Source: an optimization exercise on an open RTL-to-GDS flow (aim: small area, a short achievable clock period and few clock cycles). Production flows keep margins and buffers that such runs may drop.
RTL that was checked went through simulation tests only; none was proved equivalent to the original.
The series may have gaps, and a smaller design here may also do less where the tests do not look.
The RTL of runs 7 and 11 was laid out without a check of its function.
Power is estimated from default activity; no workload was simulated.

`flow/design.v`:
```
module vDFFE(clk, load, in, out);
  parameter n=1;
  input clk, load;
  input [n-1:0] in;
  output [n-1:0] out;
  reg [n-1:0] out;
  reg [n-1:0] vDFF_in;
  always@(*)
    vDFF_in = (load) ? in : out;
  always @(posedge clk)
    out <= vDFF_in;
endmodule
module shifter(in, shift, sout);
	input [15:0] in;
	input [1:0] shift;
	output reg [15:0] sout;
	always@(*) begin
		case(shift)
			2'b00: sout = in;
			2'b01: sout = in << 1;
			2'b10: sout = in >> 1;
			2'b11: begin
				sout = in >> 1;
				sout[15] = in[15];
			end
			default: sout = in;
		endcase
	end
endmodule
module ALU(Ain, Bin, ALUop, out, Z);
	input [15:0] Ain, Bin;
	input [1:0] ALUop;
	output reg Z;
	output reg [15:0] out;
	always@(*) begin
		casex(ALUop)
			2'b00: out = Ain + Bin;
			2'b01: out = Ain - Bin;
			2'b10: out = Ain & Bin;
			2'b11: out = ~Bin;
			default: out = 16'bxxxxxxxxxxxxxxxx;
		endcase
		Z = (out == 16'b0) ? 1'b1 : 1'b0;
	end
endmodule
module regfile(data_in, writenum, write, readnum, clk, data_out);
	input [15:0] data_in;
	input [2:0] writenum, readnum;
	input write, clk;
	output reg [15:0] data_out;
	reg [7:0] writenum_out, readnum_out;
	reg [15:0] R0, R1, R2, R3, R4, R5, R6, R7;
	always@(*) begin
		writenum_out = 8'b0;
		case(writenum)
			3'b000: writenum_out[0] = 1'b1;
			3'b001: writenum_out[1] = 1'b1;
			3'b010: writenum_out[2] = 1'b1;
			3'b011: writenum_out[3] = 1'b1;
			3'b100: writenum_out[4] = 1'b1;
			3'b101: writenum_out[5] = 1'b1;
			3'b110: writenum_out[6] = 1'b1;
			3'b111: writenum_out[7] = 1'b1;
			default: writenum_out = 8'b0;
		endcase
	end
	always@(posedge clk) begin
		if(write) begin
			case(writenum_out)
				8'b00000001: R0 <= data_in;
				8'b00000010: R1 <= data_in;
				8'b00000100: R2 <= data_in;
				8'b00001000: R3 <= data_in;
				8'b00010000: R4 <= data_in;
				8'b00100000: R5 <= data_in;
				8'b01000000: R6 <= data_in;
				8'b10000000: R7 <= data_in;
				default: {R0, R1, R2, R3, R4, R5, R6, R7} <= {8'b0, 8'b0, 8'b0, 8'b0, 8'b0, 8'b0, 8'b0, 8'b0};
			endcase
		end
	end
	always@(*) begin
		readnum_out = 8'b0;
		case(readnum)
			3'b000: readnum_out[0] = 1'b1;
			3'b001: readnum_out[1] = 1'b1;
			3'b010: readnum_out[2] = 1'b1;
			3'b011: readnum_out[3] = 1'b1;
			3'b100: readnum_out[4] = 1'b1;
			3'b101: readnum_out[5] = 1'b1;
			3'b110: readnum_out[6] = 1'b1;
			3'b111: readnum_out[7] = 1'b1;
			default: readnum_out = 8'b0;
		endcase
	end
	always@(*) begin
		case(readnum_out)
			8'b00000001: data_out = R0;
			8'b00000010: data_out = R1;
			8'b00000100: data_out = R2;
			8'b00001000: data_out = R3;
			8'b00010000: data_out = R4;
			8'b00100000: data_out = R5;
			8'b01000000: data_out = R6;
			8'b10000000: data_out = R7;
			default: data_out = 16'b0;
		endcase
	end
endmodule
module datapath(clk,readnum,vsel,loada,loadb,shift,asel,bsel,ALUop,loadc,loads,writenum,write,mdata,PC,sximm5,sximm8,Z_out,datapath_out);
  input clk;
  input [2:0] readnum, writenum;
  input [1:0] ALUop, shift;
  input write, loada, loadb, asel, bsel, loadc, loads;
  input [1:0] vsel;
  input [15:0] sximm5, sximm8, mdata;
  input [7:0] PC;
  output [15:0] datapath_out;
  output [2:0] Z_out;
  wire [15:0] data_out;
  wire [15:0] out;
  wire [15:0] sout;
  wire Z;
  wire [15:0] in;
  wire [15:0] in_loadA;
  wire [15:0] datapath_out;
  wire [2:0] Z_out;
  reg [15:0] data_in;
  reg [15:0] Ain;
  reg [15:0] Bin;
  reg [2:0] status_in;
  regfile REGFILE(.data_in(data_in),.writenum(writenum),.write(write),.readnum(readnum),.clk(clk),.data_out(data_out));
  ALU U2(.Ain(Ain),.Bin(Bin),.ALUop(ALUop),.out(out),.Z(Z));
  shifter U1(.in(in),.shift(shift),.sout(sout));
  always@(*)begin   
    case(vsel)
      2'b00: data_in = datapath_out;
      2'b01: data_in = {8'b0, PC};
      2'b10: data_in = sximm8;
      2'b11: data_in = mdata;
      default: data_in = 16'b0;
    endcase
  end
  always@(*)begin
    if(asel == 1'b1)  
      Ain = 16'b0000000000000000;
    else
      Ain = in_loadA;
  end
  always@(*)begin
    if(bsel == 1'b1)  
      Bin = sximm5;
    else
      Bin = sout;
  end
  always@(*) begin
    status_in[2] = (Ain[15]^Bin[15]) ? 0 : (out[15]^Ain[15]);
    status_in[1] = out[15];
    status_in[0] = Z;
  end
  vDFFE #(16) A(clk, loada, data_out, in_loadA);
  vDFFE #(16) B(clk, loadb, data_out, in);
  vDFFE #(16) C(clk, loadc, out, datapath_out);
  vDFFE #(3) STATUS(clk, loads, status_in, Z_out);
endmodule
module cpu(clk, reset, s, load, in, out, N, V, Z, w);
    input clk, reset, s, load;
    input [15:0] in;
    output [15:0] out;
    output reg N, V, Z, w;
    parameter Swait = 4'b0000, Sdecode = 4'b0001, SgetA = 4'b0010, SgetB = 4'b0011, Swrite = 4'b0100, Srewrite = 4'b0101, Salu = 4'b0110, Sshift = 4'b0111, Sloadout = 4'b1000;
    wire [15:0] decoder_in;
    reg [1:0] op, shift;
    reg [15:0] sximm5, sximm8;
    reg [2:0] opcode, readnum, writenum;
    reg [3:0] state;
    reg [2:0] nsel;
    reg [1:0] vsel;
    reg loada, loadb, asel, bsel, loadc, loads, write;
    wire [2:0] Z_out;
    vDFFE #(16) Instruct_Reg(clk, load, in, decoder_in);
    always@(*) begin
        op = decoder_in[12:11];
        sximm5 = { {11{decoder_in[4]}}, decoder_in[4:0] };
        sximm8 = { {8{decoder_in[7]}}, decoder_in[7:0] };
        shift = decoder_in[4:3];
        opcode = decoder_in[15:13];
    end
    always@(*)begin
       case(nsel)
            3'b001: begin
                readnum = decoder_in[2:0];
                writenum = decoder_in[2:0];
            end  
            3'b010: begin
                readnum = decoder_in[7:5];
                writenum = decoder_in[7:5];
            end  
            3'b100: begin
                readnum = decoder_in[10:8];
                writenum = decoder_in[10:8];
            end  
            default: {readnum, writenum} = 3'b0;
        endcase 
    end
    reg [3:0] state_t;
    reg w_t;
    reg [2:0] nsel_t;
    reg [1:0] vsel_t;
    reg loada_t, loadb_t, asel_t, bsel_t, loadc_t, loads_t, write_t;
    always @(posedge clk) begin
        {state_t, w_t, nsel_t, vsel_t} = {state, w, nsel, vsel};
        {loada_t, loadb_t, asel_t, bsel_t, loadc_t, loads_t, write_t} = {loada, loadb, asel, bsel, loadc, loads, write};
        if(reset == 1'b1) {w_t, state_t} = {1'b1, Swait};
        else begin
            case(state_t)
                Sdecode: begin
                    if(opcode == 3'b110 && op == 2'b10) {w_t, state_t} = {1'b0, Swrite};
                    else {w_t, state_t} = {1'b0, SgetA};
                end
                Swrite: state_t = Swait;
                Swait: begin 
                    state_t = (s == 1'b1) ? Sdecode : Swait;
                    w_t = ~s;
                end
                SgetA: state_t = SgetB;
                SgetB: begin
                    if(opcode == 3'b110 && op == 2'b0) state_t = Sshift;
                    else if(opcode == 3'b101) state_t = Salu;
                end
                Salu: state_t = Sloadout;
                Sshift: state_t = Sloadout;
                Sloadout: state_t = Srewrite;
                Srewrite: state_t = Swait;
                default: {state_t, w_t} = {Swait, 1'b1};
            endcase
        end
        case(state_t)
            SgetA: {nsel_t, loada_t, loadb_t} = {3'b100, 1'b1, 1'b0};
            SgetB: {nsel_t, loadb_t, loada_t} = {3'b001, 1'b1, 1'b0};
            Salu: {asel_t, bsel_t} = {1'b0, 1'b0};
            Sshift: {asel_t, bsel_t} = {1'b1, 1'b0};
            Sloadout: {loadc_t, loads_t} = {1'b1, 1'b1};
            Srewrite: {vsel_t, nsel_t, write_t} = {2'b0, 3'b010, 1'b1};
            Swrite: {vsel_t, nsel_t, write_t} = {2'b10, 3'b100, 1'b1};
            default: begin 
                {nsel_t, vsel_t} = {3'b0, 2'b0};
                {loada_t, loadb_t, loadc_t, loads_t, asel_t, bsel_t, write_t} = 1'b0;
            end
        endcase
        {state, w, nsel, vsel} <= {state_t, w_t, nsel_t, vsel_t};
        {loada, loadb, asel, bsel, loadc, loads, write} <= {loada_t, loadb_t, asel_t, bsel_t, loadc_t, loads_t, write_t};
    end
    datapath DP(
        .clk(clk), 
        .readnum(readnum), 
        .vsel(vsel), 
        .loada(loada), 
        .loadb(loadb), 
        .shift(shift),
        .asel(asel),
        .bsel(bsel),
        .ALUop(op),
        .loadc(loadc),
        .loads(loads),
        .writenum(writenum),
        .write(write),
        .mdata(16'b0),
        .PC(8'b0),
        .sximm5(sximm5),
        .sximm8(sximm8),
        .Z_out(Z_out),
        .datapath_out(out)
    );
    always @(*) begin
        V = Z_out[2];
        N = Z_out[1];
        Z = Z_out[0];
    end
endmodule
```
`flow/run.sh`:
```
#!/bin/bash
# synth_recipe.tcl (not shown) runs the flow's synth.tcl, then flattens the netlist and writes it again
# the make line also repeats each setting of config.mk as NAME=value (left out here)
make -C /OpenROAD-flow-scripts/flow DESIGN_CONFIG=/design/flow/config.mk WORK_HOME=/design/flow/orfs CLKGATE_MAP_FILE= SYNTH_SCRIPT=/design/flow/synth_recipe.tcl finish
```
`flow/config.mk`:
```
export PLATFORM = sky130hd
export DESIGN_NAME = cpu
export DESIGN_NICKNAME = cpu
export VERILOG_FILES = /design/flow/design.v
export SDC_FILE = /design/flow/constraint.sdc
export NUM_CORES = 4
export LEC_CHECK = 0
export CAP_MARGIN = 20
export CORE_MARGIN = 2
export CORE_UTILIZATION = 40
export SLEW_MARGIN = 20
```
`flow/constraint.sdc`:
```
create_clock -name core_clock -period 8.0 [get_ports {clk}]
set_input_delay 1.6000 -clock core_clock [delete_from_list [all_inputs] [get_ports {clk}]]
set_output_delay 1.6000 -clock core_clock [all_outputs]
set_load 0.01 [all_outputs]
```
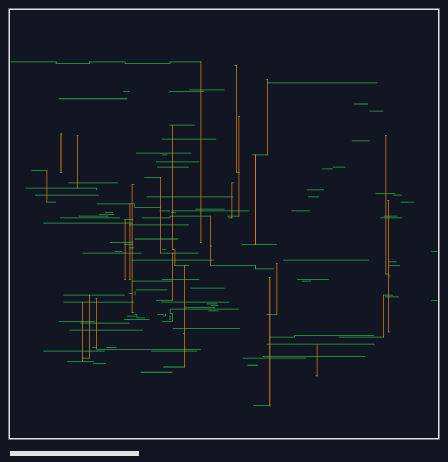
run_1/metal_stack.png
The bar under the picture is 50 µm long. Only two layers are drawn.
legend:
  met4:
    colour: orange
    wire_length: 808 µm
  met3:
    colour: green
    wire_length: 1500 µm
routed wire length: 27000 µm
Avg WL per Cell: 21.0 µm
Via Count: 7352
Total GRT Usage: 19.4%

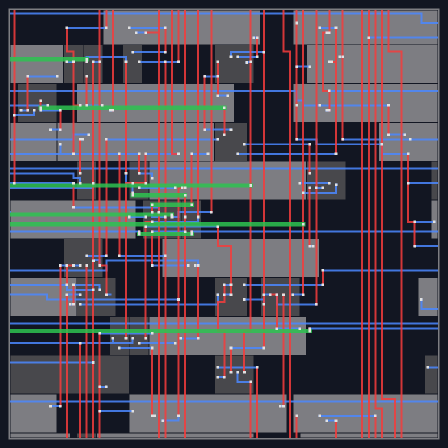
run_1/zoom.png
Region (68, 35) to (98, 65) µm. Cells in grey, sequential cells in the stronger grey; small squares are vias.
legend:
  met2:
    colour: red
  met1:
    colour: blue
  met3:
    colour: green
cells with their middle in the window: 31
most frequent: edfxtp_1 (12), a22oi_1 (8), nor2_1 (7)
sequential cells in the window: 12
netlist names of flops here include: DP.B.out (2), DP.REGFILE.R2 (2), DP.REGFILE.R3 (2)

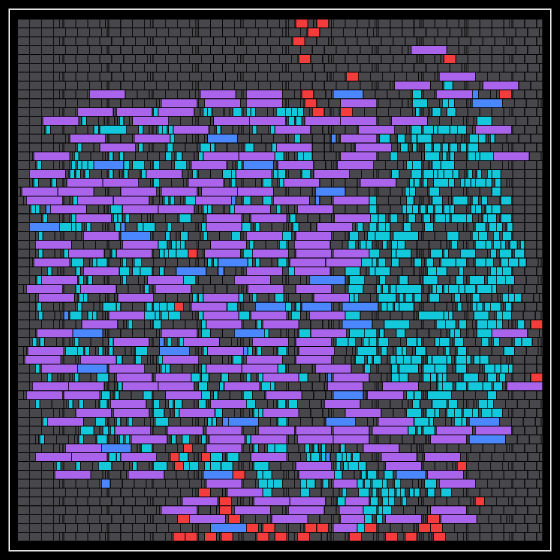
run_1/cell_classes.png
Fill, decap, tap and diode cells in grey.
legend:
  other buffers and delay cells:
    colour: red
    cells: 47
  all other logic:
    colour: cyan
    cells: 654
  flops:
    colour: purple
    cells: 208
  clock drivers and dummy loads:
    colour: blue
    cells: 42
floorplan row count: 59
core area: 25900 µm²
sequential share of cell area: 52.0%
Post-Layout Inst Area: 11900 µm²

==> results.txt, run 1 <==
status=no timing/DRC/antenna violations; asr flop ratio synth=0%; dpl cells=about 1200; power density over the cells=251 nW/µm²; reg-to-reg endpoint=DP.STATUS.out[2]; synth top area cells=edfxtp_1, nor2_1, ha_1; Seq cells=208; maximum VDD drop=around 0.00018 V; Worst Hold Class=flop to flop; worst endpoint required time=8.37 ns; clk root buf=clkbuf_16; crit-path cells=inv_1 > ha_1 > inv_2 > a2bb2oi_1 > inv_1 > ha_1 > inv_1 > o41ai_1 > nand2_1 > xnor2_1 > ha_1 > and4_1 > and3_1 > nor3_1 > a21oi_1 > nor3_1 > o211a_2 > or4_1 > a21oi_1; Overflow after GRT=0; fraction of area in non-clock buffers=~3.8%; CP max stage cell=o41ai_1; Die Wd=166 µm; Iteration-0 DRC Markers=621; WP depth=19; clock group share of total power=a little over a third; area of the multi-input gates=4000 µm²; ANT cells=0; starting density of the core=around two fifths; Layout clock area frac=~6.6%; setup tns final=0 ns; combinational cell power=around 610 µW; Ys Warns=7; DP Worst Slack=2.61 ns; Netlist cell types=79; largest net degree at the start of global routing=35; critical path arrival=about 5.8 ns; simple-gate share of the synthesized area=16.6%; Setup crit end=DP.STATUS.out[2]; invs w/o clock=18; sw frac=28.3%; setup violators final=0; number of antenna violations at the first check in global routing=0; Post-synth EDFFs=just over 200; # Max-Cap Violations=0; largest class=flip-flops and latches; Cell Count, Final, Fillers Out=roughly 1300; Clock Latency Late Sink=0.54 ns; R2R setup slack=2.57 ns; crit path from=Instruct_Reg.out[4]; most frequent cell after synthesis=edfxtp_1; final net count=979; most common cell after layout, fill and taps aside=edfxtp_1; sequential element share of the synthesized area=59.0%; Port Buffers=39; number of fill cells in the layout=2361; hold_buf cts=0; commonest cells in the netlist=edfxtp_1, nor2_1, a21oi_1; RSZ-0062 raised after global routing=no; Pre-Repair DR Iteration Count=6; Final Max Tran Viols=0; post-route ant nets=0; clock skew=0.0283 ns; critical hold path startpoint=w; CP Launch Type=flop; Die Span Y=~170 µm; heaviest power group=sequential cells; CP peak stage delay=between 0.7 and 0.8 ns; Post-Syn Area=about 10000 µm²; Crit Path Max Fanout=21; Period minus WS final=5.43 ns; internal power=between 2000 and 2500 µW; dpl cell area=around 11000 µm²; area share of fa/ha/maj cells after synthesis=a little under 3%; Worst slew margin=between 20% and 30%; area grow syn2layout=13.5%; Vias/cell=~5.7; synthesized instance count=908; leading area contributor after synthesis=edfxtp_1; commonest non-fill, non-tap cells in the layout=edfxtp_1, nor2_1, a21oi_1; first-pass GRT wire length=between 40000 and 50000 µm; cts repair resizes=0; Comb power frac=about a fifth; layout buffer count excluding clock buffers=47; Seq group=roughly 1300 µW; I/O pin count=40; worst setup path category=flop to flop; multi-input logic portion of the cell area=33.6%; Leak=about 0.0043 µW; Worst Hold Endpoint=w; die area=about 28000 µm²; Max H-tree Level=1; Main synth FF type=edfxtp_1; actual slew at the worst max-slew pin=1.09 ns; layout cells sized above 1=under 10%; CTS tree=done; period utilization=approximately two thirds; worst setup margin=approximately 2.6 ns; CP delay by family, top=compound AO/OA/AOI/OAI gates; critical path endpoint category=flop; CTS Buffer Depth=3; CTS Buf Count=24; sw power=847 µW; GP Congestion=approximately 0.83; multi-input combinational gate total=between 600 and 700; R2R Path Start=Instruct_Reg.out[4]; Yosys top cell area share=58.1%; Synth Area in Compound Gates=around 14%
Testbench counts for the RTL of run 1, summed over its fixed seeds: cycles 20,508.
run 1: through the flow:
step	util [%]	hold slack [ns]	power, µW
2_1_floorplan	-	0.514	1740
3_3_place_gp	43.0	0.460	1920
3_5_place_dp	43.0	0.470	1920
4_1_cts	46.0	0.486	3000
5_1_grt	46.0	0.531	3120
6_report	46.0	0.481	2990
run 1: flip-flops by register name, indices dropped and copies added (netlist names), 3 cells and up:
register,count
DP.A.out,16
DP.B.out,16
DP.C.out,15
DP.REGFILE.R0,16
DP.REGFILE.R1,16
DP.REGFILE.R2,16
DP.REGFILE.R3,16
DP.REGFILE.R4,16
DP.REGFILE.R5,16
DP.REGFILE.R6,16
DP.REGFILE.R7,16
DP.STATUS.out,3
Instruct_Reg.out,16
nsel,3
state,4
run 1: per-layer routing:
metal  share of wire (%)  vias up  GRT usage (%)
met5                   0        -              0
met4                 3.0        0           6.50
met3                 5.5       61           2.53
met2                  48      241           32.1
met1                  44     3599           26.5
li1                    -     3451              -
## Run 2: what changed since run 1
==> flow/design.v (replaced) <==
module shifter(in, shift, sout);
  input [15:0] in;
  input [1:0] shift;
  output reg [15:0] sout;
  always @(*)
    case (shift)
      2'b00: sout = in;
      2'b01: sout = {in[14:0], 1'b0};
      2'b10: sout = {1'b0, in[15:1]};
      default: sout = {in[15], in[15:1]};
    endcase
endmodule
module ALU(Ain, Bin, is_alu, ALUop, out, V);
  input [15:0] Ain, Bin;
  input is_alu;
  input [1:0] ALUop;
  output reg [15:0] out;
  output V;
  always @(*)
    if (!is_alu) out = Bin;
    else
      case (ALUop)
        2'b00: out = Ain + Bin;
        2'b01: out = Ain - Bin;
        2'b10: out = Ain & Bin;
        default: out = ~Bin;
      endcase
  assign V = is_alu & ~(Ain[15] ^ Bin[15]) & (out[15] ^ Ain[15]);
endmodule
module regfile(clk, write, writenum, data_in, readnum_a, data_a, readnum_b, data_b);
  input clk, write;
  input [2:0] writenum, readnum_a, readnum_b;
  input [15:0] data_in;
  output [15:0] data_a, data_b;
  reg [15:0] R0, R1, R2, R3, R4, R5, R6, R7;
  always @(posedge clk)
    if (write)
      case (writenum)
        3'd0: R0 <= data_in;
        3'd1: R1 <= data_in;
        3'd2: R2 <= data_in;
        3'd3: R3 <= data_in;
        3'd4: R4 <= data_in;
        3'd5: R5 <= data_in;
        3'd6: R6 <= data_in;
        3'd7: R7 <= data_in;
      endcase
  function [15:0] rd;
    input [2:0] n;
    input [15:0] r0, r1, r2, r3, r4, r5, r6, r7;
    case (n)
      3'd0: rd = r0;
      3'd1: rd = r1;
      3'd2: rd = r2;
      3'd3: rd = r3;
      3'd4: rd = r4;
      3'd5: rd = r5;
      3'd6: rd = r6;
      default: rd = r7;
    endcase
  endfunction
  assign data_a = rd(readnum_a, R0, R1, R2, R3, R4, R5, R6, R7);
  assign data_b = rd(readnum_b, R0, R1, R2, R3, R4, R5, R6, R7);
endmodule
module cpu(clk, reset, s, load, in, out, N, V, Z, w);
  input clk, reset, s, load;
  input [15:0] in;
  output [15:0] out;
  output N, V, Z, w;
  reg [13:0] ir;
  always @(posedge clk)
    if (load) ir <= in[13:0];
  wire [13:0] I = load ? in[13:0] : ir;
  wire       is_alu  = I[13];           
  wire       is_movi = ~I[13] & I[12];  
  wire [1:0] op = I[12:11];
  wire [2:0] rn = I[10:8];
  wire [2:0] rd = I[7:5];
  wire [1:0] sh = I[4:3];
  wire [2:0] rm = I[2:0];
  wire [15:0] sximm8 = {{8{I[7]}}, I[7:0]};
  wire [15:0] a_reg, m_reg;
  wire [2:0] wnum = is_movi ? rn : rd;
  wire [15:0] result;
  wire [15:0] wdata = is_movi ? sximm8 : result;
  regfile REGFILE(.clk(clk), .write(s), .writenum(wnum), .data_in(wdata),
                  .readnum_a(rn), .data_a(a_reg), .readnum_b(rm), .data_b(m_reg));
  wire [15:0] b;
  shifter U1(.in(m_reg), .shift(sh), .sout(b));
  wire v;
  ALU U2(.Ain(a_reg), .Bin(b), .is_alu(is_alu), .ALUop(op), .out(result), .V(v));
  reg [15:0] c;
  reg v_r;
  always @(posedge clk)
    if (s & ~is_movi) begin
      c <= result;
      v_r <= v;
    end
  reg w_r;
  always @(posedge clk)
    w_r <= ~reset;
  assign out = c;
  assign N = c[15];
  assign Z = ~|c;
  assign V = v_r;
  assign w = w_r;
endmodule
--- a/flow/config.mk
+++ b/flow/config.mk
@@ -5,7 +5,9 @@
 export SDC_FILE = /design/flow/constraint.sdc
 export NUM_CORES = 4
 export LEC_CHECK = 0
+export ABC_AREA = 1
 export CAP_MARGIN = 20
 export CORE_MARGIN = 2
 export CORE_UTILIZATION = 40
+export SETUP_SLACK_MARGIN = 2
 export SLEW_MARGIN = 20
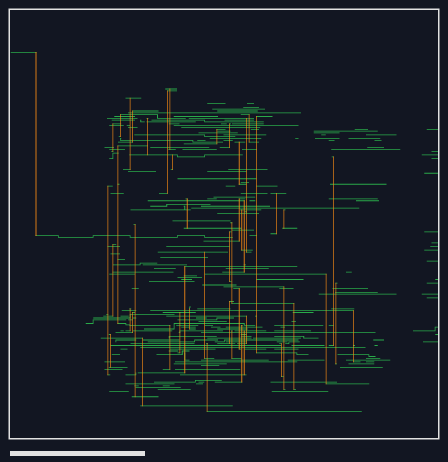
run_2/metal_stack.png
The bar under the picture is 50 µm long. Only two layers are drawn.
legend:
  met3:
    colour: green
    wire_length: 3350 µm
  met4:
    colour: orange
    wire_length: 1280 µm

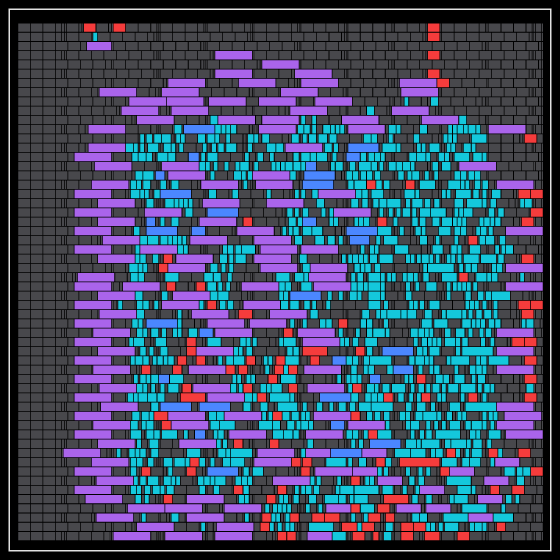
run_2/cell_classes.png
Fill, decap, tap and diode cells in grey.
legend:
  other buffers and delay cells:
    colour: red
    cells: 110
  clock drivers and dummy loads:
    colour: blue
    cells: 32
  flops:
    colour: purple
    cells: 160
  all other logic:
    colour: cyan
    cells: 881

==> results.txt, run 2 <==
number of fill cells in the layout=2231 (was 2361); Total GRT Usage=24.6% (was 19.4%); largest net degree at the start of global routing=34 (was 35); starting density of the core=40.7% (was 40.5%); Overflow after GRT=0 (unchanged); leading area contributor after synthesis=edfxtp_1 (unchanged); CP Launch Type=input pin (was flop); # Max-Cap Violations=0 (unchanged); max layer used=met4 (unchanged); area of the multi-input gates=4580 µm² (was 4000 µm²); Post-Syn Area=9590 µm² (was 10500 µm²); cts repair resizes=49 (was 0); Final Max Tran Viols=0 (unchanged); CP peak stage delay=0.33 ns (was 0.71 ns); Ys Warns=4 (was 7); met2 wire len=14800 µm (was 12900 µm); Synth Area in Compound Gates=11.4% (was 14.2%); commonest non-fill, non-tap cells in the layout=nand2_1, edfxtp_1, nand3_1 (was edfxtp_1, nor2_1, a21oi_1); worst setup path category=input pin to flop (was flop to flop); clk root buf=clkbuf_16 (unchanged); Avg WL per Cell=21.4 µm (was 21.0 µm); power density over the cells=265 nW/µm² (was 251 nW/µm²); Main synth FF type=edfxtp_1 (unchanged); Vias/cell=5.90 (was 5.72); Die Span Y=159 µm (was 166 µm); worst setup margin=2.23 ns (was 2.57 ns); number of antenna violations at the first check in global routing=0 (unchanged); CTS tree=done (unchanged); Cell Count, Final, Fillers Out=1502 (was 1286); vias in the first global route=8127 (was 7098); Iteration-0 DRC Markers=1084 (was 621); area grow syn2layout=20.9% (was 13.5%); synth top area cells=edfxtp_1, nand2_1, nand3_1 (was edfxtp_1, nor2_1, ha_1); CP max stage cell=a221o_1 (was o41ai_1); final net count=1209 (was 979); first-pass GRT wire length=47700 µm (was 41600 µm); ANT cells=0 (unchanged); Yosys top cell area share=45.4% (was 58.1%); asr flop ratio synth=0% (unchanged); most frequent cell after synthesis=nand2_1 (was edfxtp_1); Tot Pwr=3080 µW (was 2990 µW); Leak=0.00477 µW (was 0.00426 µW); setup violators final=0 (unchanged); worst hold slack across all endpoints=0.542 ns (was 0.481 ns); Period minus WS final=5.77 ns (was 5.43 ns); Die Wd=159 µm (was 166 µm); status=no timing/DRC/antenna violations (unchanged); critical path endpoint category=flop (unchanged); Post-synth EDFFs=145 (was 203); Max H-tree Level=4 (was 1); clock skew=0.0148 ns (was 0.0283 ns); synthesized instance count=1090 (was 908); Netlist cell types=51 (was 79); hold_buf cts=0 (unchanged); post-route ant nets=0 (unchanged); commonest cells in the netlist=nand2_1, edfxtp_1, nand3_1 (was edfxtp_1, nor2_1, a21oi_1); die area=25200 µm² (was 27600 µm²); worst endpoint required time=8.19 ns (was 8.37 ns); Core Util, Final=49.3% (was 46.0%); Clock Latency Late Sink=0.45 ns (was 0.54 ns); maximum VDD drop=0.000127 V (was 0.000179 V); sequential element share of the synthesized area=48.5% (was 59.0%); dpl cell area=10300 µm² (was 11100 µm²); DP Worst Slack=0.667 ns (was 2.61 ns); met1 WL=12800 µm (was 11900 µm); Pre-Repair DR Iteration Count=6 (unchanged); GP Congestion=0.907 (was 0.835); met3 Use GR=5.07% (was 2.53%); CTS Buffer Depth=2 (was 3); most common cell after layout, fill and taps aside=nand2_1 (was edfxtp_1); Worst Hold Class=flop to flop (unchanged); area share of fa/ha/maj cells after synthesis=2.56% (was 2.93%); met1 Use GR=32.2% (was 26.5%); layer with the highest usage=met2 (unchanged); period utilization=72.1% (was 67.9%); layout cells sized above 1=18.3% (was 8.31%); setup tns final=0 ns (unchanged); met3 WL=3350 µm (was 1500 µm); dpl cells=1430 (was 1244); routed wire length=32200 µm (was 27000 µm); Via Count=8855 (was 7352); Post-Layout Inst Area=11600 µm² (was 11900 µm²); RSZ-0062 raised after global routing=no (unchanged)
Testbench counts for the RTL of run 2, summed over its fixed seeds: cycles 3,200.
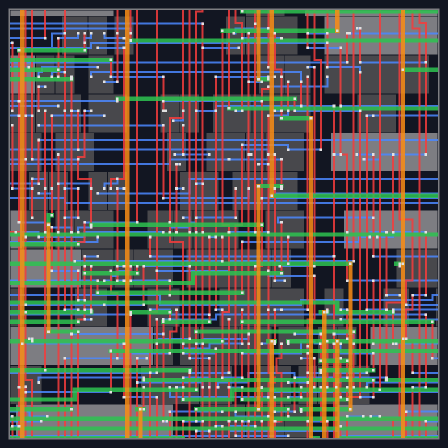
run_2/zoom.png
Region (64, 33) to (94, 63) µm. Cells in grey, sequential cells in the stronger grey; small squares are vias.
legend:
  met4:
    colour: orange
  met1:
    colour: blue
  met2:
    colour: red
  met3:
    colour: green
netlist names of flops here include: REGFILE.R7 (4), REGFILE.R5 (2)
sequential cells in the window: 6
cells with their middle in the window: 70
most frequent: nand2_1 (13), buf_4 (12), nand4_1 (8)

-- run 2: cell type report --
type                       instances  area share [%]
clock buffer                      17            3.67
clock inverter                    15            1.37
sequential                       160            40.1
tap                              319            3.44
timing repair buffer             110            8.54
inverter                          97            3.38
multi-input combinational        784            39.5
-- run 2: cells by family after synthesis --
kind of cell,count (synthesis)
simple gates,573
compound gates,173
flops,160
buf+inv,151
fa+ha+maj,19
xor+xnor,14
-- run 2: where the power goes --
| group | internal [µW] | switching, µW |
|---|---|---|
| combinational | 399 | 760 |
| clock | 419 | 398 |
| sequential | 1070 | 31.5 |
-- run 2: path summary, 6_finish.rpt --
kind	end	slack [ns]	start
worst max-delay path	REGFILE.R3[15]	2.23	load
worst max register to register	REGFILE.R3[15]	3.43	ir[0]
worst min register to register	ir[5]	0.54	ir[5]
worst min-delay path	ir[5]	0.54	ir[5]
-- run 2: critical path, delay by kind of cell --
kind | cells | cell delay [ns]
AOI/OAI and AO/OA | 5 | 0.84
and+or+nand+nor | 16 | 1.87
buffers and inverters | 8 | 0.97
xor gates and xnor gates | 1 | 0.18
adders and majority gates | 2 | 0.47
## Run 3: what changed since run 2
--- a/flow/config.mk
+++ b/flow/config.mk
@@ -9,5 +9,5 @@
 export CAP_MARGIN = 20
 export CORE_MARGIN = 2
 export CORE_UTILIZATION = 40
-export SETUP_SLACK_MARGIN = 2
+export SETUP_SLACK_MARGIN = 3
 export SLEW_MARGIN = 20
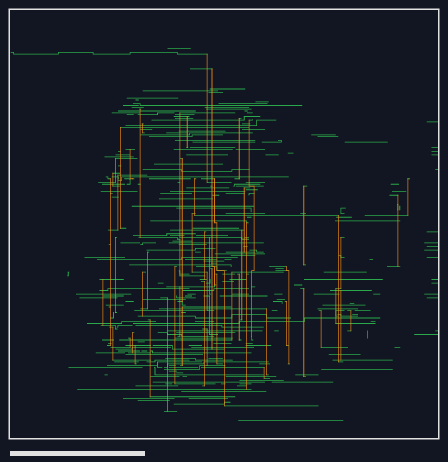
run_3/metal_stack.png
The bar under the picture is 50 µm long. Only two layers are drawn.
legend:
  met4:
    colour: orange
    wire_length: 1610 µm
  met3:
    colour: green
    wire_length: 3850 µm

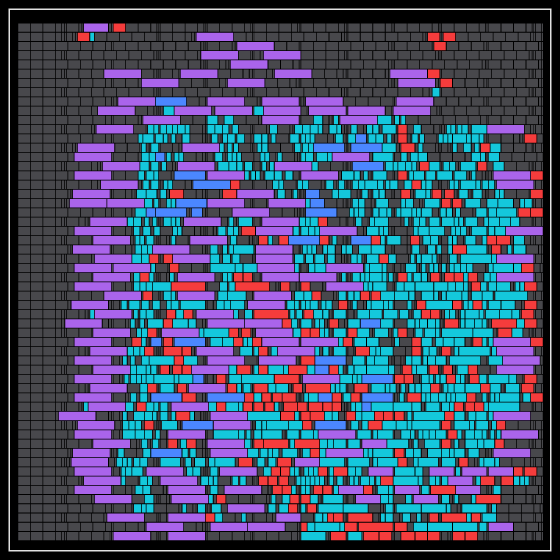
run_3/cell_classes.png
Fill, decap, tap and diode cells in grey.
legend:
  all other logic:
    colour: cyan
    cells: 882
  other buffers and delay cells:
    colour: red
    cells: 227
  clock drivers and dummy loads:
    colour: blue
    cells: 32
  flops:
    colour: purple
    cells: 160
Post-Layout Inst Area: 13600 µm²
core area: 23500 µm²

==> results.txt, run 3 <==
status=no timing/DRC/antenna violations (unchanged); Synth Net Count=1129 (unchanged); Cells on Worst Hold Path=2 (unchanged); Total GRT Usage=27.3% (was 24.6%); CTS Buf Count=17 (unchanged); Final Max Tran Viols=0 (unchanged); CTS Buffer Depth=2 (unchanged); synth top area cells=edfxtp_1, nand2_1, nand3_1 (unchanged); I/O pin count=40 (unchanged); Period minus WS final=5.51 ns (was 5.77 ns); internal power=2250 µW (was 1890 µW); Netlist cell types=51 (unchanged); ANT cells=0 (unchanged); Die Wd=159 µm (unchanged); DP Wirelength=20900 µm (about the same); Seq pwr share=30.0% (was 35.7%); Synth Area in Compound Gates=11.4% (unchanged); asr flop ratio synth=0% (unchanged); largest net degree at the start of global routing=26 (was 34); power density over the cells=269 nW/µm² (was 265 nW/µm²); simple-gate share of the synthesized area=28.9% (unchanged); Worst Hold Endpoint=ir[8] (was ir[5]); sw frac=38.7% (about the same); Clk. pwr=867 µW (was 817 µW); post-CTS setup buffer count=113 (was 19); cts repair resizes=235 (was 49); R2R setup slack=3.45 ns (was 3.43 ns); Worst Hold Class=flop to flop (unchanged); Max H-tree Level=4 (unchanged); CP Launch Type=input pin (unchanged); Seq group=1100 µW (about the same); hold_buf cts=0 (unchanged); most frequent cell after synthesis=nand2_1 (unchanged); die area=25200 µm² (unchanged); WP depth=31 (was 32); Yosys top cell area share=45.4% (unchanged); Pre-Repair DR Iteration Count=6 (unchanged); most common cell after layout, fill and taps aside=nand2_1 (unchanged); Worst slew margin=30.2% (was 22.8%); Setup crit end=REGFILE.R3[13] (was REGFILE.R3[15]); critical path endpoint category=flop (unchanged); routed wire length=36100 µm (was 32200 µm); crit path from=load (unchanged); GP Congestion=0.920 (was 0.907); final net count=1327 (was 1209); Ys Warns=4 (unchanged); clock group share of total power=23.7% (was 26.6%); worst setup path category=input pin to flop (unchanged); Port Buffers=37 (unchanged); Via Count=9673 (was 8855); commonest non-fill, non-tap cells in the layout=nand2_1, buf_4, edfxtp_1 (was nand2_1, edfxtp_1, nand3_1); critical hold path startpoint=ir[8] (was ir[5]); Overflow after GRT=0 (unchanged); setup tns final=0 ns (unchanged); Iteration-0 DRC Markers=1215 (was 1084); clock skew=0.0166 ns (was 0.0148 ns); RSZ-0062 raised after global routing=yes (was no); Post-synth EDFFs=145 (unchanged); Main synth FF type=edfxtp_1 (unchanged); Crit Path Max Fanout=8 (was 15); Die Span Y=159 µm (unchanged); CTS Sinks=160 (unchanged); worst endpoint required time=8.24 ns (was 8.19 ns); CP delay by family, top=simple AND/OR/NAND/NOR gates (unchanged); worst setup margin=2.49 ns (was 2.23 ns); commonest cells in the netlist=nand2_1, edfxtp_1, nand3_1 (unchanged); Avg WL per Cell=22.3 µm (was 21.4 µm); Vias/cell=5.97 (was 5.90); number of antenna violations at the first check in global routing=1 (was 0); first-pass GRT wire length=52800 µm (was 47700 µm); Post-Syn Area=9590 µm² (unchanged); CTS tree=done (unchanged); combinational cell power=1700 µW (was 1160 µW); sw power=1420 µW (was 1190 µW); heaviest power group=combinational cells (unchanged); CP max stage cell=ha_1 (was a221o_1); number of fill cells in the layout=1911 (was 2231); starting density of the core=40.7% (unchanged); vias in the first global route=9070 (was 8127); maximum VDD drop=0.000128 V (was 0.000127 V); mux share of post-synthesis cell area=0% (unchanged); DP Worst Slack=0.495 ns (was 0.667 ns); floorplan row count=56 (unchanged); # Max-Cap Violations=0 (unchanged); Comb power frac=46.3% (was 37.7%); CP peak stage delay=0.34 ns (was 0.33 ns); Clock Latency Late Sink=0.44 ns (was 0.45 ns); post-route ant nets=0 (unchanged); clock slew seen by the registers of the worst setup and hold paths=0.08 ns (was 0.07 ns); actual slew at the worst max-slew pin=1.05 ns (was 1.15 ns); Leak=0.00556 µW (was 0.00477 µW); setup violators final=0 (unchanged); critical path arrival=5.75 ns (was 5.95 ns); layout cells sized above 1=37.7% (was 18.3%); area grow syn2layout=42.0% (was 20.9%); area share of fa/ha/maj cells after synthesis=2.56% (unchanged); synthesized instance count=1090 (unchanged); xor/xnor share of the synthesized area=1.28% (unchanged); period utilization=68.8% (was 72.1%); leading area contributor after synthesis=edfxtp_1 (unchanged); reg-to-reg endpoint=REGFILE.R3[13] (was REGFILE.R3[15]); sequential element share of the synthesized area=48.5% (unchanged); Bufs and invs on worst path=7 (was 8); clk root buf=clkbuf_16 (unchanged); R2R Path Start=ir[2] (was ir[0])
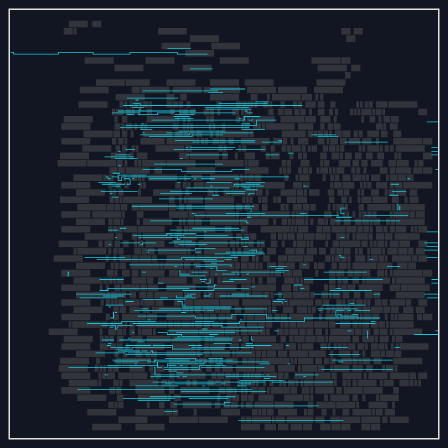
run_3/met3.png
wire length on this layer: 3850 µm
longest straight run: 64.4 µm
nets with wire on the layer: 193

[run 3: per-stage QoR]
step | utilization (%) | total power, µW | instance area, µm² | instances | hold slack [ns]
2_1_floorplan | - | 1820 | 9680 | 1090 | 0.431
3_3_place_gp | 43.9 | 2120 | 10300 | 1423 | 0.499
3_5_place_dp | 43.9 | 2130 | 10300 | 1423 | 0.512
4_1_cts | 54.7 | 3390 | 12900 | 1576 | 0.553
5_1_grt | 57.9 | 3810 | 13600 | 1620 | 0.582
6_report | 57.9 | 3670 | 13600 | 1620 | 0.562
[run 3: layer usage]
metal	vias up	track usage [%]	wire length (µm)
met5	-	0	0
met3	131	6.06	3850
met2	608	44.3	16700
met4	0	12.0	1610
li1	4296	-	-
met1	4638	35.0	14000
[run 3: area by class of cell]
| type | instances | area [µm²] | area share [%] |
|---|---|---|---|
| clock buffer | 17 | 425 | 3.12 |
| clock inverter | 15 | 195 | 1.43 |
| inverter | 97 | 432 | 3.17 |
| multi-input combinational | 784 | 5410 | 39.7 |
| sequential | 160 | 4650 | 34.2 |
| tap | 319 | 399 | 2.93 |
| timing repair buffer | 227 | 2100 | 15.4 |
| timing repair inverter | 1 | 8.76 | 0.0643 |
## Run 4: what changed since run 3
--- a/flow/config.mk
+++ b/flow/config.mk
@@ -5,9 +5,7 @@
 export SDC_FILE = /design/flow/constraint.sdc
 export NUM_CORES = 4
 export LEC_CHECK = 0
-export ABC_AREA = 1
 export CAP_MARGIN = 20
 export CORE_MARGIN = 2
 export CORE_UTILIZATION = 40
-export SETUP_SLACK_MARGIN = 3
 export SLEW_MARGIN = 20
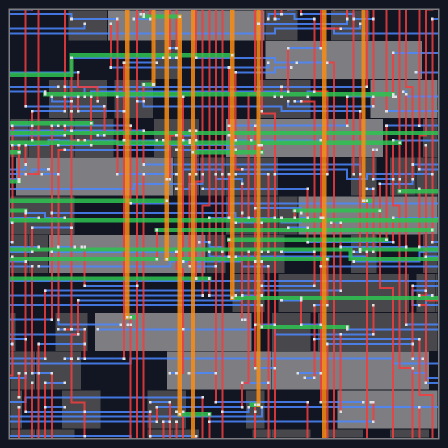
run_4/zoom.png
Region (64, 32) to (94, 62) µm. Cells in grey, sequential cells in the stronger grey; small squares are vias.
legend:
  met4:
    colour: orange
  met1:
    colour: blue
  met3:
    colour: green
  met2:
    colour: red
most frequent: edfxtp_1 (9), nand2_1 (5)
sequential cells in the window: 10
cells with their middle in the window: 48
netlist names of flops here include: REGFILE.R3 (2)

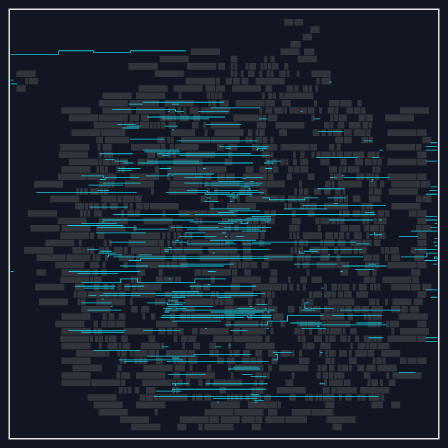
run_4/met3.png
share of all routed wire: 9.6%
wire length on this layer: 3060 µm
longest straight run: 92.0 µm
nets with wire on the layer: 160
met3 Use GR: 5.31%
routed wire length: 31700 µm
Via Count: 8269

==> results.txt, run 4 <==
status=no timing/DRC/antenna violations (unchanged); area share of fa/ha/maj cells after synthesis=2.58% (was 2.56%); Hold Vio Cnt, Final=0 (unchanged); Overflow after GRT=0 (unchanged); floorplan row count=56 (unchanged); internal power=1880 µW (was 2250 µW); maximum VDD drop=0.000161 V (was 0.000128 V); largest net degree at the start of global routing=31 (was 26); grt met2 use=40.4% (was 44.3%); # Max-Cap Violations=0 (unchanged); met1 Use GR=35.2% (was 35.0%); post-CTS setup buffer count=0 (was 113); area grow syn2layout=15.7% (was 42.0%); asr flop ratio synth=0% (unchanged); Iteration-0 DRC Markers=897 (was 1215); clk root buf=clkbuf_16 (unchanged); Ys Warns=4 (unchanged); dpl cell area=10500 µm² (was 10300 µm²); Bufs and invs on worst path=3 (was 7); clock group share of total power=25.9% (was 23.7%); die area=25000 µm² (was 25200 µm²); syn avg cell area=10.1 µm² (was 8.80 µm²); crit-path cells=clkdlybuf4s50_1 > buf_4 > and3_1 > nor2_1 > o221ai_1 > a31oi_1 > a2111oi_2 > buf_4 > a211oi_1 > a21oi_1 > ha_1 > a21oi_1 > ha_1 > nor2b_1 > o31a_1 > o211ai_1 > a21oi_1 > nand4b_1 > a41o_1 > and3_1 > a2111oi_2 > o31ai_4 > o21ai_1; met3 WL=3060 µm (was 3850 µm); number of antenna violations at the first check in global routing=1 (unchanged); CTS Buffer Depth=2 (unchanged); Period minus WS final=7.47 ns (was 5.51 ns); Netlist cell types=78 (was 51); Vias/cell=6.23 (was 5.97); commonest non-fill, non-tap cells in the layout=edfxtp_1, nand2_1, nor2_1 (was nand2_1, buf_4, edfxtp_1); vias in the first global route=7639 (was 9070); hold_buf cts=0 (unchanged); cell repeated most along the worst path=a21oi_1 (was nand2_1); setup violators final=0 (unchanged); fmax=134 MHz (was 182 MHz); simple-gate share of the synthesized area=15.0% (was 28.9%); Pre-Repair DR Iteration Count=7 (was 6); RSZ-0062 raised after global routing=no (was yes); most frequent cell after synthesis=edfxtp_1 (was nand2_1); Synth Net Count=978 (was 1129); Main synth FF type=edfxtp_1 (unchanged); Post-Syn Area=9510 µm² (was 9590 µm²); cts repair resizes=0 (was 235); #FFs+latches synth=160 (unchanged); Leak=0.00395 µW (was 0.00556 µW); sw power=1090 µW (was 1420 µW); commonest cells in the netlist=edfxtp_1, nand2_1, nor2_1 (was nand2_1, edfxtp_1, nand3_1); post-route ant nets=0 (unchanged); Post-synth EDFFs=145 (unchanged); Port Buffers=37 (unchanged); Final Max Tran Viols=0 (unchanged); clock slew seen by the registers of the worst setup and hold paths=0.08 ns (about the same); CP max stage cell=clkdlybuf4s50_1 (was ha_1); Avg WL per Cell=23.9 µm (was 22.3 µm); Max H-tree Level=4 (unchanged); layer with the highest usage=met2 (unchanged); max layer used=met4 (unchanged); critical path arrival=7.62 ns (was 5.75 ns); Total GRT Usage=25.8% (was 27.3%); setup tns final=0 ns (unchanged); GP Congestion=0.908 (was 0.920); met2 wire len=14100 µm (was 16700 µm); most common cell after layout, fill and taps aside=edfxtp_1 (was nand2_1); Comb power frac=36.8% (was 46.3%); dpl cells=1295 (was 1423); CP peak stage delay=0.66 ns (was 0.34 ns); worst setup path category=input pin to flop (unchanged); drt drc=0 (unchanged); Cell Count, Final, Fillers Out=1328 (was 1620); actual slew at the worst max-slew pin=0.977 ns (was 1.05 ns); Worst slew margin=34.6% (was 30.2%); CTS Buf Count=17 (unchanged); sequential element share of the synthesized area=48.9% (was 48.5%); Die Span Y=158 µm (was 159 µm); Crit Path Max Fanout=8 (unchanged); largest family of logic cells by synthesized area=compound AO/OA/AOI/OAI gates (was simple AND/OR/NAND/NOR gates); critical path endpoint category=flop (unchanged); Clock Latency Late Sink=0.44 ns (about the same); I/O pin count=40 (unchanged); Worst Hold Class=flop to flop (unchanged); Yosys top cell area share=45.8% (was 45.4%); first-pass GRT wire length=47300 µm (was 52800 µm); layout cells sized above 1=12.7% (was 37.7%); CTS Sinks=160 (unchanged); power density over the cells=270 nW/µm² (was 269 nW/µm²); period utilization=93.4% (was 68.8%); synthesized instance count=939 (was 1090); mux share of post-synthesis cell area=7.20% (was 0%); worst setup margin=0.526 ns (was 2.49 ns); Die Wd=158 µm (was 159 µm); Tot Pwr=2970 µW (was 3670 µW); CTS tree=done (unchanged); final net count=1034 (was 1327); Synth Area in Compound Gates=20.7% (was 11.4%); leading area contributor after synthesis=edfxtp_1 (unchanged); starting density of the core=40.6% (was 40.7%); clock skew=0.0158 ns (was 0.0166 ns); DP Worst Slack=0.180 ns (was 0.495 ns); worst endpoint required time=8.15 ns (was 8.24 ns); worst hold slack across all endpoints=0.521 ns (was 0.562 ns); met1 WL=13300 µm (was 14000 µm); DP Wirelength=22600 µm (was 20900 µm); synth top area cells=edfxtp_1, nand2_1, mux2i_1 (was edfxtp_1, nand2_1, nand3_1); sw frac=36.7% (was 38.7%); CP delay by family, top=compound AO/OA/AOI/OAI gates (was simple AND/OR/NAND/NOR gates); xor/xnor share of the synthesized area=1.93% (was 1.28%); CP Launch Type=input pin (unchanged); Seq pwr share=37.3% (was 30.0%)
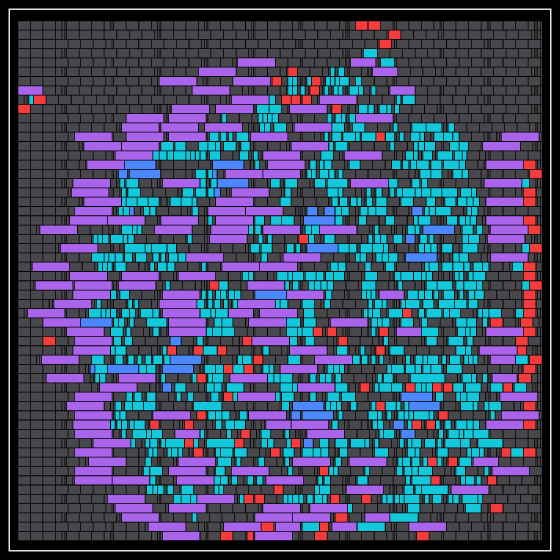
run_4/cell_classes.png
Fill, decap, tap and diode cells in grey.
legend:
  all other logic:
    colour: cyan
    cells: 722
  clock drivers and dummy loads:
    colour: blue
    cells: 32
  flops:
    colour: purple
    cells: 160
  other buffers and delay cells:
    colour: red
    cells: 94
Post-Layout Inst Area: 11000 µm²
Core Util, Final: 47.0%
sequential share of cell area: 42.3%
core area: 23400 µm²

## run 4: cell count changes in the layout (fill, tap and decap cells not counted), moves of 45 or more
cell     before  now
buf_4       150   57
inv_1        67   15
mux2i_1       0   45
nand2_2      48    0
nand3_1      79   33
nand4_1      68   11
## run 4: path summary, 6_finish.rpt
kind / endpoint / cells past startpoint / from / slack (ns)
hold / removal: ir[6] / 1 / ir[6] / 0.52
setup / recovery: REGFILE.R2[15] / 23 / in[0] / 0.53
hold reg to reg: ir[6] / 1 / ir[6] / 0.52
setup reg to reg: REGFILE.R2[15] / 22 / ir[2] / 1.68
## run 4: power groups by stage
| stage | logic, µW | clock network (µW) | registers (µW) |
|---|---|---|---|
| 6_report | 1090 | 770 | 1110 |
| 5_1_grt | 1180 | 803 | 1120 |
| 4_1_cts | 1070 | 771 | 1110 |
| 3_5_place_dp | 1070 | 0 | 1130 |
| 3_3_place_gp | 1060 | 0 | 1130 |
| 2_1_floorplan | 713 | 0 | 1120 |
## run 4: final cells by class
cell class                 instances  area, µm²
antenna                            1       2.50
clock buffer                      19        433
clock inverter                    13        101
fill                            2198      12400
inverter                          21       78.8
multi-input combinational        701       4540
sequential                       160       4650
tap                              319        399
timing repair buffer              94        793
## Run 5: files that changed since run 4, shown whole
==> flow/design.v <==
module shifter(in, shift, sout);
  input [15:0] in;
  input [1:0] shift;
  output reg [15:0] sout;
  always @(*)
    case (shift)
      2'b00: sout = in;
      2'b01: sout = {in[14:0], 1'b0};
      2'b10: sout = {1'b0, in[15:1]};
      default: sout = {in[15], in[15:1]};
    endcase
endmodule
module ALUpg(Ain, Bin, is_alu, ALUop, P, G, e);
  input [15:0] Ain, Bin;
  input is_alu;
  input [1:0] ALUop;
  output [15:0] P, G;
  output e;
  wire is_and = is_alu & (ALUop == 2'b10);
  wire use_a  = is_alu & (ALUop != 2'b11);
  wire binv   = is_alu & ALUop[0];
  wire cin    = is_alu & (ALUop == 2'b01);
  wire [15:0] a  = use_a ? Ain : 16'd0;
  wire [15:0] bb = binv ? ~Bin : Bin;
  wire [15:0] p = is_and ? (Ain & Bin) : (a ^ bb);
  wire [15:0] g = is_and ? 16'd0 : (a & bb);
  assign P = {p[15:1], p[0] ^ cin};
  assign G = {Ain[15], g[14:1], g[0] | (p[0] & cin)};
  assign e = is_alu & ~(Ain[15] ^ Bin[15]);
endmodule
module ALUsum(P, G, out, Z);
  input [15:0] P, G;
  output [15:0] out;
  output Z;
  wire [15:0] g0 = {1'b0, G[14:1], G[0]};
  wire [15:0] p0 = {P[15:1], 1'b0};
  wire [15:0] g1, p1, g2, p2, g3, p3, g4, p4;
  genvar i;
  generate
    for (i = 0; i < 16; i = i + 1) begin : l1
      if (i % 2 == 1) begin
        assign g1[i] = g0[i] | (p0[i] & g0[i-1]);
        assign p1[i] = p0[i] & p0[i-1];
      end else begin
        assign g1[i] = g0[i];
        assign p1[i] = p0[i];
      end
    end
    for (i = 0; i < 16; i = i + 1) begin : l2
      if (i % 4 >= 2) begin
        assign g2[i] = g1[i] | (p1[i] & g1[(i/4)*4+1]);
        assign p2[i] = p1[i] & p1[(i/4)*4+1];
      end else begin
        assign g2[i] = g1[i];
        assign p2[i] = p1[i];
      end
    end
    for (i = 0; i < 16; i = i + 1) begin : l3
      if (i % 8 >= 4) begin
        assign g3[i] = g2[i] | (p2[i] & g2[(i/8)*8+3]);
        assign p3[i] = p2[i] & p2[(i/8)*8+3];
      end else begin
        assign g3[i] = g2[i];
        assign p3[i] = p2[i];
      end
    end
    for (i = 0; i < 16; i = i + 1) begin : l4
      if (i >= 8) begin
        assign g4[i] = g3[i] | (p3[i] & g3[7]);
        assign p4[i] = p3[i] & p3[7];
      end else begin
        assign g4[i] = g3[i];
        assign p4[i] = p3[i];
      end
    end
  endgenerate
  assign out = {P[15:1] ^ g4[14:0], P[0]};
  assign Z = ~P[0] & ~(P[1] ^ G[0]) & ~|(P[15:2] ^ (G[14:1] | P[14:1]));
endmodule
module regfile(clk, write, writenum, data_in, readnum_a, data_a, readnum_b, data_b);
  input clk, write;
  input [2:0] writenum, readnum_a, readnum_b;
  input [15:0] data_in;
  output [15:0] data_a, data_b;
  reg [15:0] R0, R1, R2, R3, R4, R5, R6, R7;
  always @(posedge clk)
    if (write)
      case (writenum)
        3'd0: R0 <= data_in;
        3'd1: R1 <= data_in;
        3'd2: R2 <= data_in;
        3'd3: R3 <= data_in;
        3'd4: R4 <= data_in;
        3'd5: R5 <= data_in;
        3'd6: R6 <= data_in;
        3'd7: R7 <= data_in;
      endcase
  function [15:0] rd;
    input [2:0] n;
    input [15:0] r0, r1, r2, r3, r4, r5, r6, r7;
    case (n)
      3'd0: rd = r0;
      3'd1: rd = r1;
      3'd2: rd = r2;
      3'd3: rd = r3;
      3'd4: rd = r4;
      3'd5: rd = r5;
      3'd6: rd = r6;
      default: rd = r7;
    endcase
  endfunction
  assign data_a = rd(readnum_a, R0, R1, R2, R3, R4, R5, R6, R7);
  assign data_b = rd(readnum_b, R0, R1, R2, R3, R4, R5, R6, R7);
endmodule
module cpu(clk, reset, s, load, in, out, N, V, Z, w);
  input clk, reset, s, load;
  input [15:0] in;
  output [15:0] out;
  output N, V, Z, w;
  reg [13:0] ir;
  always @(posedge clk)
    if (load) ir <= in[13:0];
  wire [13:0] I = load ? in[13:0] : ir;
  wire       is_alu  = I[13];           
  wire       is_movi = ~I[13] & I[12];  
  wire [1:0] op = I[12:11];
  wire [2:0] rn = I[10:8];
  wire [1:0] sh = I[4:3];
  wire [2:0] rm = I[2:0];
  reg pw;
  always @(posedge clk)
    pw <= s;
  wire       pmovi = ~ir[13] & ir[12];
  wire [2:0] pwr = pmovi ? ir[10:8] : ir[7:5];
  wire [15:0] result;
  wire [15:0] wdata = pmovi ? {{8{ir[7]}}, ir[7:0]} : result;
  wire [15:0] ra, rb;
  regfile REGFILE(.clk(clk), .write(pw), .writenum(pwr), .data_in(wdata),
                  .readnum_a(rn), .data_a(ra), .readnum_b(rm), .data_b(rb));
  wire [15:0] a = (pw && pwr == rn) ? wdata : ra;
  wire [15:0] m = (pw && pwr == rm) ? wdata : rb;
  wire [15:0] b;
  shifter U1(.in(m), .shift(sh), .sout(b));
  wire [15:0] p_in, g_in;
  wire e_in;
  ALUpg U2(.Ain(a), .Bin(b), .is_alu(is_alu), .ALUop(op),
           .P(p_in), .G(g_in), .e(e_in));
  reg [15:0] P, G;
  reg e;
  always @(posedge clk)
    if (s & ~is_movi) begin
      P <= p_in;
      G <= g_in;
      e <= e_in;
    end
  wire zero;
  ALUsum U3(.P(P), .G(G), .out(result), .Z(zero));
  reg w_r;
  always @(posedge clk)
    w_r <= ~reset;
  assign out = result;
  assign N = result[15];
  assign Z = zero;
  assign V = e & (result[15] ^ G[15]);
  assign w = w_r;
endmodule
==> flow/config.mk <==
export PLATFORM = sky130hd
export DESIGN_NAME = cpu
export DESIGN_NICKNAME = cpu
export VERILOG_FILES = /design/flow/design.v
export SDC_FILE = /design/flow/constraint.sdc
export NUM_CORES = 4
export LEC_CHECK = 0
export ABC_AREA = 1
export CAP_MARGIN = 20
export CORE_MARGIN = 2
export CORE_UTILIZATION = 40
export SETUP_SLACK_MARGIN = 3.5
export SLEW_MARGIN = 20
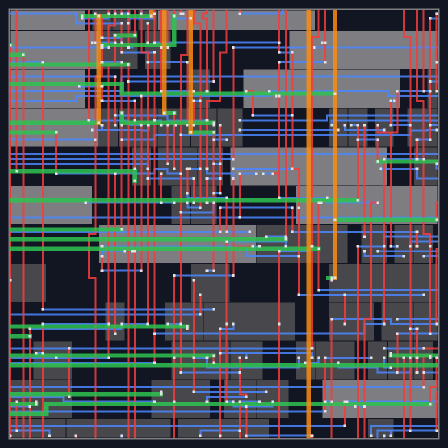
run_5/zoom.png
Region (66, 34) to (96, 64) µm. Cells in grey, sequential cells in the stronger grey; small squares are vias.
legend:
  met3:
    colour: green
  met4:
    colour: orange
  met2:
    colour: red
  met1:
    colour: blue
netlist names of flops here include: REGFILE.R7 (5), REGFILE.R6 (2)
most frequent: edfxtp_1 (10), nand2_1 (10), nor2_1 (7)
sequential cells in the window: 10
cells with their middle in the window: 59

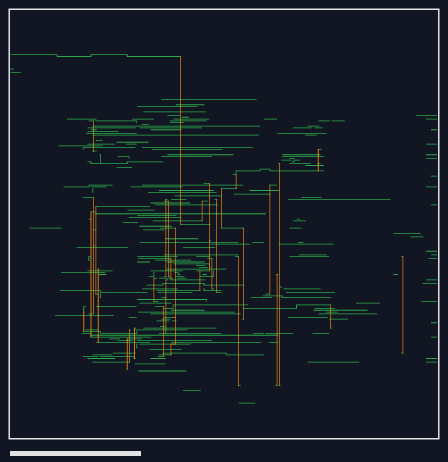
run_5/metal_stack.png
The bar under the picture is 50 µm long. Only two layers are drawn.
legend:
  met4:
    colour: orange
    wire_length: 857 µm
  met3:
    colour: green
    wire_length: 2840 µm
routed wire length: 29600 µm
Avg WL per Cell: 18.8 µm
Via Count: 8683
Total GRT Usage: 22.9%

==> results.txt, run 5 <==
Setup crit end=out[9] (was REGFILE.R2[15]); core area=25000 µm² (was 23400 µm²); multi-input combinational gate total=827 (was 701); leading area contributor after synthesis=edfxtp_1 (unchanged); critical path arrival=2.71 ns (was 7.62 ns); Period minus WS final=4.31 ns (was 7.47 ns); Comb power frac=29.6% (was 36.8%); fmax=232 MHz (was 134 MHz); CP delay by family, top=buffers and inverters (was compound AO/OA/AOI/OAI gates); Die Span Y=163 µm (was 158 µm); CTS Sinks=177 (was 160); max layer used=met4 (unchanged); Iteration-0 DRC Markers=924 (was 897); syn avg cell area=8.50 µm² (was 10.1 µm²); Post-synth EDFFs=164 (was 145); clk root buf=clkbuf_16 (unchanged); most frequent cell after synthesis=nand2_1 (was edfxtp_1); area of the multi-input gates=4260 µm² (was 4540 µm²); critical path endpoint category=primary output (was flop); Ys Warns=3 (was 4); Main synth FF type=edfxtp_1 (unchanged); vias in the first global route=7942 (was 7639); number of fill cells in the layout=2408 (was 2198); cell repeated most along the worst path=nand2_1 (was a21oi_1); Final Max Tran Viols=0 (unchanged); sequential share of cell area=44.6% (was 42.3%); heaviest power group=sequential cells (unchanged); Synth Net Count=1229 (was 978); asr flop ratio synth=0% (unchanged); Post-Syn Area=10100 µm² (was 9510 µm²); met1 WL=12600 µm (was 13300 µm); GP Congestion=0.898 (was 0.908); final net count=1274 (was 1034); R2R setup slack=4.41 ns (was 1.68 ns); commonest non-fill, non-tap cells in the layout=nand2_1, edfxtp_1, inv_1 (was edfxtp_1, nand2_1, nor2_1); clock group share of total power=27.5% (was 25.9%); CP peak stage delay=0.62 ns (was 0.66 ns); WP depth=11 (was 23); synth top area cells=edfxtp_1, nand2_1, inv_1 (was edfxtp_1, nand2_1, mux2i_1); CTS Buf Count=17 (unchanged); status=no timing/DRC/antenna violations (unchanged); combinational cell power=833 µW (was 1090 µW); Seq cells=177 (was 160); clock buf count=20 (was 19); worst setup path category=flop to primary output (was input pin to flop); Vias/cell=5.51 (was 6.23)
Testbench counts for the RTL of run 5, summed over its fixed seeds: cycles 3,200.
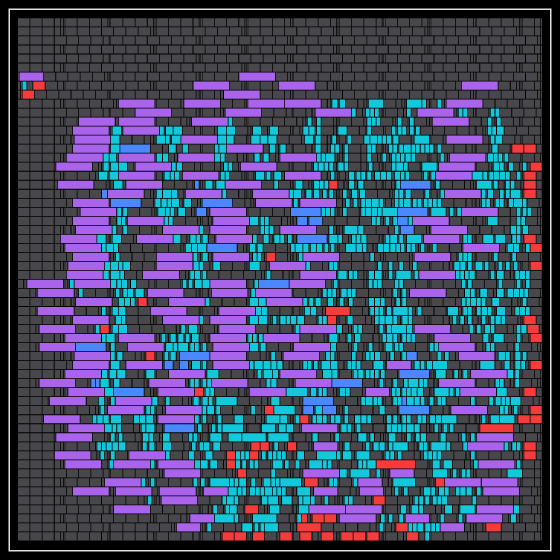
run_5/cell_classes.png
Fill, decap, tap and diode cells in grey.
legend:
  other buffers and delay cells:
    colour: red
    cells: 60
  flops:
    colour: purple
    cells: 177
  clock drivers and dummy loads:
    colour: blue
    cells: 32
  all other logic:
    colour: cyan
    cells: 977

==> run 5: cell count changes in the layout (fill, tap and decap cells not counted), sizes merged, moves of 12 or more <==
cell,previous run,this run
o221ai,14,0
o21ai,53,86
nand4,11,34
nor2,79,117
a31oi,22,0
nand3,33,59
buf,58,22
nand2,137,362
mux2i,52,0
edfxtp,145,164
a22oi,13,40
mux2,12,0
inv,25,150
==> run 5: metrics by stage <==
| stage | power (µW) | cells | worst slack (ns) | hold slack [ns] |
|---|---|---|---|---|
| after floorplan | 1730 | 1188 | 3.59 | 0.464 |
| after detailed placement | 2020 | 1534 | 2.55 | 0.507 |
| after global placement | 2010 | 1534 | 2.60 | 0.503 |
| after CTS | 2810 | 1575 | 3.59 | 0.524 |
| final | 2820 | 1576 | 3.69 | 0.522 |
| after global routing | 2960 | 1576 | 3.52 | 0.596 |
==> run 5: cells by family after synthesis <==
| kind of cell | Yosys count | synth area share (%) |
|---|---|---|
| AO/OA/AOI/OAI | 211 | 12.6 |
| XOR/XNOR | 10 | 0.868 |
| adder cells (fa/ha/maj) | 21 | 2.60 |
| buffers and inverters | 184 | 7.65 |
| flip-flops | 177 | 51.4 |
| AND/OR/NAND/NOR | 585 | 24.9 |
## Run 6: what changed since run 5
--- a/flow/config.mk
+++ b/flow/config.mk
@@ -9,5 +9,5 @@
 export CAP_MARGIN = 20
 export CORE_MARGIN = 2
 export CORE_UTILIZATION = 40
-export SETUP_SLACK_MARGIN = 3.5
+export SETUP_SLACK_MARGIN = 4
 export SLEW_MARGIN = 20
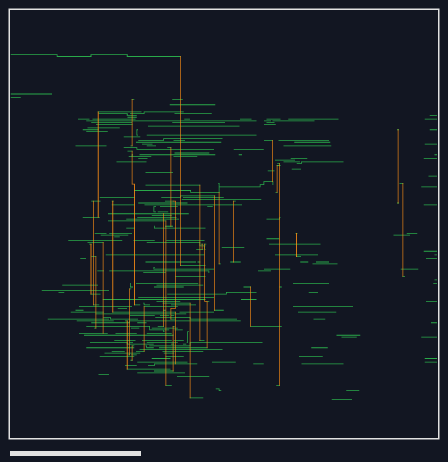
run_6/metal_stack.png
The bar under the picture is 50 µm long. Only two layers are drawn.
legend:
  met4:
    colour: orange
    wire_length: 1070 µm
  met3:
    colour: green
    wire_length: 2730 µm
Total GRT Usage: 23.6%
routed wire length: 31600 µm
Avg WL per Cell: 19.2 µm

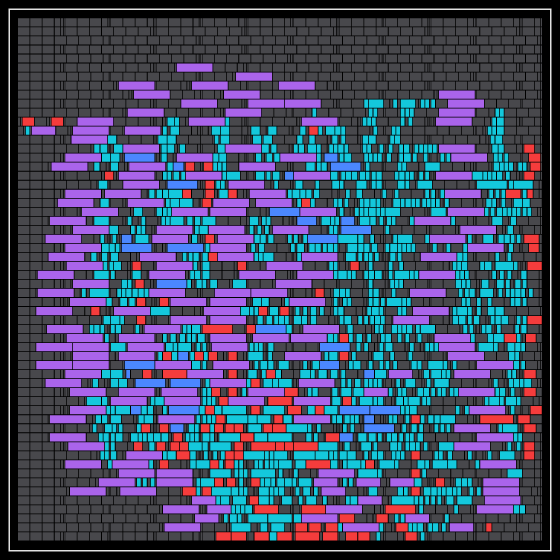
run_6/cell_classes.png
Fill, decap, tap and diode cells in grey.
legend:
  other buffers and delay cells:
    colour: red
    cells: 128
  clock drivers and dummy loads:
    colour: blue
    cells: 32
  all other logic:
    colour: cyan
    cells: 978
  flops:
    colour: purple
    cells: 177

==> results.txt, run 6 <==
critical path arrival=2.34 ns (was 2.71 ns); layout cells sized above 1=18.2% (was 9.79%); Die Wd=163 µm (unchanged); Comb power frac=30.9% (was 29.6%); sw power=1050 µW (was 980 µW); CP Launch Type=flop (unchanged); clock skew=0.00965 ns (was 0.0104 ns); Seq group=1210 µW (about the same); drt drc=0 (unchanged); FF+latch area=5180 µm² (unchanged); Tot Pwr=2970 µW (was 2820 µW); largest net degree at the start of global routing=45 (unchanged); CTS Sinks=177 (unchanged); die area=26500 µm² (unchanged); clock group share of total power=28.4% (was 27.5%); CP peak stage delay=0.53 ns (was 0.62 ns); Overflow after GRT=0 (unchanged); dpl cell area=10800 µm² (unchanged); RSZ-0062 raised after global routing=yes (was no); #FFs+latches synth=177 (unchanged); GP Congestion=0.881 (was 0.898); commonest non-fill, non-tap cells in the layout=nand2_1, edfxtp_1, inv_1 (unchanged); cell repeated most along the worst path=nand2_1 (unchanged); core area=25000 µm² (unchanged); DP Worst Slack=2.28 ns (was 2.55 ns); asr flop ratio synth=0% (unchanged); Synth Area in Compound Gates=12.6% (unchanged); mux share of post-synthesis cell area=0% (unchanged); power density over the cells=235 nW/µm² (was 242 nW/µm²); Post-synth EDFFs=164 (unchanged); Final Max Tran Viols=0 (unchanged); fmax=254 MHz (was 232 MHz); Bufs and invs on worst path=2 (unchanged); synthesized instance count=1188 (unchanged); I/O pin count=40 (unchanged); setup violators final=0 (unchanged); Synth Net Count=1229 (unchanged); Crit Path Max Fanout=7 (unchanged); sequential element share of the synthesized area=51.4% (unchanged); Max H-tree Level=4 (unchanged); DP Wirelength=20400 µm (was 20500 µm); Post-Syn Area=10100 µm² (unchanged); crit-path cells=ha_1 > inv_1 > nand2_1 > nand2_1 > nand2_1 > nand2_2 > nand2_4 > nand3_1 > nand3_1 > nand2_1 > clkdlybuf4s50_1 (was ha_1 > inv_1 > nand2_1 > nand2_1 > nand2_1 > nand2_1 > nand2_2 > ha_1 > nor2_1 > xnor2_1 > clkdlybuf4s50_1); CTS tree=done (unchanged); Leak=0.00549 µW (was 0.00493 µW); worst setup path category=flop to primary output (unchanged); Worst Hold Class=flop to flop (unchanged); starting density of the core=40.4% (unchanged); worst setup margin=4.06 ns (was 3.69 ns); heaviest power group=sequential cells (unchanged); Clock Latency Late Sink=0.43 ns (was 0.44 ns); Worst slew margin=39.2% (was 31.9%); vias in the first global route=8215 (was 7942); Via Count=9005 (was 8683); Period minus WS final=3.94 ns (was 4.31 ns); leading area contributor after synthesis=edfxtp_1 (unchanged); Core Util, Final=50.6% (was 46.6%); area share of fa/ha/maj cells after synthesis=2.60% (unchanged); CTS Buffer Depth=2 (unchanged); CP max stage cell=clkdlybuf4s50_1 (unchanged); # Max-Cap Violations=0 (unchanged); clock slew seen by the registers of the worst setup and hold paths=0.07 ns (about the same); Hold Vio Cnt, Final=0 (unchanged); CP delay by family, top=simple AND/OR/NAND/NOR gates (was buffers and inverters); first-pass GRT wire length=47400 µm (was 45600 µm); simple-gate share of the synthesized area=24.9% (unchanged); Ys Warns=3 (unchanged); Vias/cell=5.47 (was 5.51); area grow syn2layout=25.2% (was 15.1%); period utilization=49.2% (was 53.9%); hold_buf cts=0 (unchanged); number of fill cells in the layout=2297 (was 2408); setup tns final=0 ns (unchanged); number of antenna violations at the first check in global routing=0 (unchanged); dpl cells=1534 (unchanged); Main synth FF type=edfxtp_1 (unchanged); worst endpoint required time=6.40 ns (about the same); area of the multi-input gates=4520 µm² (was 4260 µm²); Clk. pwr=844 µW (was 774 µW); Post-Layout Inst Area=12600 µm² (was 11600 µm²); most common cell after layout, fill and taps aside=nand2_1 (unchanged); most frequent cell after synthesis=nand2_1 (unchanged); post-route ant nets=0 (unchanged); worst hold slack across all endpoints=0.518 ns (was 0.522 ns); Seq pwr share=40.7% (was 42.9%); status=no timing/DRC/antenna violations (unchanged); Die Span Y=163 µm (unchanged); internal power=1920 µW (was 1840 µW)
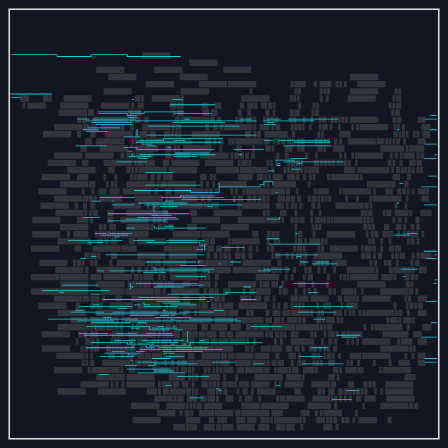
run_6/met3.png
share of all routed wire: 8.7%
main direction: horizontal
wire length on this layer: 2730 µm
longest straight run: 64.4 µm

run 6: area by class of cell:
type	instances	area share, %
Timing Repair inverter	1	0.0693
Clock inverter	14	1.33
Inverter	150	5.36
Tap cell	330	3.27
Clock buffer	18	3.40
Sequential cell	177	41.0
Multi-Input combinational cell	827	35.7
Timing Repair Buffer	128	9.80
run 6: timing repair:
| item | 4_1_cts | 5_1_grt |
|---|---|---|
| pin swaps | 11 | 26 |
| setup buffers | 37 | 38 |
| endpoints found under the setup margin | 78 | 38 |
| gates resized for setup | 102 | 71 |
| gates cloned | 1 | 2 |
run 6: per-layer routing:
layer / track usage [%] / part of all wire [%] / wire, µm / vias up
li1: - / - / - / 4256
met1: 32.6 / 42 / 13300 / 4201
met2: 37.7 / 46 / 14500 / 467
met3: 3.36 / 8.7 / 2730 / 81
met4: 9.25 / 3.4 / 1070 / 0
met5: 0 / 0 / 0 / -
run 6: worst paths after layout:
kind | startpoint | slack [ns] | cells after the start | end
min reg2reg | ir[11] | 0.52 | 2 | ir[11]
max reg2reg | P[1] | 4.57 | 23 | P[9]
max | P[1] | 4.06 | 11 | out[11]
min | ir[11] | 0.52 | 2 | ir[11]
## Run 7: what changed since run 6
--- a/flow/design.v
+++ b/flow/design.v
@@ -25,13 +25,13 @@
   wire [15:0] p = is_and ? (Ain & Bin) : (a ^ bb);
   wire [15:0] g = is_and ? 16'd0 : (a & bb);
   assign P = {p[15:1], p[0] ^ cin};
-  assign G = {Ain[15], g[14:1], g[0] | (p[0] & cin)};
+  assign G = {p[15] ^ Ain[15], g[14:1], g[0] | (p[0] & cin)};
   assign e = is_alu & ~(Ain[15] ^ Bin[15]);
 endmodule
-module ALUsum(P, G, out, Z);
+module ALUsum(P, G, out, Z, c15);
   input [15:0] P, G;
   output [15:0] out;
-  output Z;
+  output Z, c15;
   wire [15:0] g0 = {1'b0, G[14:1], G[0]};
   wire [15:0] p0 = {P[15:1], 1'b0};
   wire [15:0] g1, p1, g2, p2, g3, p3, g4, p4;
@@ -75,6 +75,7 @@
     end
   endgenerate
   assign out = {P[15:1] ^ g4[14:0], P[0]};
+  assign c15 = g4[14];
   assign Z = ~P[0] & ~(P[1] ^ G[0]) & ~|(P[15:2] ^ (G[14:1] | P[14:1]));
 endmodule
 module regfile(clk, write, writenum, data_in, readnum_a, data_a, readnum_b, data_b);
@@ -120,7 +121,11 @@
   reg [13:0] ir;
   always @(posedge clk)
     if (load) ir <= in[13:0];
-  wire [13:0] I = load ? in[13:0] : ir;
+  reg replay;
+  always @(posedge clk)
+    replay <= s & ~load;
+  wire go = (s & load) | replay;
+  wire [13:0] I = replay ? ir : in[13:0];
   wire       is_alu  = I[13];           
   wire       is_movi = ~I[13] & I[12];  
   wire [1:0] op = I[12:11];
@@ -129,7 +134,7 @@
   wire [2:0] rm = I[2:0];
   reg pw;
   always @(posedge clk)
-    pw <= s;
+    pw <= go;
   wire       pmovi = ~ir[13] & ir[12];
   wire [2:0] pwr = pmovi ? ir[10:8] : ir[7:5];
   wire [15:0] result;
@@ -148,19 +153,19 @@
   reg [15:0] P, G;
   reg e;
   always @(posedge clk)
-    if (s & ~is_movi) begin
+    if (go & ~is_movi) begin
       P <= p_in;
       G <= g_in;
       e <= e_in;
     end
-  wire zero;
-  ALUsum U3(.P(P), .G(G), .out(result), .Z(zero));
+  wire zero, c15;
+  ALUsum U3(.P(P), .G(G), .out(result), .Z(zero), .c15(c15));
   reg w_r;
   always @(posedge clk)
-    w_r <= ~reset;
+    w_r <= ~reset & ~(s & ~load);
   assign out = result;
   assign N = result[15];
   assign Z = zero;
-  assign V = e & (result[15] ^ G[15]);
+  assign V = e & (c15 ^ G[15]);
   assign w = w_r;
 endmodule
==> flow/flow/run.sh (new file) <==
#!/bin/bash
# The standard layout, with plain buf_2 cells as the port buffers (the
# default pick is a slow delay cell).
export BUFFER_PORTS_ARGS="-buffer_cell sky130_fd_sc_hd__buf_2"
bash standard.sh > standard.log 2>&1
==> flow/standard.sh (new file) <==
#!/bin/bash
# synth_recipe.tcl (not shown) runs the flow's synth.tcl, then flattens the netlist and writes it again
# the make line also repeats each setting of config.mk as NAME=value (left out here)
make -C /OpenROAD-flow-scripts/flow DESIGN_CONFIG=/design/flow/config.mk WORK_HOME=/design/flow/orfs CLKGATE_MAP_FILE= SYNTH_SCRIPT=/design/flow/synth_recipe.tcl "${@:-finish}"
--- a/flow/config.mk
+++ b/flow/config.mk
@@ -9,5 +9,5 @@
 export CAP_MARGIN = 20
 export CORE_MARGIN = 2
 export CORE_UTILIZATION = 40
-export SETUP_SLACK_MARGIN = 4
+export SETUP_SLACK_MARGIN = 4.3
 export SLEW_MARGIN = 20
removed: flow/run.sh
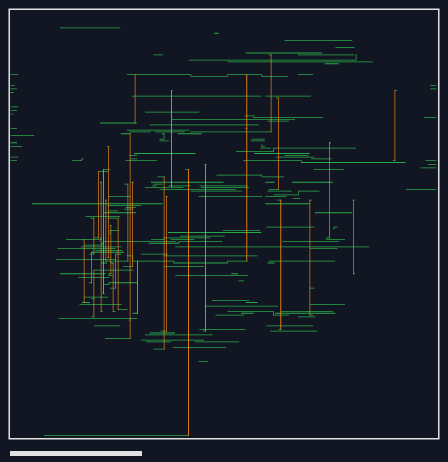
run_7/metal_stack.png
The bar under the picture is 50 µm long. Only two layers are drawn.
legend:
  met3:
    colour: green
    wire_length: 2420 µm
  met4:
    colour: orange
    wire_length: 1150 µm
Via Count: 8533
routed wire length: 30400 µm

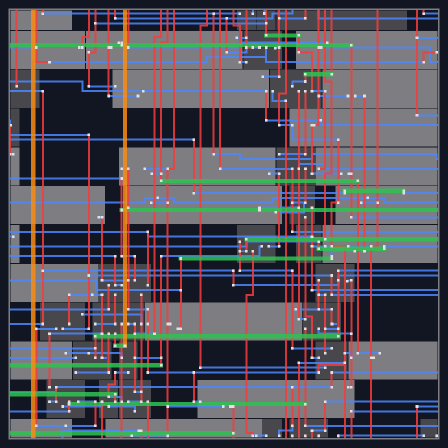
run_7/zoom.png
Region (66, 34) to (96, 64) µm. Cells in grey, sequential cells in the stronger grey; small squares are vias.
legend:
  met2:
    colour: red
  met4:
    colour: orange
  met1:
    colour: blue
  met3:
    colour: green
cells with their middle in the window: 41
netlist names of flops here include: REGFILE.R6 (4), REGFILE.R3 (3), REGFILE.R1 (2)
sequential cells in the window: 16
most frequent: edfxtp_1 (16), a22oi_1 (8)

==> results.txt, run 7 <==
status=no timing/DRC/antenna violations (unchanged); cell repeated most along the worst path=nand2_1 (unchanged); layout buffer count excluding clock buffers=107 (was 128); R2R Path Start=ir[13] (was P[1]); largest family of logic cells by synthesized area=simple AND/OR/NAND/NOR gates (unchanged); Hold Vio Cnt, Final=0 (unchanged); area share of fa/ha/maj cells after synthesis=2.63% (was 2.60%); hold_buf cts=0 (unchanged); synthesized instance count=1105 (was 1188); area grow syn2layout=22.6% (was 25.2%); worst setup margin=4.30 ns (was 4.06 ns); critical hold path startpoint=REGFILE.R7[2] (was ir[11]); Cell Count, Final, Fillers Out=1531 (was 1645); commonest non-fill, non-tap cells in the layout=nand2_1, edfxtp_1, inv_1 (unchanged); Core Util, Final=50.1% (was 50.6%); layout cells sized above 1=25.3% (was 18.2%); Post-synth EDFFs=175 (was 164); leading area contributor after synthesis=edfxtp_1 (unchanged); area of the multi-input gates=4610 µm² (was 4520 µm²); #FFs+latches synth=178 (was 177); DP Wirelength=20600 µm (was 20400 µm); Worst Hold Endpoint=P[2] (was ir[11]); dpl cell area=10500 µm² (was 10800 µm²); RSZ-0062 raised after global routing=yes (unchanged); asr flop ratio synth=0% (unchanged); number of fill cells in the layout=2195 (was 2297); multi-input combinational gate total=758 (was 827); clock buf count=18 (unchanged); core area=24500 µm² (was 25000 µm²); clock slew seen by the registers of the worst setup and hold paths=0.07 ns (about the same); mux share of post-synthesis cell area=0.100% (was 0%); vias in the first global route=7810 (was 8215); Port Buffers=37 (unchanged); Worst Hold Class=flop to flop (unchanged); CP Launch Type=input pin (was flop); actual slew at the worst max-slew pin=1.00 ns (was 0.911 ns); critical path arrival=3.90 ns (was 2.34 ns); # Max-Cap Violations=0 (unchanged); most frequent cell after synthesis=nand2_1 (unchanged); Main synth FF type=edfxtp_1 (unchanged); worst endpoint required time=8.20 ns (was 6.40 ns); Vias/cell=5.57 (was 5.47); Leak=0.00507 µW (was 0.00549 µW); starting density of the core=40.9% (was 40.4%); post-CTS setup buffer count=26 (was 37); ANT cells=0 (unchanged); invs w/o clock=132 (was 151); maximum VDD drop=0.000177 V (was 0.000149 V); R2R setup slack=4.54 ns (was 4.57 ns); DP Worst Slack=3.30 ns (was 2.28 ns); commonest cells in the netlist=nand2_1, edfxtp_1, inv_1 (unchanged); GP Congestion=0.938 (was 0.881); syn avg cell area=9.05 µm² (was 8.50 µm²); Yosys top cell area share=52.5% (was 48.8%); Avg WL per Cell=19.8 µm (was 19.2 µm); sequential element share of the synthesized area=53.1% (was 51.4%); cts repair resizes=34 (was 102); Max H-tree Level=4 (unchanged); worst hold slack across all endpoints=0.831 ns (was 0.518 ns); final net count=1235 (was 1343); CP delay by family, top=simple AND/OR/NAND/NOR gates (unchanged); critical path endpoint category=flop (was primary output); setup violators final=0 (unchanged); Post-Syn Area=10000 µm² (was 10100 µm²); Pre-Repair DR Iteration Count=5 (unchanged); crit-path cells=buf_4 > nand2_4 > nand2_8 > buf_4 > nand3_4 > inv_8 > a22oi_2 > nand4_1 > nand2_1 > o21ai_2 > nand2_1 > nand2_2 > xor2_1 > ha_1 > nand2_1 > nand2_1 > ha_2 > a21o_1 (was ha_1 > inv_1 > nand2_1 > nand2_1 > nand2_1 > nand2_2 > nand2_4 > nand3_1 > nand3_1 > nand2_1 > clkdlybuf4s50_1); CTS Buf Count=17 (unchanged); Synth Net Count=1146 (was 1229); Tot Pwr=2910 µW (was 2970 µW); floorplan row count=57 (was 58); number of antenna violations at the first check in global routing=0 (unchanged); clock skew=0.00936 ns (was 0.00965 ns); Period minus WS final=3.70 ns (was 3.94 ns); drt drc=0 (unchanged); fraction of area in non-clock buffers=6.37% (was 9.80%); fmax=270 MHz (was 254 MHz); sequential share of cell area=43.3% (was 41.0%); Bufs and invs on worst path=3 (was 2); largest class=flip-flops and latches (unchanged); Iteration-0 DRC Markers=973 (was 951); worst setup path category=input pin to flop (was flop to primary output); power density over the cells=237 nW/µm² (was 235 nW/µm²); largest net degree at the start of global routing=45 (unchanged)
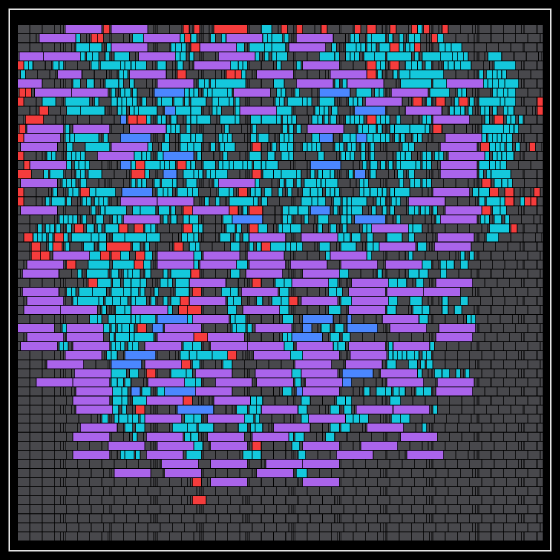
run_7/cell_classes.png
Fill, decap, tap and diode cells in grey.
legend:
  other buffers and delay cells:
    colour: red
    cells: 107
  all other logic:
    colour: cyan
    cells: 890
  clock drivers and dummy loads:
    colour: blue
    cells: 32
  flops:
    colour: purple
    cells: 178

==> run 7: cell count changes in the layout (fill, tap and decap cells not counted), sizes merged, moves of 17 or more <==
| cell | change |
|---|---|
| nand2 | -44 |
| a22oi | +28 |
| nor2 | -27 |
| inv | -23 |
| buf | +17 |
| clkdlybuf4s50 | -17 |
==> run 7: metal layers <==
layer / track usage, % / share of wire, % / vias to the layer above
li1: - / - / 4004
met1: 31.5 / 43 / 4095
met2: 35.4 / 45 / 366
met3: 4.57 / 8.0 / 68
met4: 9.86 / 3.8 / 0
met5: 0 / 0 / -
==> run 7: report_power, final <==
group          switching [µW]  total, µW  internal, µW  leakage (µW)
logic                     578        878           300       0.00315
registers                46.5       1200          1160       0.00164
clock network             384        823           439      0.000275
==> run 7: how the worst max path moves through the flow <==
stage                      start  slack, ns  cells after the start  endpoint
after floorplan            in[0]       4.30                     19      G[0]
after global placement    in[10]       3.32                     14      G[0]
after detailed placement  in[10]       3.30                     14      G[0]
after CTS                  in[9]       4.28                     17      G[0]
after global routing       in[2]       4.21                     18      P[4]
final                      in[1]       4.30                     18      G[0]
## Run 8: what changed since run 7
--- a/flow/design.v
+++ b/flow/design.v
@@ -24,8 +24,21 @@
   wire [15:0] bb = binv ? ~Bin : Bin;
   wire [15:0] p = is_and ? (Ain & Bin) : (a ^ bb);
   wire [15:0] g = is_and ? 16'd0 : (a & bb);
-  assign P = {p[15:1], p[0] ^ cin};
-  assign G = {p[15] ^ Ain[15], g[14:1], g[0] | (p[0] & cin)};
+  wire p0 = cin ? (Ain[0] ^ Bin[0]) : p[0];
+  wire g0 = cin ? (Ain[0] | ~Bin[0]) : g[0];
+  wire [15:0] pf = {p[15:1], p0};
+  wire [15:0] gf = {p[15] ^ Ain[15], g[14:1], g0};
+  genvar i;
+  generate
+    for (i = 0; i < 16; i = i + 1) begin : pg
+      if (i % 2 == 1 && i < 15) begin
+        assign G[i] = gf[i] | (pf[i] & gf[i-1]);
+      end else begin
+        assign G[i] = gf[i];
+      end
+    end
+  endgenerate
+  assign P = pf;
   assign e = is_alu & ~(Ain[15] ^ Bin[15]);
 endmodule
 module ALUsum(P, G, out, Z, c15);
@@ -39,7 +52,7 @@
   generate
     for (i = 0; i < 16; i = i + 1) begin : l1
       if (i % 2 == 1) begin
-        assign g1[i] = g0[i] | (p0[i] & g0[i-1]);
+        assign g1[i] = g0[i];
         assign p1[i] = p0[i] & p0[i-1];
       end else begin
         assign g1[i] = g0[i];
--- a/flow/config.mk
+++ b/flow/config.mk
@@ -8,6 +8,6 @@
 export ABC_AREA = 1
 export CAP_MARGIN = 20
 export CORE_MARGIN = 2
-export CORE_UTILIZATION = 40
+export CORE_UTILIZATION = 55
 export SETUP_SLACK_MARGIN = 4.3
 export SLEW_MARGIN = 20
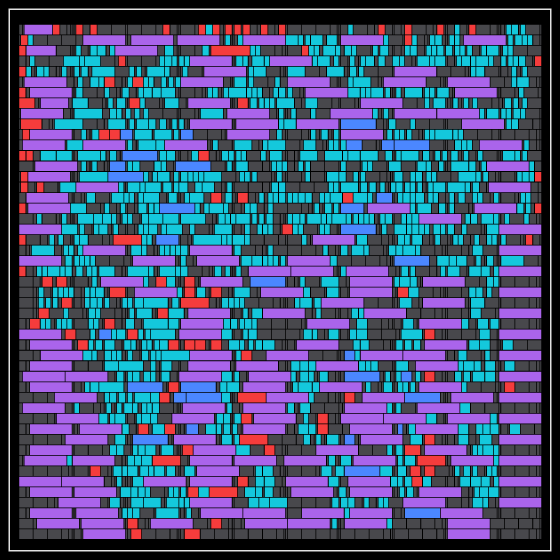
run_8/cell_classes.png
Fill, decap, tap and diode cells in grey.
legend:
  clock drivers and dummy loads:
    colour: blue
    cells: 32
  other buffers and delay cells:
    colour: red
    cells: 102
  flops:
    colour: purple
    cells: 178
  all other logic:
    colour: cyan
    cells: 906

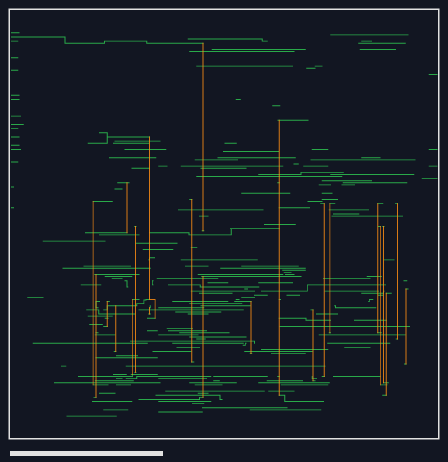
run_8/metal_stack.png
The bar under the picture is 50 µm long. Only two layers are drawn.
legend:
  met4:
    colour: orange
    wire_length: 904 µm
  met3:
    colour: green
    wire_length: 2590 µm

==> results.txt, run 8 <==
Hold Vio Cnt, Final=0 (unchanged); Clk. pwr=810 µW (was 823 µW); RSZ-0062 raised after global routing=yes (unchanged); die area=19500 µm² (was 26300 µm²); Final Max Tran Viols=0 (unchanged); period utilization=46.6% (was 46.3%); Clock Latency Late Sink=0.44 ns (about the same); Vias/cell=5.89 (was 5.57); Max H-tree Level=4 (unchanged); Overflow after GRT=0 (unchanged); sequential element share of the synthesized area=52.5% (was 53.1%); Tot Pwr=2790 µW (was 2910 µW); clock skew=0.0119 ns (was 0.00936 ns); post-route ant nets=0 (unchanged); CP max stage cell=ha_1 (unchanged); Bufs and invs on worst path=4 (was 3); actual slew at the worst max-slew pin=0.833 ns (was 1.00 ns); Core Util, Final=66.6% (was 50.1%); syn avg cell area=9.06 µm² (was 9.05 µm²); Total GRT Usage=30.3% (was 22.9%); Port Buffers=37 (unchanged); Seq pwr share=42.7% (was 41.4%); floorplan row count=49 (was 57); Worst slew margin=44.5% (was 32.6%); worst endpoint required time=8.20 ns (about the same); Period minus WS final=3.72 ns (was 3.70 ns); routed wire length=29800 µm (was 30400 µm); core area=18000 µm² (was 24500 µm²); dpl cells=1365 (was 1440); setup violators final=0 (unchanged); post-CTS setup buffer count=13 (was 26); ANT cells=0 (unchanged); setup tns final=0 ns (unchanged); CP Launch Type=input pin (unchanged); critical path arrival=3.92 ns (was 3.90 ns); Cells on Worst Hold Path=4 (unchanged); starting density of the core=56.2% (was 40.9%); crit-path cells=buf_2 > nand2_1 > nand2_4 > nor2_1 > nand2_2 > clkinvlp_4 > buf_4 > a22oi_1 > nand4_1 > o21ai_2 > o21ai_1 > inv_1 > nor2_1 > ha_1 > nand3_1 > nand2_1 (was buf_4 > nand2_4 > nand2_8 > buf_4 > nand3_4 > inv_8 > a22oi_2 > nand4_1 > nand2_1 > o21ai_2 > nand2_1 > nand2_2 > xor2_1 > ha_1 > nand2_1 > nand2_1 > ha_2 > a21o_1); reg-to-reg endpoint=G[9] (was G[0]); Comb power frac=28.3% (was 30.2%); worst hold slack across all endpoints=0.796 ns (was 0.831 ns); Avg WL per Cell=20.6 µm (was 19.8 µm); Post-synth EDFFs=175 (unchanged); Iteration-0 DRC Markers=956 (was 973); cts repair resizes=35 (was 34); vias in the first global route=7791 (was 7810); CTS tree=done (unchanged); Pre-Repair DR Iteration Count=6 (was 5); Worst Reg-to-Reg Cells=14 (was 21); most frequent cell after synthesis=nand2_1 (unchanged); Leak=0.00502 µW (was 0.00507 µW); Die Span Y=140 µm (was 162 µm); layout cells sized above 1=21.5% (was 25.3%); DP Worst Slack=3.39 ns (was 3.30 ns); status=no timing/DRC/antenna violations (unchanged); Cell Count, Final, Fillers Out=1447 (was 1531); first-pass GRT wire length=44600 µm (was 44700 µm); worst setup path category=input pin to flop (unchanged); Post-Layout Inst Area=12000 µm² (was 12300 µm²); largest net degree at the start of global routing=46 (was 45); Ys Warns=3 (unchanged); clock slew seen by the registers of the worst setup and hold paths=0.08 ns (was 0.07 ns); leading area contributor after synthesis=edfxtp_1 (unchanged); most common cell after layout, fill and taps aside=nand2_1 (unchanged); DP Wirelength=19900 µm (was 20600 µm); CP peak stage delay=0.32 ns (was 0.31 ns); GP Congestion=0.905 (was 0.938); Die Wd=140 µm (was 162 µm); maximum VDD drop=0.000171 V (was 0.000177 V); Netlist cell types=45 (was 46); hold_buf cts=0 (unchanged); clock group share of total power=29.0% (was 28.3%); crit path from=in[9] (was in[1]); sw power=960 µW (was 1010 µW); CP delay by family, top=simple AND/OR/NAND/NOR gates (unchanged); synth top area cells=edfxtp_1, nand2_1, a22oi_1 (unchanged); asr flop ratio synth=0% (unchanged)
Testbench counts for the RTL of run 8, summed over its fixed seeds: cycles 3,200.
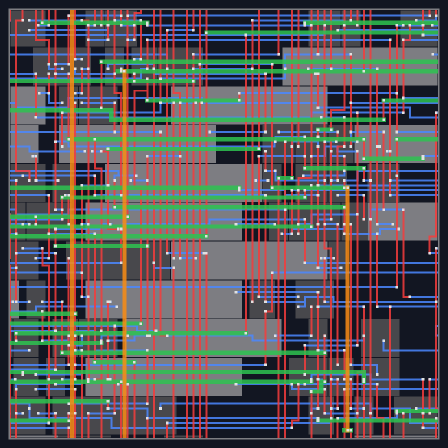
run_8/zoom.png
Region (55, 27) to (85, 57) µm. Cells in grey, sequential cells in the stronger grey; small squares are vias.
legend:
  met1:
    colour: blue
  met2:
    colour: red
  met3:
    colour: green
  met4:
    colour: orange
sequential cells in the window: 10
cells with their middle in the window: 59
most frequent: edfxtp_1 (10), nand2_1 (9), a22oi_1 (7)
netlist names of flops here include: REGFILE.R1 (2), REGFILE.R2 (2), REGFILE.R4 (2)

## run 8: cell count changes in the layout (fill, tap and decap cells not counted), sizes merged, moves of 9 or more
cell,previous run,this run
xor2,13,24
inv,129,113
a21oi,42,51
nor2,90,100
nand3,57,75
nand2,318,330
a22oi,68,51
o22ai,18,4
## run 8: cells by family (layout without fill, tap and decap cells)
logic type | Yosys count | in the layout | synth area share [%]
fa+ha+maj | 21 | 21 | 2.59
flops | 178 | 178 | 52.5
simple gates | 535 | 535 | 23.4
xor+xnor | 32 | 32 | 2.77
compound gates | 196 | 196 | 12.2
buf+inv | 156 | 256 | 6.57
## run 8: area by class of cell
cell class,instances,area [µm²]
clock buffers,18,429
clock inverters,14,141
fillers,1486,6020
inverters,120,528
multi-input cells,784,4490
flip-flops and latches,178,5320
well taps,229,287
repair buffers,102,808
repair inverters,2,10.0
## run 8: per-layer routing
metal / vias to the layer above / GRT usage (%) / share of wire (%)
li1: 4023 / - / -
met1: 4015 / 42.9 / 42
met2: 424 / 47.4 / 46
met3: 58 / 5.61 / 8.7
met4: 0 / 10.1 / 3.0
met5: - / 0 / 0
## Run 9: what changed since run 8
--- a/flow/config.mk
+++ b/flow/config.mk
@@ -8,6 +8,6 @@
 export ABC_AREA = 1
 export CAP_MARGIN = 20
 export CORE_MARGIN = 2
-export CORE_UTILIZATION = 55
+export CORE_UTILIZATION = 40
 export SETUP_SLACK_MARGIN = 4.3
 export SLEW_MARGIN = 20
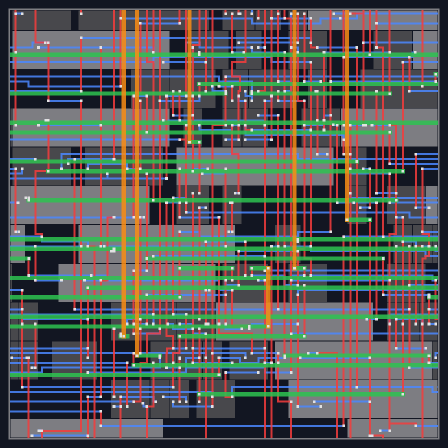
run_9/zoom.png
Region (67, 34) to (97, 64) µm. Cells in grey, sequential cells in the stronger grey; small squares are vias.
legend:
  met2:
    colour: red
  met3:
    colour: green
  met4:
    colour: orange
  met1:
    colour: blue
netlist names of flops here include: REGFILE.R4 (3), REGFILE.R5 (3), REGFILE.R0 (2)
sequential cells in the window: 13
most frequent: edfxtp_1 (13), buf_4 (7), nor2_1 (6)
cells with their middle in the window: 62

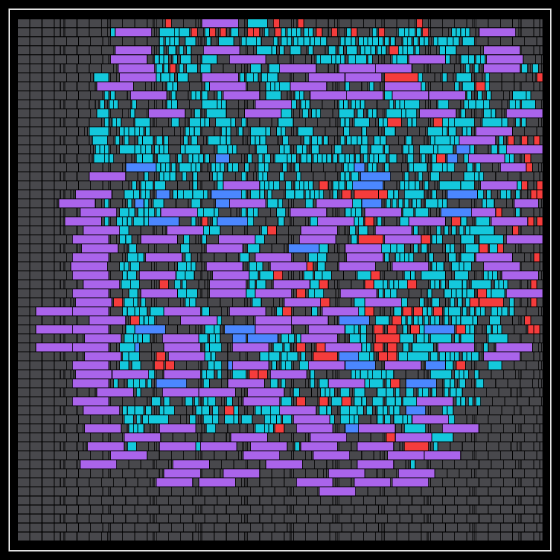
run_9/cell_classes.png
Fill, decap, tap and diode cells in grey.
legend:
  flops:
    colour: purple
    cells: 178
  other buffers and delay cells:
    colour: red
    cells: 100
  all other logic:
    colour: cyan
    cells: 907
  clock drivers and dummy loads:
    colour: blue
    cells: 32

==> results.txt, run 9 <==
layer with the highest usage=met2 (unchanged); asr flop ratio synth=0% (unchanged); Period minus WS final=3.62 ns (was 3.72 ns); Post-Syn Area=10100 µm² (unchanged); Seq pwr share=42.4% (was 42.7%); cell repeated most along the worst path=nand2_1; WP depth=17 (was 16); Cell Count, Final, Fillers Out=1547 (was 1447); met3 WL=3430 µm (was 2590 µm); number of fill cells in the layout=2279 (was 1486); area share of fa/ha/maj cells after synthesis=2.59% (unchanged); Pre-Repair DR Iteration Count=8 (was 6); # Max-Cap Violations=0 (unchanged); ANT cells=0 (unchanged); internal power=1830 µW (about the same); Core Util, Final=48.3% (was 66.6%); commonest cells in the netlist=nand2_1, edfxtp_1, inv_1 (unchanged); Post-synth EDFFs=175 (unchanged); CP delay by family, top=simple AND/OR/NAND/NOR gates (unchanged); CP max stage cell=ha_1 (unchanged); R2R setup slack=4.66 ns (was 4.65 ns); status=no timing/DRC/antenna violations (unchanged); worst setup margin=4.38 ns (was 4.28 ns); GP Congestion=0.889 (was 0.905); Overflow after GRT=0 (unchanged); drt drc=0 (unchanged); I/O pin count=40 (unchanged); critical path arrival=3.83 ns (was 3.92 ns); crit-path cells=buf_2 > nand2_1 > nand2_4 > buf_4 > buf_12 > o21ai_0 > nand4_1 > nand2_1 > nand2_1 > nand2_1 > nand3_2 > xor2_1 > ha_1 > nand2_1 > nand2_1 > nand2_1 > nand2_1 (was buf_2 > nand2_1 > nand2_4 > nor2_1 > nand2_2 > clkinvlp_4 > buf_4 > a22oi_1 > nand4_1 > o21ai_2 > o21ai_1 > inv_1 > nor2_1 > ha_1 > nand3_1 > nand2_1); DP Worst Slack=3.35 ns (was 3.39 ns); mux share of post-synthesis cell area=0% (unchanged); most common cell after layout, fill and taps aside=nand2_1 (unchanged); number of antenna violations at the first check in global routing=0 (unchanged); clock skew=0.0131 ns (was 0.0119 ns); multi-input logic portion of the cell area=37.0% (was 37.4%); critical hold path startpoint=REGFILE.R7[2] (was REGFILE.R7[11]); Ys Warns=3 (unchanged); Leak=0.00501 µW (was 0.00502 µW); setup violators final=0 (unchanged); Final Max Tran Viols=0 (unchanged); max layer used=met4 (unchanged); tap cells=330 (was 229); Seq cells=178 (unchanged); CTS Buffer Depth=2 (unchanged); Worst Hold Class=flop to flop (unchanged); CTS Buf Count=17 (unchanged)
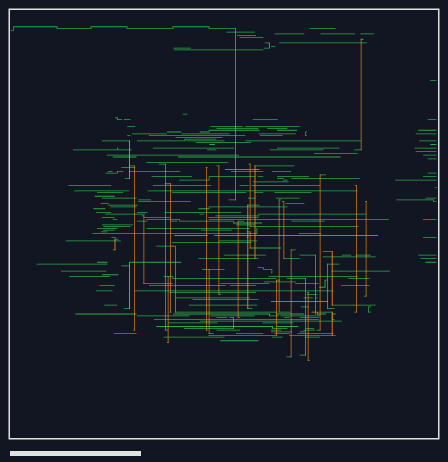
run_9/metal_stack.png
The bar under the picture is 50 µm long. Only two layers are drawn.
legend:
  met3:
    colour: green
    wire_length: 3430 µm
  met4:
    colour: orange
    wire_length: 1070 µm

## run 9: cell count changes in the layout (fill, tap and decap cells not counted), sizes merged
cell	before	now
buf	102	100
clkbuf	18	17
inv	113	116
nor2	100	101
clkinv	11	9
## run 9: worst min path at each step
stage,end,slack [ns],cells after the start
after floorplan,P[9],0.70,4
after global placement,P[2],0.74,4
after detailed placement,P[2],0.76,4
after CTS,P[2],0.78,4
after global routing,P[2],0.88,4
final,P[2],0.78,4
## run 9: worst min-delay path: stages (launching register included)
cell and delay, ns:
edfxtp_1 0.35, o211ai_1 0.13, nand2_1 0.09, nand3_1 0.06, nand2_1 0.06
## run 9: power by group through the flow
| stage | logic, µW | clock network [µW] | registers (µW) |
|---|---|---|---|
| after floorplan | 473 | 0 | 1200 |
| after global placement | 674 | 0 | 1210 |
| after detailed placement | 685 | 0 | 1210 |
| after CTS | 719 | 841 | 1190 |
| after global routing | 856 | 876 | 1200 |
| final | 781 | 838 | 1190 |
## run 9: what timing repair did
action                     in CTS  in global routing
setup endpoints to repair      33                 34
gates resized for setup        32                 63
hold buffers                    0                  0
hold endpoints to repair        0                  0
buffers inserted               22                 27
pin swaps                       3                 20
cloned                          1                  2
## Run 10: what changed since run 9
--- a/flow/config.mk
+++ b/flow/config.mk
@@ -9,5 +9,6 @@
 export CAP_MARGIN = 20
 export CORE_MARGIN = 2
 export CORE_UTILIZATION = 40
+export CTS_BUF_LIST = sky130_fd_sc_hd__clkbuf_8
 export SETUP_SLACK_MARGIN = 4.3
 export SLEW_MARGIN = 20
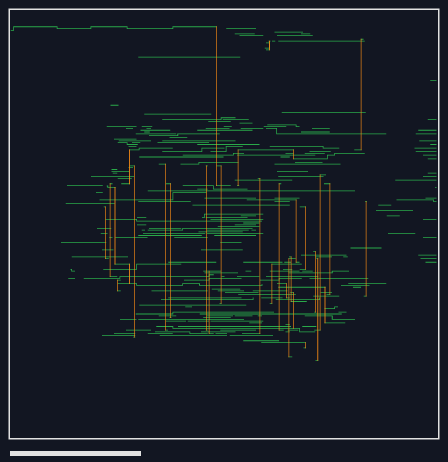
run_10/metal_stack.png
The bar under the picture is 50 µm long. Only two layers are drawn.
legend:
  met3:
    colour: green
    wire_length: 3170 µm
  met4:
    colour: orange
    wire_length: 1020 µm
routed wire length: 31100 µm
Total GRT Usage: 23.1%
Avg WL per Cell: 20.1 µm

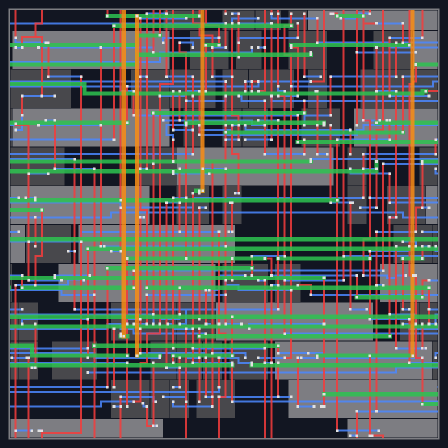
run_10/zoom.png
Region (67, 34) to (97, 64) µm. Cells in grey, sequential cells in the stronger grey; small squares are vias.
legend:
  met1:
    colour: blue
  met2:
    colour: red
  met3:
    colour: green
  met4:
    colour: orange
netlist names of flops here include: REGFILE.R4 (3), REGFILE.R5 (3), REGFILE.R0 (2)
cells with their middle in the window: 60
most frequent: edfxtp_1 (13), nor2_1 (6), buf_4 (6)
sequential cells in the window: 13

==> results.txt, run 10 <==
Yosys top cell area share=51.9% (unchanged); Synth Net Count=1159 (unchanged); vias in the first global route=7950 (was 8074); final net count=1241 (was 1245); Hold Vio Cnt, Final=0 (unchanged); most frequent cell after synthesis=nand2_1 (unchanged); GP Congestion=0.889 (unchanged); I/O pin count=40 (unchanged); heaviest power group=sequential cells (unchanged); largest family of logic cells by synthesized area=simple AND/OR/NAND/NOR gates (unchanged); Clk. pwr=627 µW (was 838 µW); most common cell after layout, fill and taps aside=nand2_1 (unchanged); CP max stage cell=ha_1 (unchanged); Main synth FF type=edfxtp_1 (unchanged); Bufs and invs on worst path=4 (was 3); simple-gate share of the synthesized area=23.4% (unchanged); FF+latch area=5320 µm² (unchanged); largest net degree at the start of global routing=46 (unchanged); crit-path cells=buf_2 > nand2_1 > nand2_2 > nor2_2 > nand2_1 > clkinvlp_4 > buf_4 > a22oi_1 > nand4_1 > o21ai_0 > o21ai_0 > inv_1 > nor2_1 > ha_1 > nand3_1 > nand2_1 (was buf_2 > nand2_1 > nand2_4 > buf_4 > buf_12 > o21ai_0 > nand4_1 > nand2_1 > nand2_1 > nand2_1 > nand3_2 > xor2_1 > ha_1 > nand2_1 > nand2_1 > nand2_1 > nand2_1); synthesized instance count=1118 (unchanged); Comb power frac=29.8% (was 27.8%); core area=25000 µm² (unchanged); number of fill cells in the layout=2336 (was 2279); Die Wd=163 µm (unchanged); Port Buffers=37 (unchanged); die area=26600 µm² (unchanged); synth top area cells=edfxtp_1, nand2_1, a22oi_1 (unchanged); actual slew at the worst max-slew pin=0.943 ns (was 1.02 ns); floorplan row count=58 (unchanged); sw power=952 µW (was 985 µW); #FFs+latches synth=178 (unchanged); post-route ant nets=0 (unchanged); sequential element share of the synthesized area=52.5% (unchanged); CP peak stage delay=0.31 ns (was 0.30 ns); power density over the cells=220 nW/µm² (was 233 nW/µm²); fraction of area in non-clock buffers=6.00% (was 6.22%); Post-Syn Area=10100 µm² (unchanged); DP Worst Slack=3.35 ns (unchanged); CTS Sinks=178 (unchanged); CTS Buffer Depth=2 (unchanged); Overflow after GRT=0 (unchanged); xor/xnor share of the synthesized area=2.77% (unchanged); commonest non-fill, non-tap cells in the layout=nand2_1, edfxtp_1, inv_1 (unchanged); status=no timing/DRC/antenna violations (unchanged); cell repeated most along the worst path=nand2_1 (unchanged)
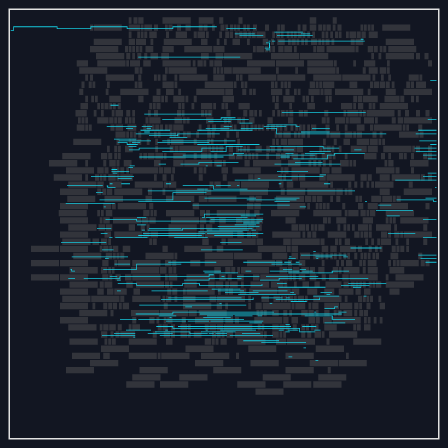
run_10/met3.png
main direction: horizontal
share of all routed wire: 10%
met3 Use GR: 4.11%
Via Count: 8714

## run 10: changes by cell type in the layout (fill, tap and decap cells not counted), sizes merged
cell,delta
buf,-4
## run 10: routing by layer
metal  GRT usage (%)  vias up  part of all wire (%)
met5               0        -                     0
met4            8.33        0                   3.3
li1                -     4014                     -
met3            4.11       70                    10
met2            36.7      497                    45
met1            31.9     4133                    41
## run 10: path summary, 6_finish.rpt
kind / start / endpoint / slack (ns) / cells after the start
max: in[8] / G[7] / 4.39 / 16
min: REGFILE.R7[2] / P[2] / 0.79 / 4
max reg2reg: ir[13] / G[7] / 4.56 / 14
min reg2reg: REGFILE.R7[2] / P[2] / 0.79 / 4
## run 10: stage by stage
step	hold WS, ns	cell area [µm²]	utilization, %	std cells
2_1_floorplan	0.695	10100	-	1118
3_3_place_gp	0.742	10600	42.4	1460
3_5_place_dp	0.763	10600	42.4	1461
4_1_cts	0.789	11300	45.0	1510
5_1_grt	0.885	11800	47.0	1543
6_report	0.787	11800	47.0	1543
## run 10: repair_timing
action / 4_1_cts / 5_1_grt
setup endpoints to repair: 33 / 36
pin swaps: 1 / 12
buffers inserted: 16 / 30
gates cloned: 1 / 2
gates resized for setup: 23 / 58
hold buffers: 0 / 0
## Run 11: what changed since run 10
--- a/flow/design.v
+++ b/flow/design.v
@@ -165,13 +165,13 @@
            .P(p_in), .G(g_in), .e(e_in));
   reg [15:0] P, G;
   reg e;
-  always @(posedge clk)
-    if (go & ~is_movi) begin
-      P <= p_in;
-      G <= g_in;
-      e <= e_in;
-    end
   wire zero, c15;
+  wire go_alu = go & ~is_movi;
+  always @(posedge clk) begin
+    P <= go_alu ? p_in : result;
+    G <= go_alu ? g_in : 16'h8000;
+    e <= go_alu ? e_in : V;
+  end
   ALUsum U3(.P(P), .G(G), .out(result), .Z(zero), .c15(c15));
   reg w_r;
   always @(posedge clk)
--- a/flow/config.mk
+++ b/flow/config.mk
@@ -10,5 +10,5 @@
 export CORE_MARGIN = 2
 export CORE_UTILIZATION = 40
 export CTS_BUF_LIST = sky130_fd_sc_hd__clkbuf_8
-export SETUP_SLACK_MARGIN = 4.3
+export SETUP_SLACK_MARGIN = 4.5
 export SLEW_MARGIN = 20
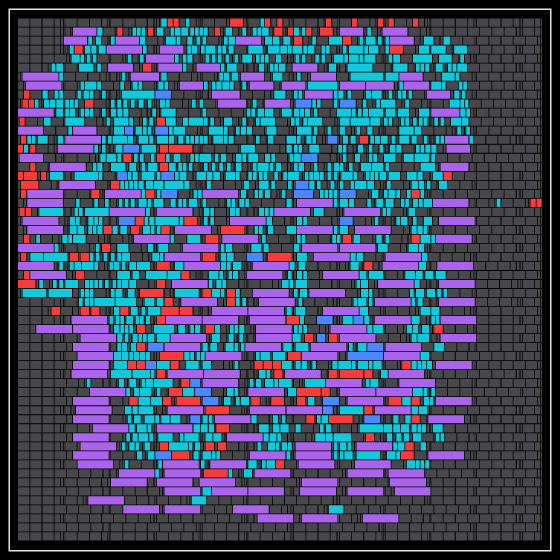
run_11/cell_classes.png
Fill, decap, tap and diode cells in grey.
legend:
  all other logic:
    colour: cyan
    cells: 972
  clock drivers and dummy loads:
    colour: blue
    cells: 32
  other buffers and delay cells:
    colour: red
    cells: 135
  flops:
    colour: purple
    cells: 178

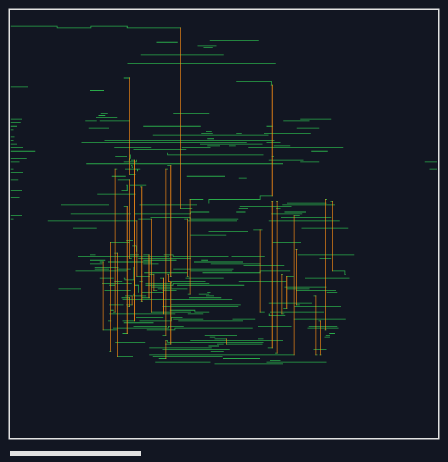
run_11/metal_stack.png
The bar under the picture is 50 µm long. Only two layers are drawn.
legend:
  met3:
    colour: green
    wire_length: 2830 µm
  met4:
    colour: orange
    wire_length: 1150 µm
Total GRT Usage: 24.3%
routed wire length: 32900 µm
Avg WL per Cell: 20.0 µm

==> results.txt, run 11 <==
status=no timing/DRC/antenna violations (unchanged); core area=25000 µm² (about the same); commonest cells in the netlist=nand2_1, edfxtp_1, inv_1 (unchanged); sequential share of cell area=39.8% (was 45.2%); largest net degree at the start of global routing=43 (was 46); layout cells sized above 1=27.9% (was 19.9%); commonest non-fill, non-tap cells in the layout=nand2_1, edfxtp_1, inv_1 (unchanged); simple-gate share of the synthesized area=24.6% (was 23.4%); multi-input combinational gate total=831 (was 785); Netlist cell types=48 (was 45); CP peak stage delay=0.34 ns (was 0.31 ns); setup violators final=0 (unchanged); number of antenna violations at the first check in global routing=0 (unchanged); grt met2 use=39.7% (was 36.7%); mux share of post-synthesis cell area=0% (unchanged); power density over the cells=240 nW/µm² (was 220 nW/µm²); maximum VDD drop=0.000118 V (was 0.000116 V); Comb power frac=37.5% (was 29.8%); sw frac=38.9% (was 36.7%); Via Count=9190 (was 8714); Seq cells=178 (unchanged); GP Congestion=0.921 (was 0.889); combinational cell power=1140 µW (was 771 µW); period utilization=43.9% (was 45.1%); Die Wd=163 µm (about the same); Seq group=1260 µW (was 1190 µW); CTS Buffer Depth=2 (unchanged); RSZ-0062 raised after global routing=yes (unchanged); Worst slew margin=20.6% (was 36.5%); setup tns final=0 ns (unchanged); sequential element share of the synthesized area=49.5% (was 52.5%); most common cell after layout, fill and taps aside=nand2_1 (unchanged); ANT cells=0 (unchanged); dpl cells=1527 (was 1461); worst setup path category=input pin to flop (unchanged); Synth Area in Compound Gates=12.5% (was 12.2%); Core Util, Final=50.7% (was 47.0%); Seq pwr share=41.3% (was 46.0%); Cell Count, Final, Fillers Out=1647 (was 1543); die area=26500 µm² (was 26600 µm²); asr flop ratio synth=0% (unchanged); area of the multi-input gates=5010 µm² (was 4390 µm²); Clk. pwr=642 µW (was 627 µW); Max H-tree Level=4 (unchanged); Hold Vio Cnt, Final=0 (unchanged); clock group share of total power=21.1% (was 24.2%); largest family of logic cells by synthesized area=simple AND/OR/NAND/NOR gates (unchanged); syn avg cell area=8.49 µm² (was 9.06 µm²); Layout clock area frac=3.17% (was 3.39%); invs w/o clock=141 (was 122); leading area contributor after synthesis=edfxtp_1 (unchanged); largest class=flip-flops and latches (unchanged); Main synth FF type=edfxtp_1 (unchanged); synthesized instance count=1190 (was 1118); critical path endpoint category=flop (unchanged); synth top area cells=edfxtp_1, nand2_1, dfxtp_1 (was edfxtp_1, nand2_1, a22oi_1); Tot Pwr=3040 µW (was 2590 µW); Clock Latency Late Sink=0.49 ns (about the same); Overflow after GRT=0 (unchanged); # Max-Cap Violations=0 (unchanged); Final Max Tran Viols=0 (unchanged); heaviest power group=sequential cells (unchanged); clock buf count=17 (unchanged); worst endpoint required time=8.39 ns (was 8.25 ns); post-route ant nets=0 (unchanged); most frequent cell after synthesis=nand2_1 (unchanged); #FFs+latches synth=178 (unchanged); met3 Use GR=5.42% (was 4.11%); crit-path cells=buf_8 > nand2_8 > nand2_8 > inv_16 > buf_6 > a21oi_1 > a211oi_1 > nand4_1 > nand2_1 > nand2_2 > nand2_1 > nand3_2 > xor2_1 > ha_1 > nand2_1 > nand2_1 > nand2_1 > nand2_1 (was buf_2 > nand2_1 > nand2_2 > nor2_2 > nand2_1 > clkinvlp_4 > buf_4 > a22oi_1 > nand4_1 > o21ai_0 > o21ai_0 > inv_1 > nor2_1 > ha_1 > nand3_1 > nand2_1); CP max stage cell=ha_1 (unchanged); clock skew=0.0135 ns (was 0.0183 ns)
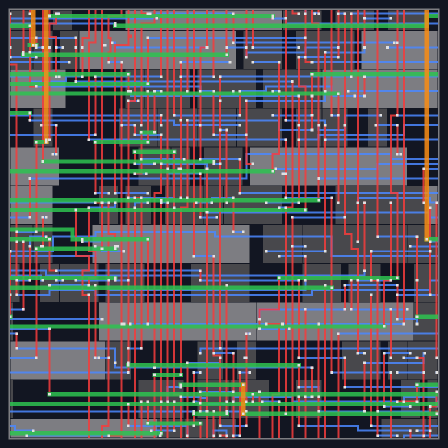
run_11/zoom.png
Region (66, 34) to (96, 64) µm. Cells in grey, sequential cells in the stronger grey; small squares are vias.
legend:
  met2:
    colour: red
  met1:
    colour: blue
  met4:
    colour: orange
  met3:
    colour: green
cells with their middle in the window: 67
most frequent: edfxtp_1 (9), buf_4 (9), inv_1 (8)
netlist names of flops here include: REGFILE.R3 (3), REGFILE.R4 (2), REGFILE.R5 (2)
sequential cells in the window: 9

## run 11: timing repair
action | in CTS | in global routing
cloned | 2 | 1
endpoints found under the setup margin | 45 | 44
resized for setup | 67 | 164
hold buffers | 0 | 0
buffers inserted | 35 | 50
pin swaps | 24 | 96
## run 11: path summary, 6_finish.rpt
| check | cells after the start | from | end | slack, ns |
|---|---|---|---|---|
| max | 18 | in[2] | P[13] | 4.49 |
| min | 3 | G[15] | e | 0.56 |
| max reg2reg | 18 | replay | P[9] | 4.69 |
| min reg2reg | 3 | G[15] | e | 0.56 |
## run 11: worst max-delay path, delay by kind of cell
family          cells  cell delay (ns)
buf+inv             3             0.38
compound gates      2             0.36
fa+ha+maj           1             0.34
xor+xnor            1             0.16
simple gates       11             1.05
## run 11: per-layer routing
layer | part of all wire (%) | vias up
met3 | 8.6 | 78
li1 | - | 4269
met5 | 0 | -
met1 | 41 | 4374
met2 | 47 | 469
met4 | 3.5 | 0
## run 11: through the flow
step                cell area [µm²]  hold slack [ns]  setup WS, ns
floorplan                     10200            0.554          4.46
finish                        12700            0.563          4.49
CTS                           11600            0.567          4.50
global placement              10600            0.538          3.24
global route                  12700            0.596          4.37
detailed placement            10600            0.553          3.22
## Run 12: what changed since run 11
--- a/flow/design.v
+++ b/flow/design.v
@@ -10,11 +10,11 @@
       default: sout = {in[15], in[15:1]};
     endcase
 endmodule
-module ALUpg(Ain, Bin, is_alu, ALUop, P, G, e);
+module ALUpg(Ain, Bin, is_alu, ALUop, T, G, e);
   input [15:0] Ain, Bin;
   input is_alu;
   input [1:0] ALUop;
-  output [15:0] P, G;
+  output [15:0] T, G;
   output e;
   wire is_and = is_alu & (ALUop == 2'b10);
   wire use_a  = is_alu & (ALUop != 2'b11);
@@ -22,37 +22,28 @@
   wire cin    = is_alu & (ALUop == 2'b01);
   wire [15:0] a  = use_a ? Ain : 16'd0;
   wire [15:0] bb = binv ? ~Bin : Bin;
-  wire [15:0] p = is_and ? (Ain & Bin) : (a ^ bb);
+  wire [15:0] t = is_and ? (Ain & Bin) : (a | bb);
   wire [15:0] g = is_and ? 16'd0 : (a & bb);
-  wire p0 = cin ? (Ain[0] ^ Bin[0]) : p[0];
+  wire p0 = cin ? (Ain[0] ^ Bin[0]) : (t[0] & ~g[0]);
   wire g0 = cin ? (Ain[0] | ~Bin[0]) : g[0];
-  wire [15:0] pf = {p[15:1], p0};
-  wire [15:0] gf = {p[15] ^ Ain[15], g[14:1], g0};
-  genvar i;
-  generate
-    for (i = 0; i < 16; i = i + 1) begin : pg
-      if (i % 2 == 1 && i < 15) begin
-        assign G[i] = gf[i] | (pf[i] & gf[i-1]);
-      end else begin
-        assign G[i] = gf[i];
-      end
-    end
-  endgenerate
-  assign P = pf;
+  wire p15 = t[15] & ~g[15];
+  assign T = {p15, t[14:1], p0};
+  assign G = {p15 ^ Ain[15], g[14:1], g0};
   assign e = is_alu & ~(Ain[15] ^ Bin[15]);
 endmodule
-module ALUsum(P, G, out, Z, c15);
-  input [15:0] P, G;
+module ALUsum(T, G, out, Z, c15);
+  input [15:0] T, G;
   output [15:0] out;
   output Z, c15;
-  wire [15:0] g0 = {1'b0, G[14:1], G[0]};
-  wire [15:0] p0 = {P[15:1], 1'b0};
+  wire [15:0] p = {T[15], T[14:1] & ~G[14:1], T[0]};
+  wire [15:0] g0 = {1'b0, G[14:0]};
+  wire [15:0] p0 = {1'b0, T[14:1], 1'b0};
   wire [15:0] g1, p1, g2, p2, g3, p3, g4, p4;
   genvar i;
   generate
     for (i = 0; i < 16; i = i + 1) begin : l1
       if (i % 2 == 1) begin
-        assign g1[i] = g0[i];
+        assign g1[i] = g0[i] | (p0[i] & g0[i-1]);
         assign p1[i] = p0[i] & p0[i-1];
       end else begin
         assign g1[i] = g0[i];
@@ -87,9 +78,9 @@
       end
     end
   endgenerate
-  assign out = {P[15:1] ^ g4[14:0], P[0]};
+  assign out = {p[15:1] ^ g4[14:0], p[0]};
   assign c15 = g4[14];
-  assign Z = ~P[0] & ~(P[1] ^ G[0]) & ~|(P[15:2] ^ (G[14:1] | P[14:1]));
+  assign Z = ~p[0] & ~(p[1] ^ G[0]) & ~|(p[15:2] ^ T[14:1]);
 endmodule
 module regfile(clk, write, writenum, data_in, readnum_a, data_a, readnum_b, data_b);
   input clk, write;
@@ -162,17 +153,17 @@
   wire [15:0] p_in, g_in;
   wire e_in;
   ALUpg U2(.Ain(a), .Bin(b), .is_alu(is_alu), .ALUop(op),
-           .P(p_in), .G(g_in), .e(e_in));
+           .T(p_in), .G(g_in), .e(e_in));
   reg [15:0] P, G;
   reg e;
+  always @(posedge clk)
+    if (go & ~is_movi) begin
+      P <= p_in;
+      G <= g_in;
+      e <= e_in;
+    end
   wire zero, c15;
-  wire go_alu = go & ~is_movi;
-  always @(posedge clk) begin
-    P <= go_alu ? p_in : result;
-    G <= go_alu ? g_in : 16'h8000;
-    e <= go_alu ? e_in : V;
-  end
-  ALUsum U3(.P(P), .G(G), .out(result), .Z(zero), .c15(c15));
+  ALUsum U3(.T(P), .G(G), .out(result), .Z(zero), .c15(c15));
   reg w_r;
   always @(posedge clk)
     w_r <= ~reset & ~(s & ~load);
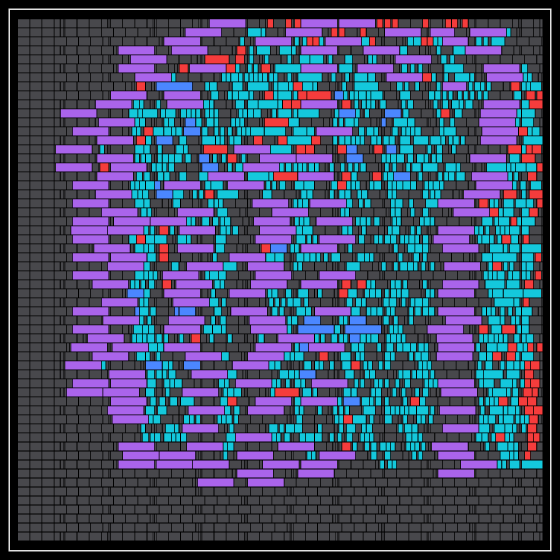
run_12/cell_classes.png
Fill, decap, tap and diode cells in grey.
legend:
  clock drivers and dummy loads:
    colour: blue
    cells: 31
  flops:
    colour: purple
    cells: 178
  other buffers and delay cells:
    colour: red
    cells: 120
  all other logic:
    colour: cyan
    cells: 958

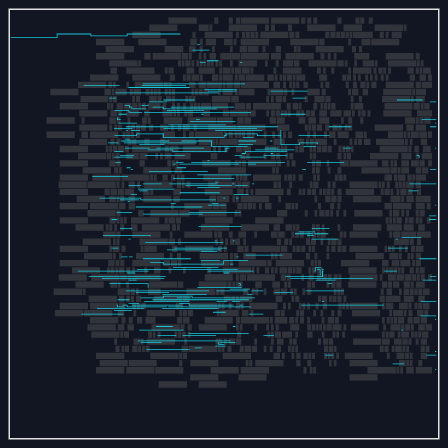
run_12/met3.png
longest straight run: 57.5 µm
share of all routed wire: 7.9%
routed wire length: 31700 µm
met3 Use GR: 3.61%
Via Count: 8792

==> results.txt, run 12 <==
status=no timing/DRC/antenna violations (unchanged); drt drc=0 (unchanged); fmax=279 MHz (was 285 MHz); multi-input logic portion of the cell area=36.9% (was 39.5%); Die Span Y=163 µm (about the same); layout cells sized above 1=22.5% (was 27.9%); met2 wire len=15200 µm (was 15400 µm); Cell Count, Final, Fillers Out=1617 (was 1647); core area=25000 µm² (about the same); area share of fa/ha/maj cells after synthesis=0.370% (was 2.60%); Die Wd=163 µm (about the same); met1 WL=13200 µm (was 13500 µm); Crit Path Max Fanout=2 (was 7); Worst Hold Class=flop to flop (unchanged); RSZ-0062 raised after global routing=yes (unchanged); starting density of the core=40.5% (about the same); dpl cell area=10600 µm² (about the same); mux share of post-synthesis cell area=0.198% (was 0%); met3 WL=2490 µm (was 2830 µm); Post-Syn Area=10100 µm² (about the same); fraction of area in non-clock buffers=7.52% (was 9.17%); layer with the highest usage=met2 (unchanged); CTS Buffer Depth=2 (unchanged); Max H-tree Level=4 (unchanged); worst setup path category=flop to primary output (was input pin to flop); Port Buffers=37 (unchanged); number of fill cells in the layout=2298 (was 2349); met1 Use GR=31.4% (was 31.7%); largest net degree at the start of global routing=34 (was 43); multi-input combinational gate total=809 (was 831); Main synth FF type=edfxtp_1 (unchanged); layout buffer count excluding clock buffers=120 (was 135); Tot Pwr=2610 µW (was 3040 µW); xor/xnor share of the synthesized area=1.99% (was 3.04%); Worst slew margin=29.2% (was 20.6%); critical path arrival=1.99 ns (was 3.90 ns); final net count=1298 (was 1345); CTS tree=done (unchanged); Pre-Repair DR Iteration Count=8 (was 6); Overflow after GRT=0 (unchanged); clock buf count=17 (unchanged); # Max-Cap Violations=0 (unchanged); CTS Sinks=178 (unchanged); invs w/o clock=149 (was 141); CP Launch Type=flop (was input pin); area of the multi-input gates=4480 µm² (was 5010 µm²); Post-Layout Inst Area=12100 µm² (was 12700 µm²); Leak=0.00500 µW (was 0.00525 µW); DP Worst Slack=3.55 ns (was 3.22 ns); Cells on Worst Hold Path=2 (was 3); Layout clock area frac=3.29% (was 3.17%); area grow syn2layout=19.6% (was 25.4%); largest family of logic cells by synthesized area=simple AND/OR/NAND/NOR gates (unchanged); dpl cells=1513 (was 1527); post-CTS setup buffer count=38 (was 35); clock slew seen by the registers of the worst setup and hold paths=0.09 ns (was 0.11 ns); CTS Buf Count=17 (unchanged); power density over the cells=215 nW/µm² (was 240 nW/µm²); die area=26600 µm² (was 26500 µm²); Post-synth EDFFs=175 (was 143); asr flop ratio synth=0% (unchanged); Netlist cell types=49 (was 48); DP Wirelength=20600 µm (was 21200 µm); maximum VDD drop=0.0000956 V (was 0.000118 V); Final Max Tran Viols=0 (unchanged); reg-to-reg endpoint=G[10] (was P[9]); first-pass GRT wire length=46600 µm (was 48200 µm); FF+latch area=5320 µm² (was 5040 µm²); grt met2 use=39.9% (was 39.7%); setup violators final=0 (unchanged); Worst Hold Endpoint=pw (was e); I/O pin count=40 (unchanged); synthesized instance count=1168 (was 1190); period utilization=44.9% (was 43.9%); GP Congestion=0.902 (was 0.921); Iteration-0 DRC Markers=802 (was 863); most common cell after layout, fill and taps aside=nand2_1 (unchanged); clock skew=0.0140 ns (was 0.0135 ns); ANT cells=0 (unchanged); worst endpoint required time=6.40 ns (was 8.39 ns); commonest cells in the netlist=nand2_1, edfxtp_1, inv_1 (unchanged); commonest non-fill, non-tap cells in the layout=nand2_1, edfxtp_1, inv_1 (unchanged); max layer used=met4 (unchanged); Period minus WS final=3.59 ns (was 3.51 ns); sequential element share of the synthesized area=52.5% (was 49.5%); most frequent cell after synthesis=nand2_1 (unchanged); largest class=flip-flops and latches (unchanged); setup tns final=0 ns (unchanged); leading area contributor after synthesis=edfxtp_1 (unchanged); worst hold slack across all endpoints=0.758 ns (was 0.563 ns); Synth Net Count=1191 (was 1231); vias in the first global route=8081 (was 8510); critical path endpoint category=primary output (was flop); floorplan row count=58 (unchanged); #FFs+latches synth=178 (unchanged); cts repair resizes=42 (was 67)
Testbench counts for the RTL of run 12, summed over its fixed seeds: cycles 3,200.
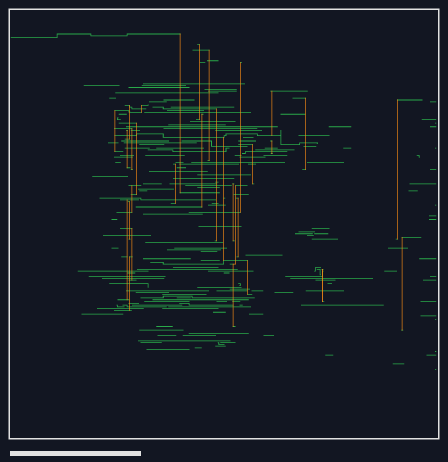
run_12/metal_stack.png
The bar under the picture is 50 µm long. Only two layers are drawn.
legend:
  met3:
    colour: green
    wire_length: 2490 µm
  met4:
    colour: orange
    wire_length: 803 µm
Total GRT Usage: 23.5%
Avg WL per Cell: 19.6 µm

==> run 12: cell count changes after synthesis, moves of 6 or more <==
cell,previous run,this run
nor2_1,104,93
o21ai_1,15,26
buf_2,24,13
o21ai_0,50,39
dfxtp_1,35,3
xor2_1,30,18
inv_2,10,20
or2_2,1,7
edfxtp_1,143,175
ha_1,21,3
nand4_1,21,31
nand2_1,304,315
==> run 12: report_power, final <==
group | leakage [µW] | internal, µW | switching, µW
combinational | 0.00316 | 260 | 527
sequential | 0.00164 | 1140 | 38.2
clock | 0.000202 | 306 | 338
==> run 12: worst max path at each step <==
| stage | end | cells after the start | start |
|---|---|---|---|
| 5_1_grt | Z | 7 | P[2] |
| 3_5_place_dp | P[0] | 17 | in[1] |
| 2_1_floorplan | G[15] | 14 | in[2] |
| 4_1_cts | Z | 8 | G[1] |
| 3_3_place_gp | P[0] | 17 | in[0] |
| 6_report | Z | 6 | G[2] |
==> run 12: worst max-delay path, stage by stage, from the launching register on <==
cell      delay, ns
edfxtp_1       0.41
or2_4          0.28
xnor2_1        0.13
nor2_1         0.17
nand4_1        0.14
nor4b_2        0.22
buf_2          0.17

==> screenshots <==
Metal 3.
shot_01.png
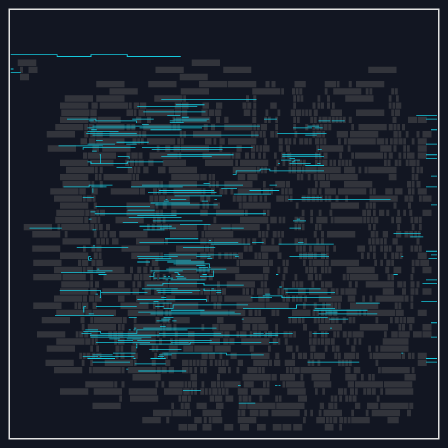
shot_02.png
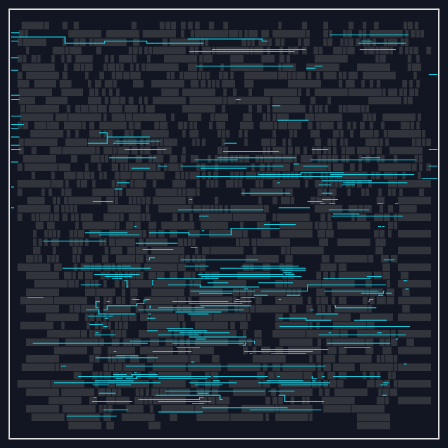
shot_03.png
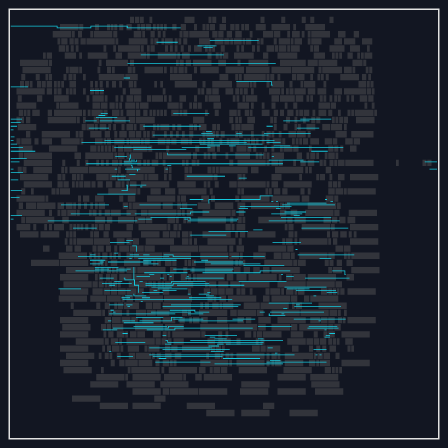
shot_04.png
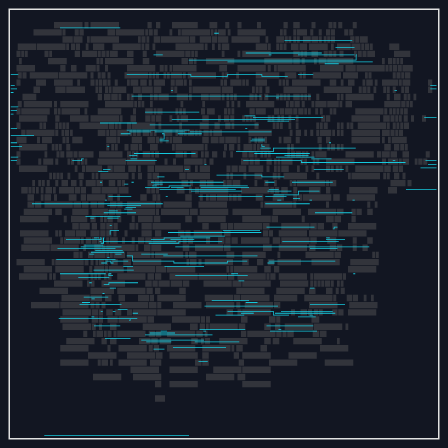
shot_05.png
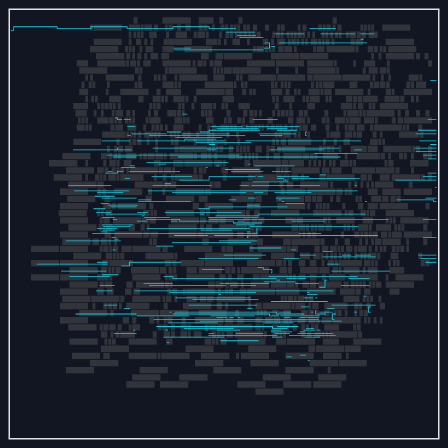
shot_06.png
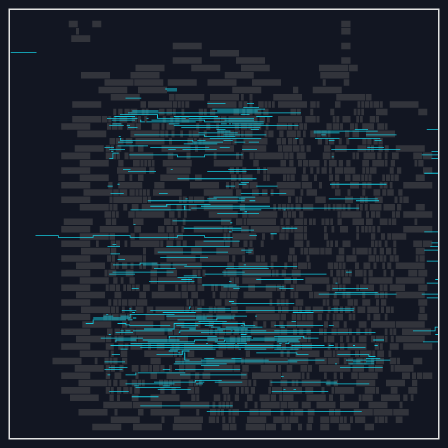
Run 8 is shot_02.png.
Run 7 is shot_04.png.
Run 9 is shot_05.png.
Run 5 is shot_01.png.
Run 11 is shot_03.png.
Run 2 is shot_06.png.


## Gallery

A small window of the routed layout.
Plate I
Region (67, 34) to (97, 64) µm. Cells in grey, sequential cells in the stronger grey; small squares are vias.
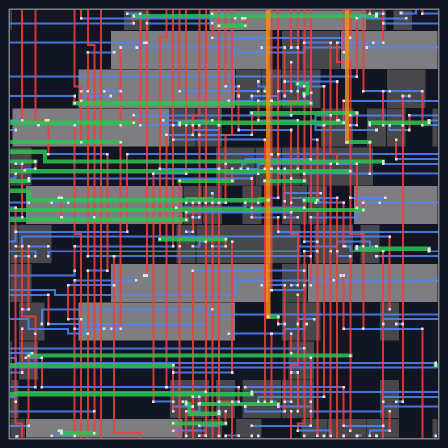
Plate II
Region (66, 34) to (96, 64) µm. Cells in grey, sequential cells in the stronger grey; small squares are vias.
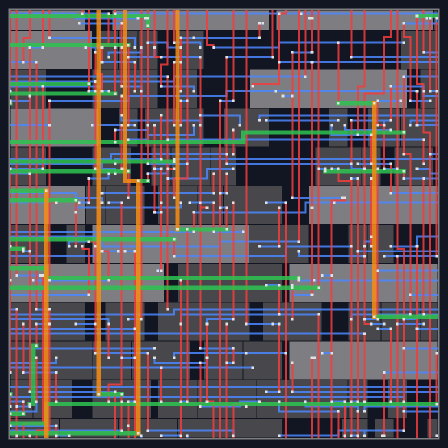
Plate III
Region (64, 33) to (94, 63) µm. Cells in grey, sequential cells in the stronger grey; small squares are vias.
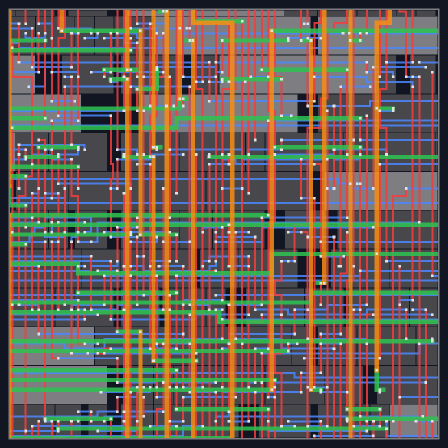
run 6: Plate II
run 3: Plate III
run 12: Plate I

Key to Plate III:
legend:
  met2:
    colour: red
  met3:
    colour: green
  met1:
    colour: blue
  met4:
    colour: orange
most frequent: buf_4 (16), nand2_1 (8), buf_6 (8)
sequential cells in the window: 7
cells with their middle in the window: 75
netlist names of flops here include: REGFILE.R4 (2), REGFILE.R5 (2), REGFILE.R7 (2)

==> port drivers added, routing unchanged <==
The results above use ideal ports. As a check the final layouts listed here were re-extracted and re-timed, cells and wires unchanged. Step 1, drivers: a clkbuf_16 drives clk and a buf_2 each remaining input, both assumed. Step 2 adds t to the input delays and takes it off the output delays; t is the mean of the earliest and latest rising clock arrival at the registers after step 1. Input paths then give back, and output paths get back, about the clock's delay inside the block. a / b / c = ideal ports / drivers / drivers and shift; a / b = the first two.
| run | t (ns) | setup slack, ns | worst data-port slew with drivers (ns) |
|---|---|---|---|
| run 1 | 0.567 | 2.566 / 2.566 / 2.566 | 0.03 |
| run 2 | 0.484 | 2.235 / 2.258 / 1.773 | 0.04 |
| run 3 | 0.473 | 2.492 / 2.451 / 1.978 | 0.08 |
| run 4 | 0.476 | 0.526 / 0.537 / 0.062 | 0.06 |
| run 5 | 0.479 | 3.685 / 3.639 / 3.241 | 0.03 |
| run 6 | 0.475 | 4.064 / 4.015 / 3.615 | 0.06 |
| run 7 | 0.480 | 4.300 / 4.309 / 3.829 | 0.05 |
| run 8 | 0.484 | 4.276 / 4.301 / 3.817 | 0.05 |
| run 9 | 0.489 | 4.376 / 4.383 / 3.917 | 0.04 |
| run 10 | 0.520 | 4.391 / 4.372 / 3.886 | 0.04 |
| run 11 | 0.529 | 4.490 / 4.477 / 3.965 | 0.05 |
| run 12 | 0.521 | 4.412 / 4.368 / 4.017 | 0.03 |
After both steps setup and hold are still met in every run listed. For run 11, which loses most, drivers alone change the setup slack by -0.013 ns; drivers and shift together by -0.525 ns.
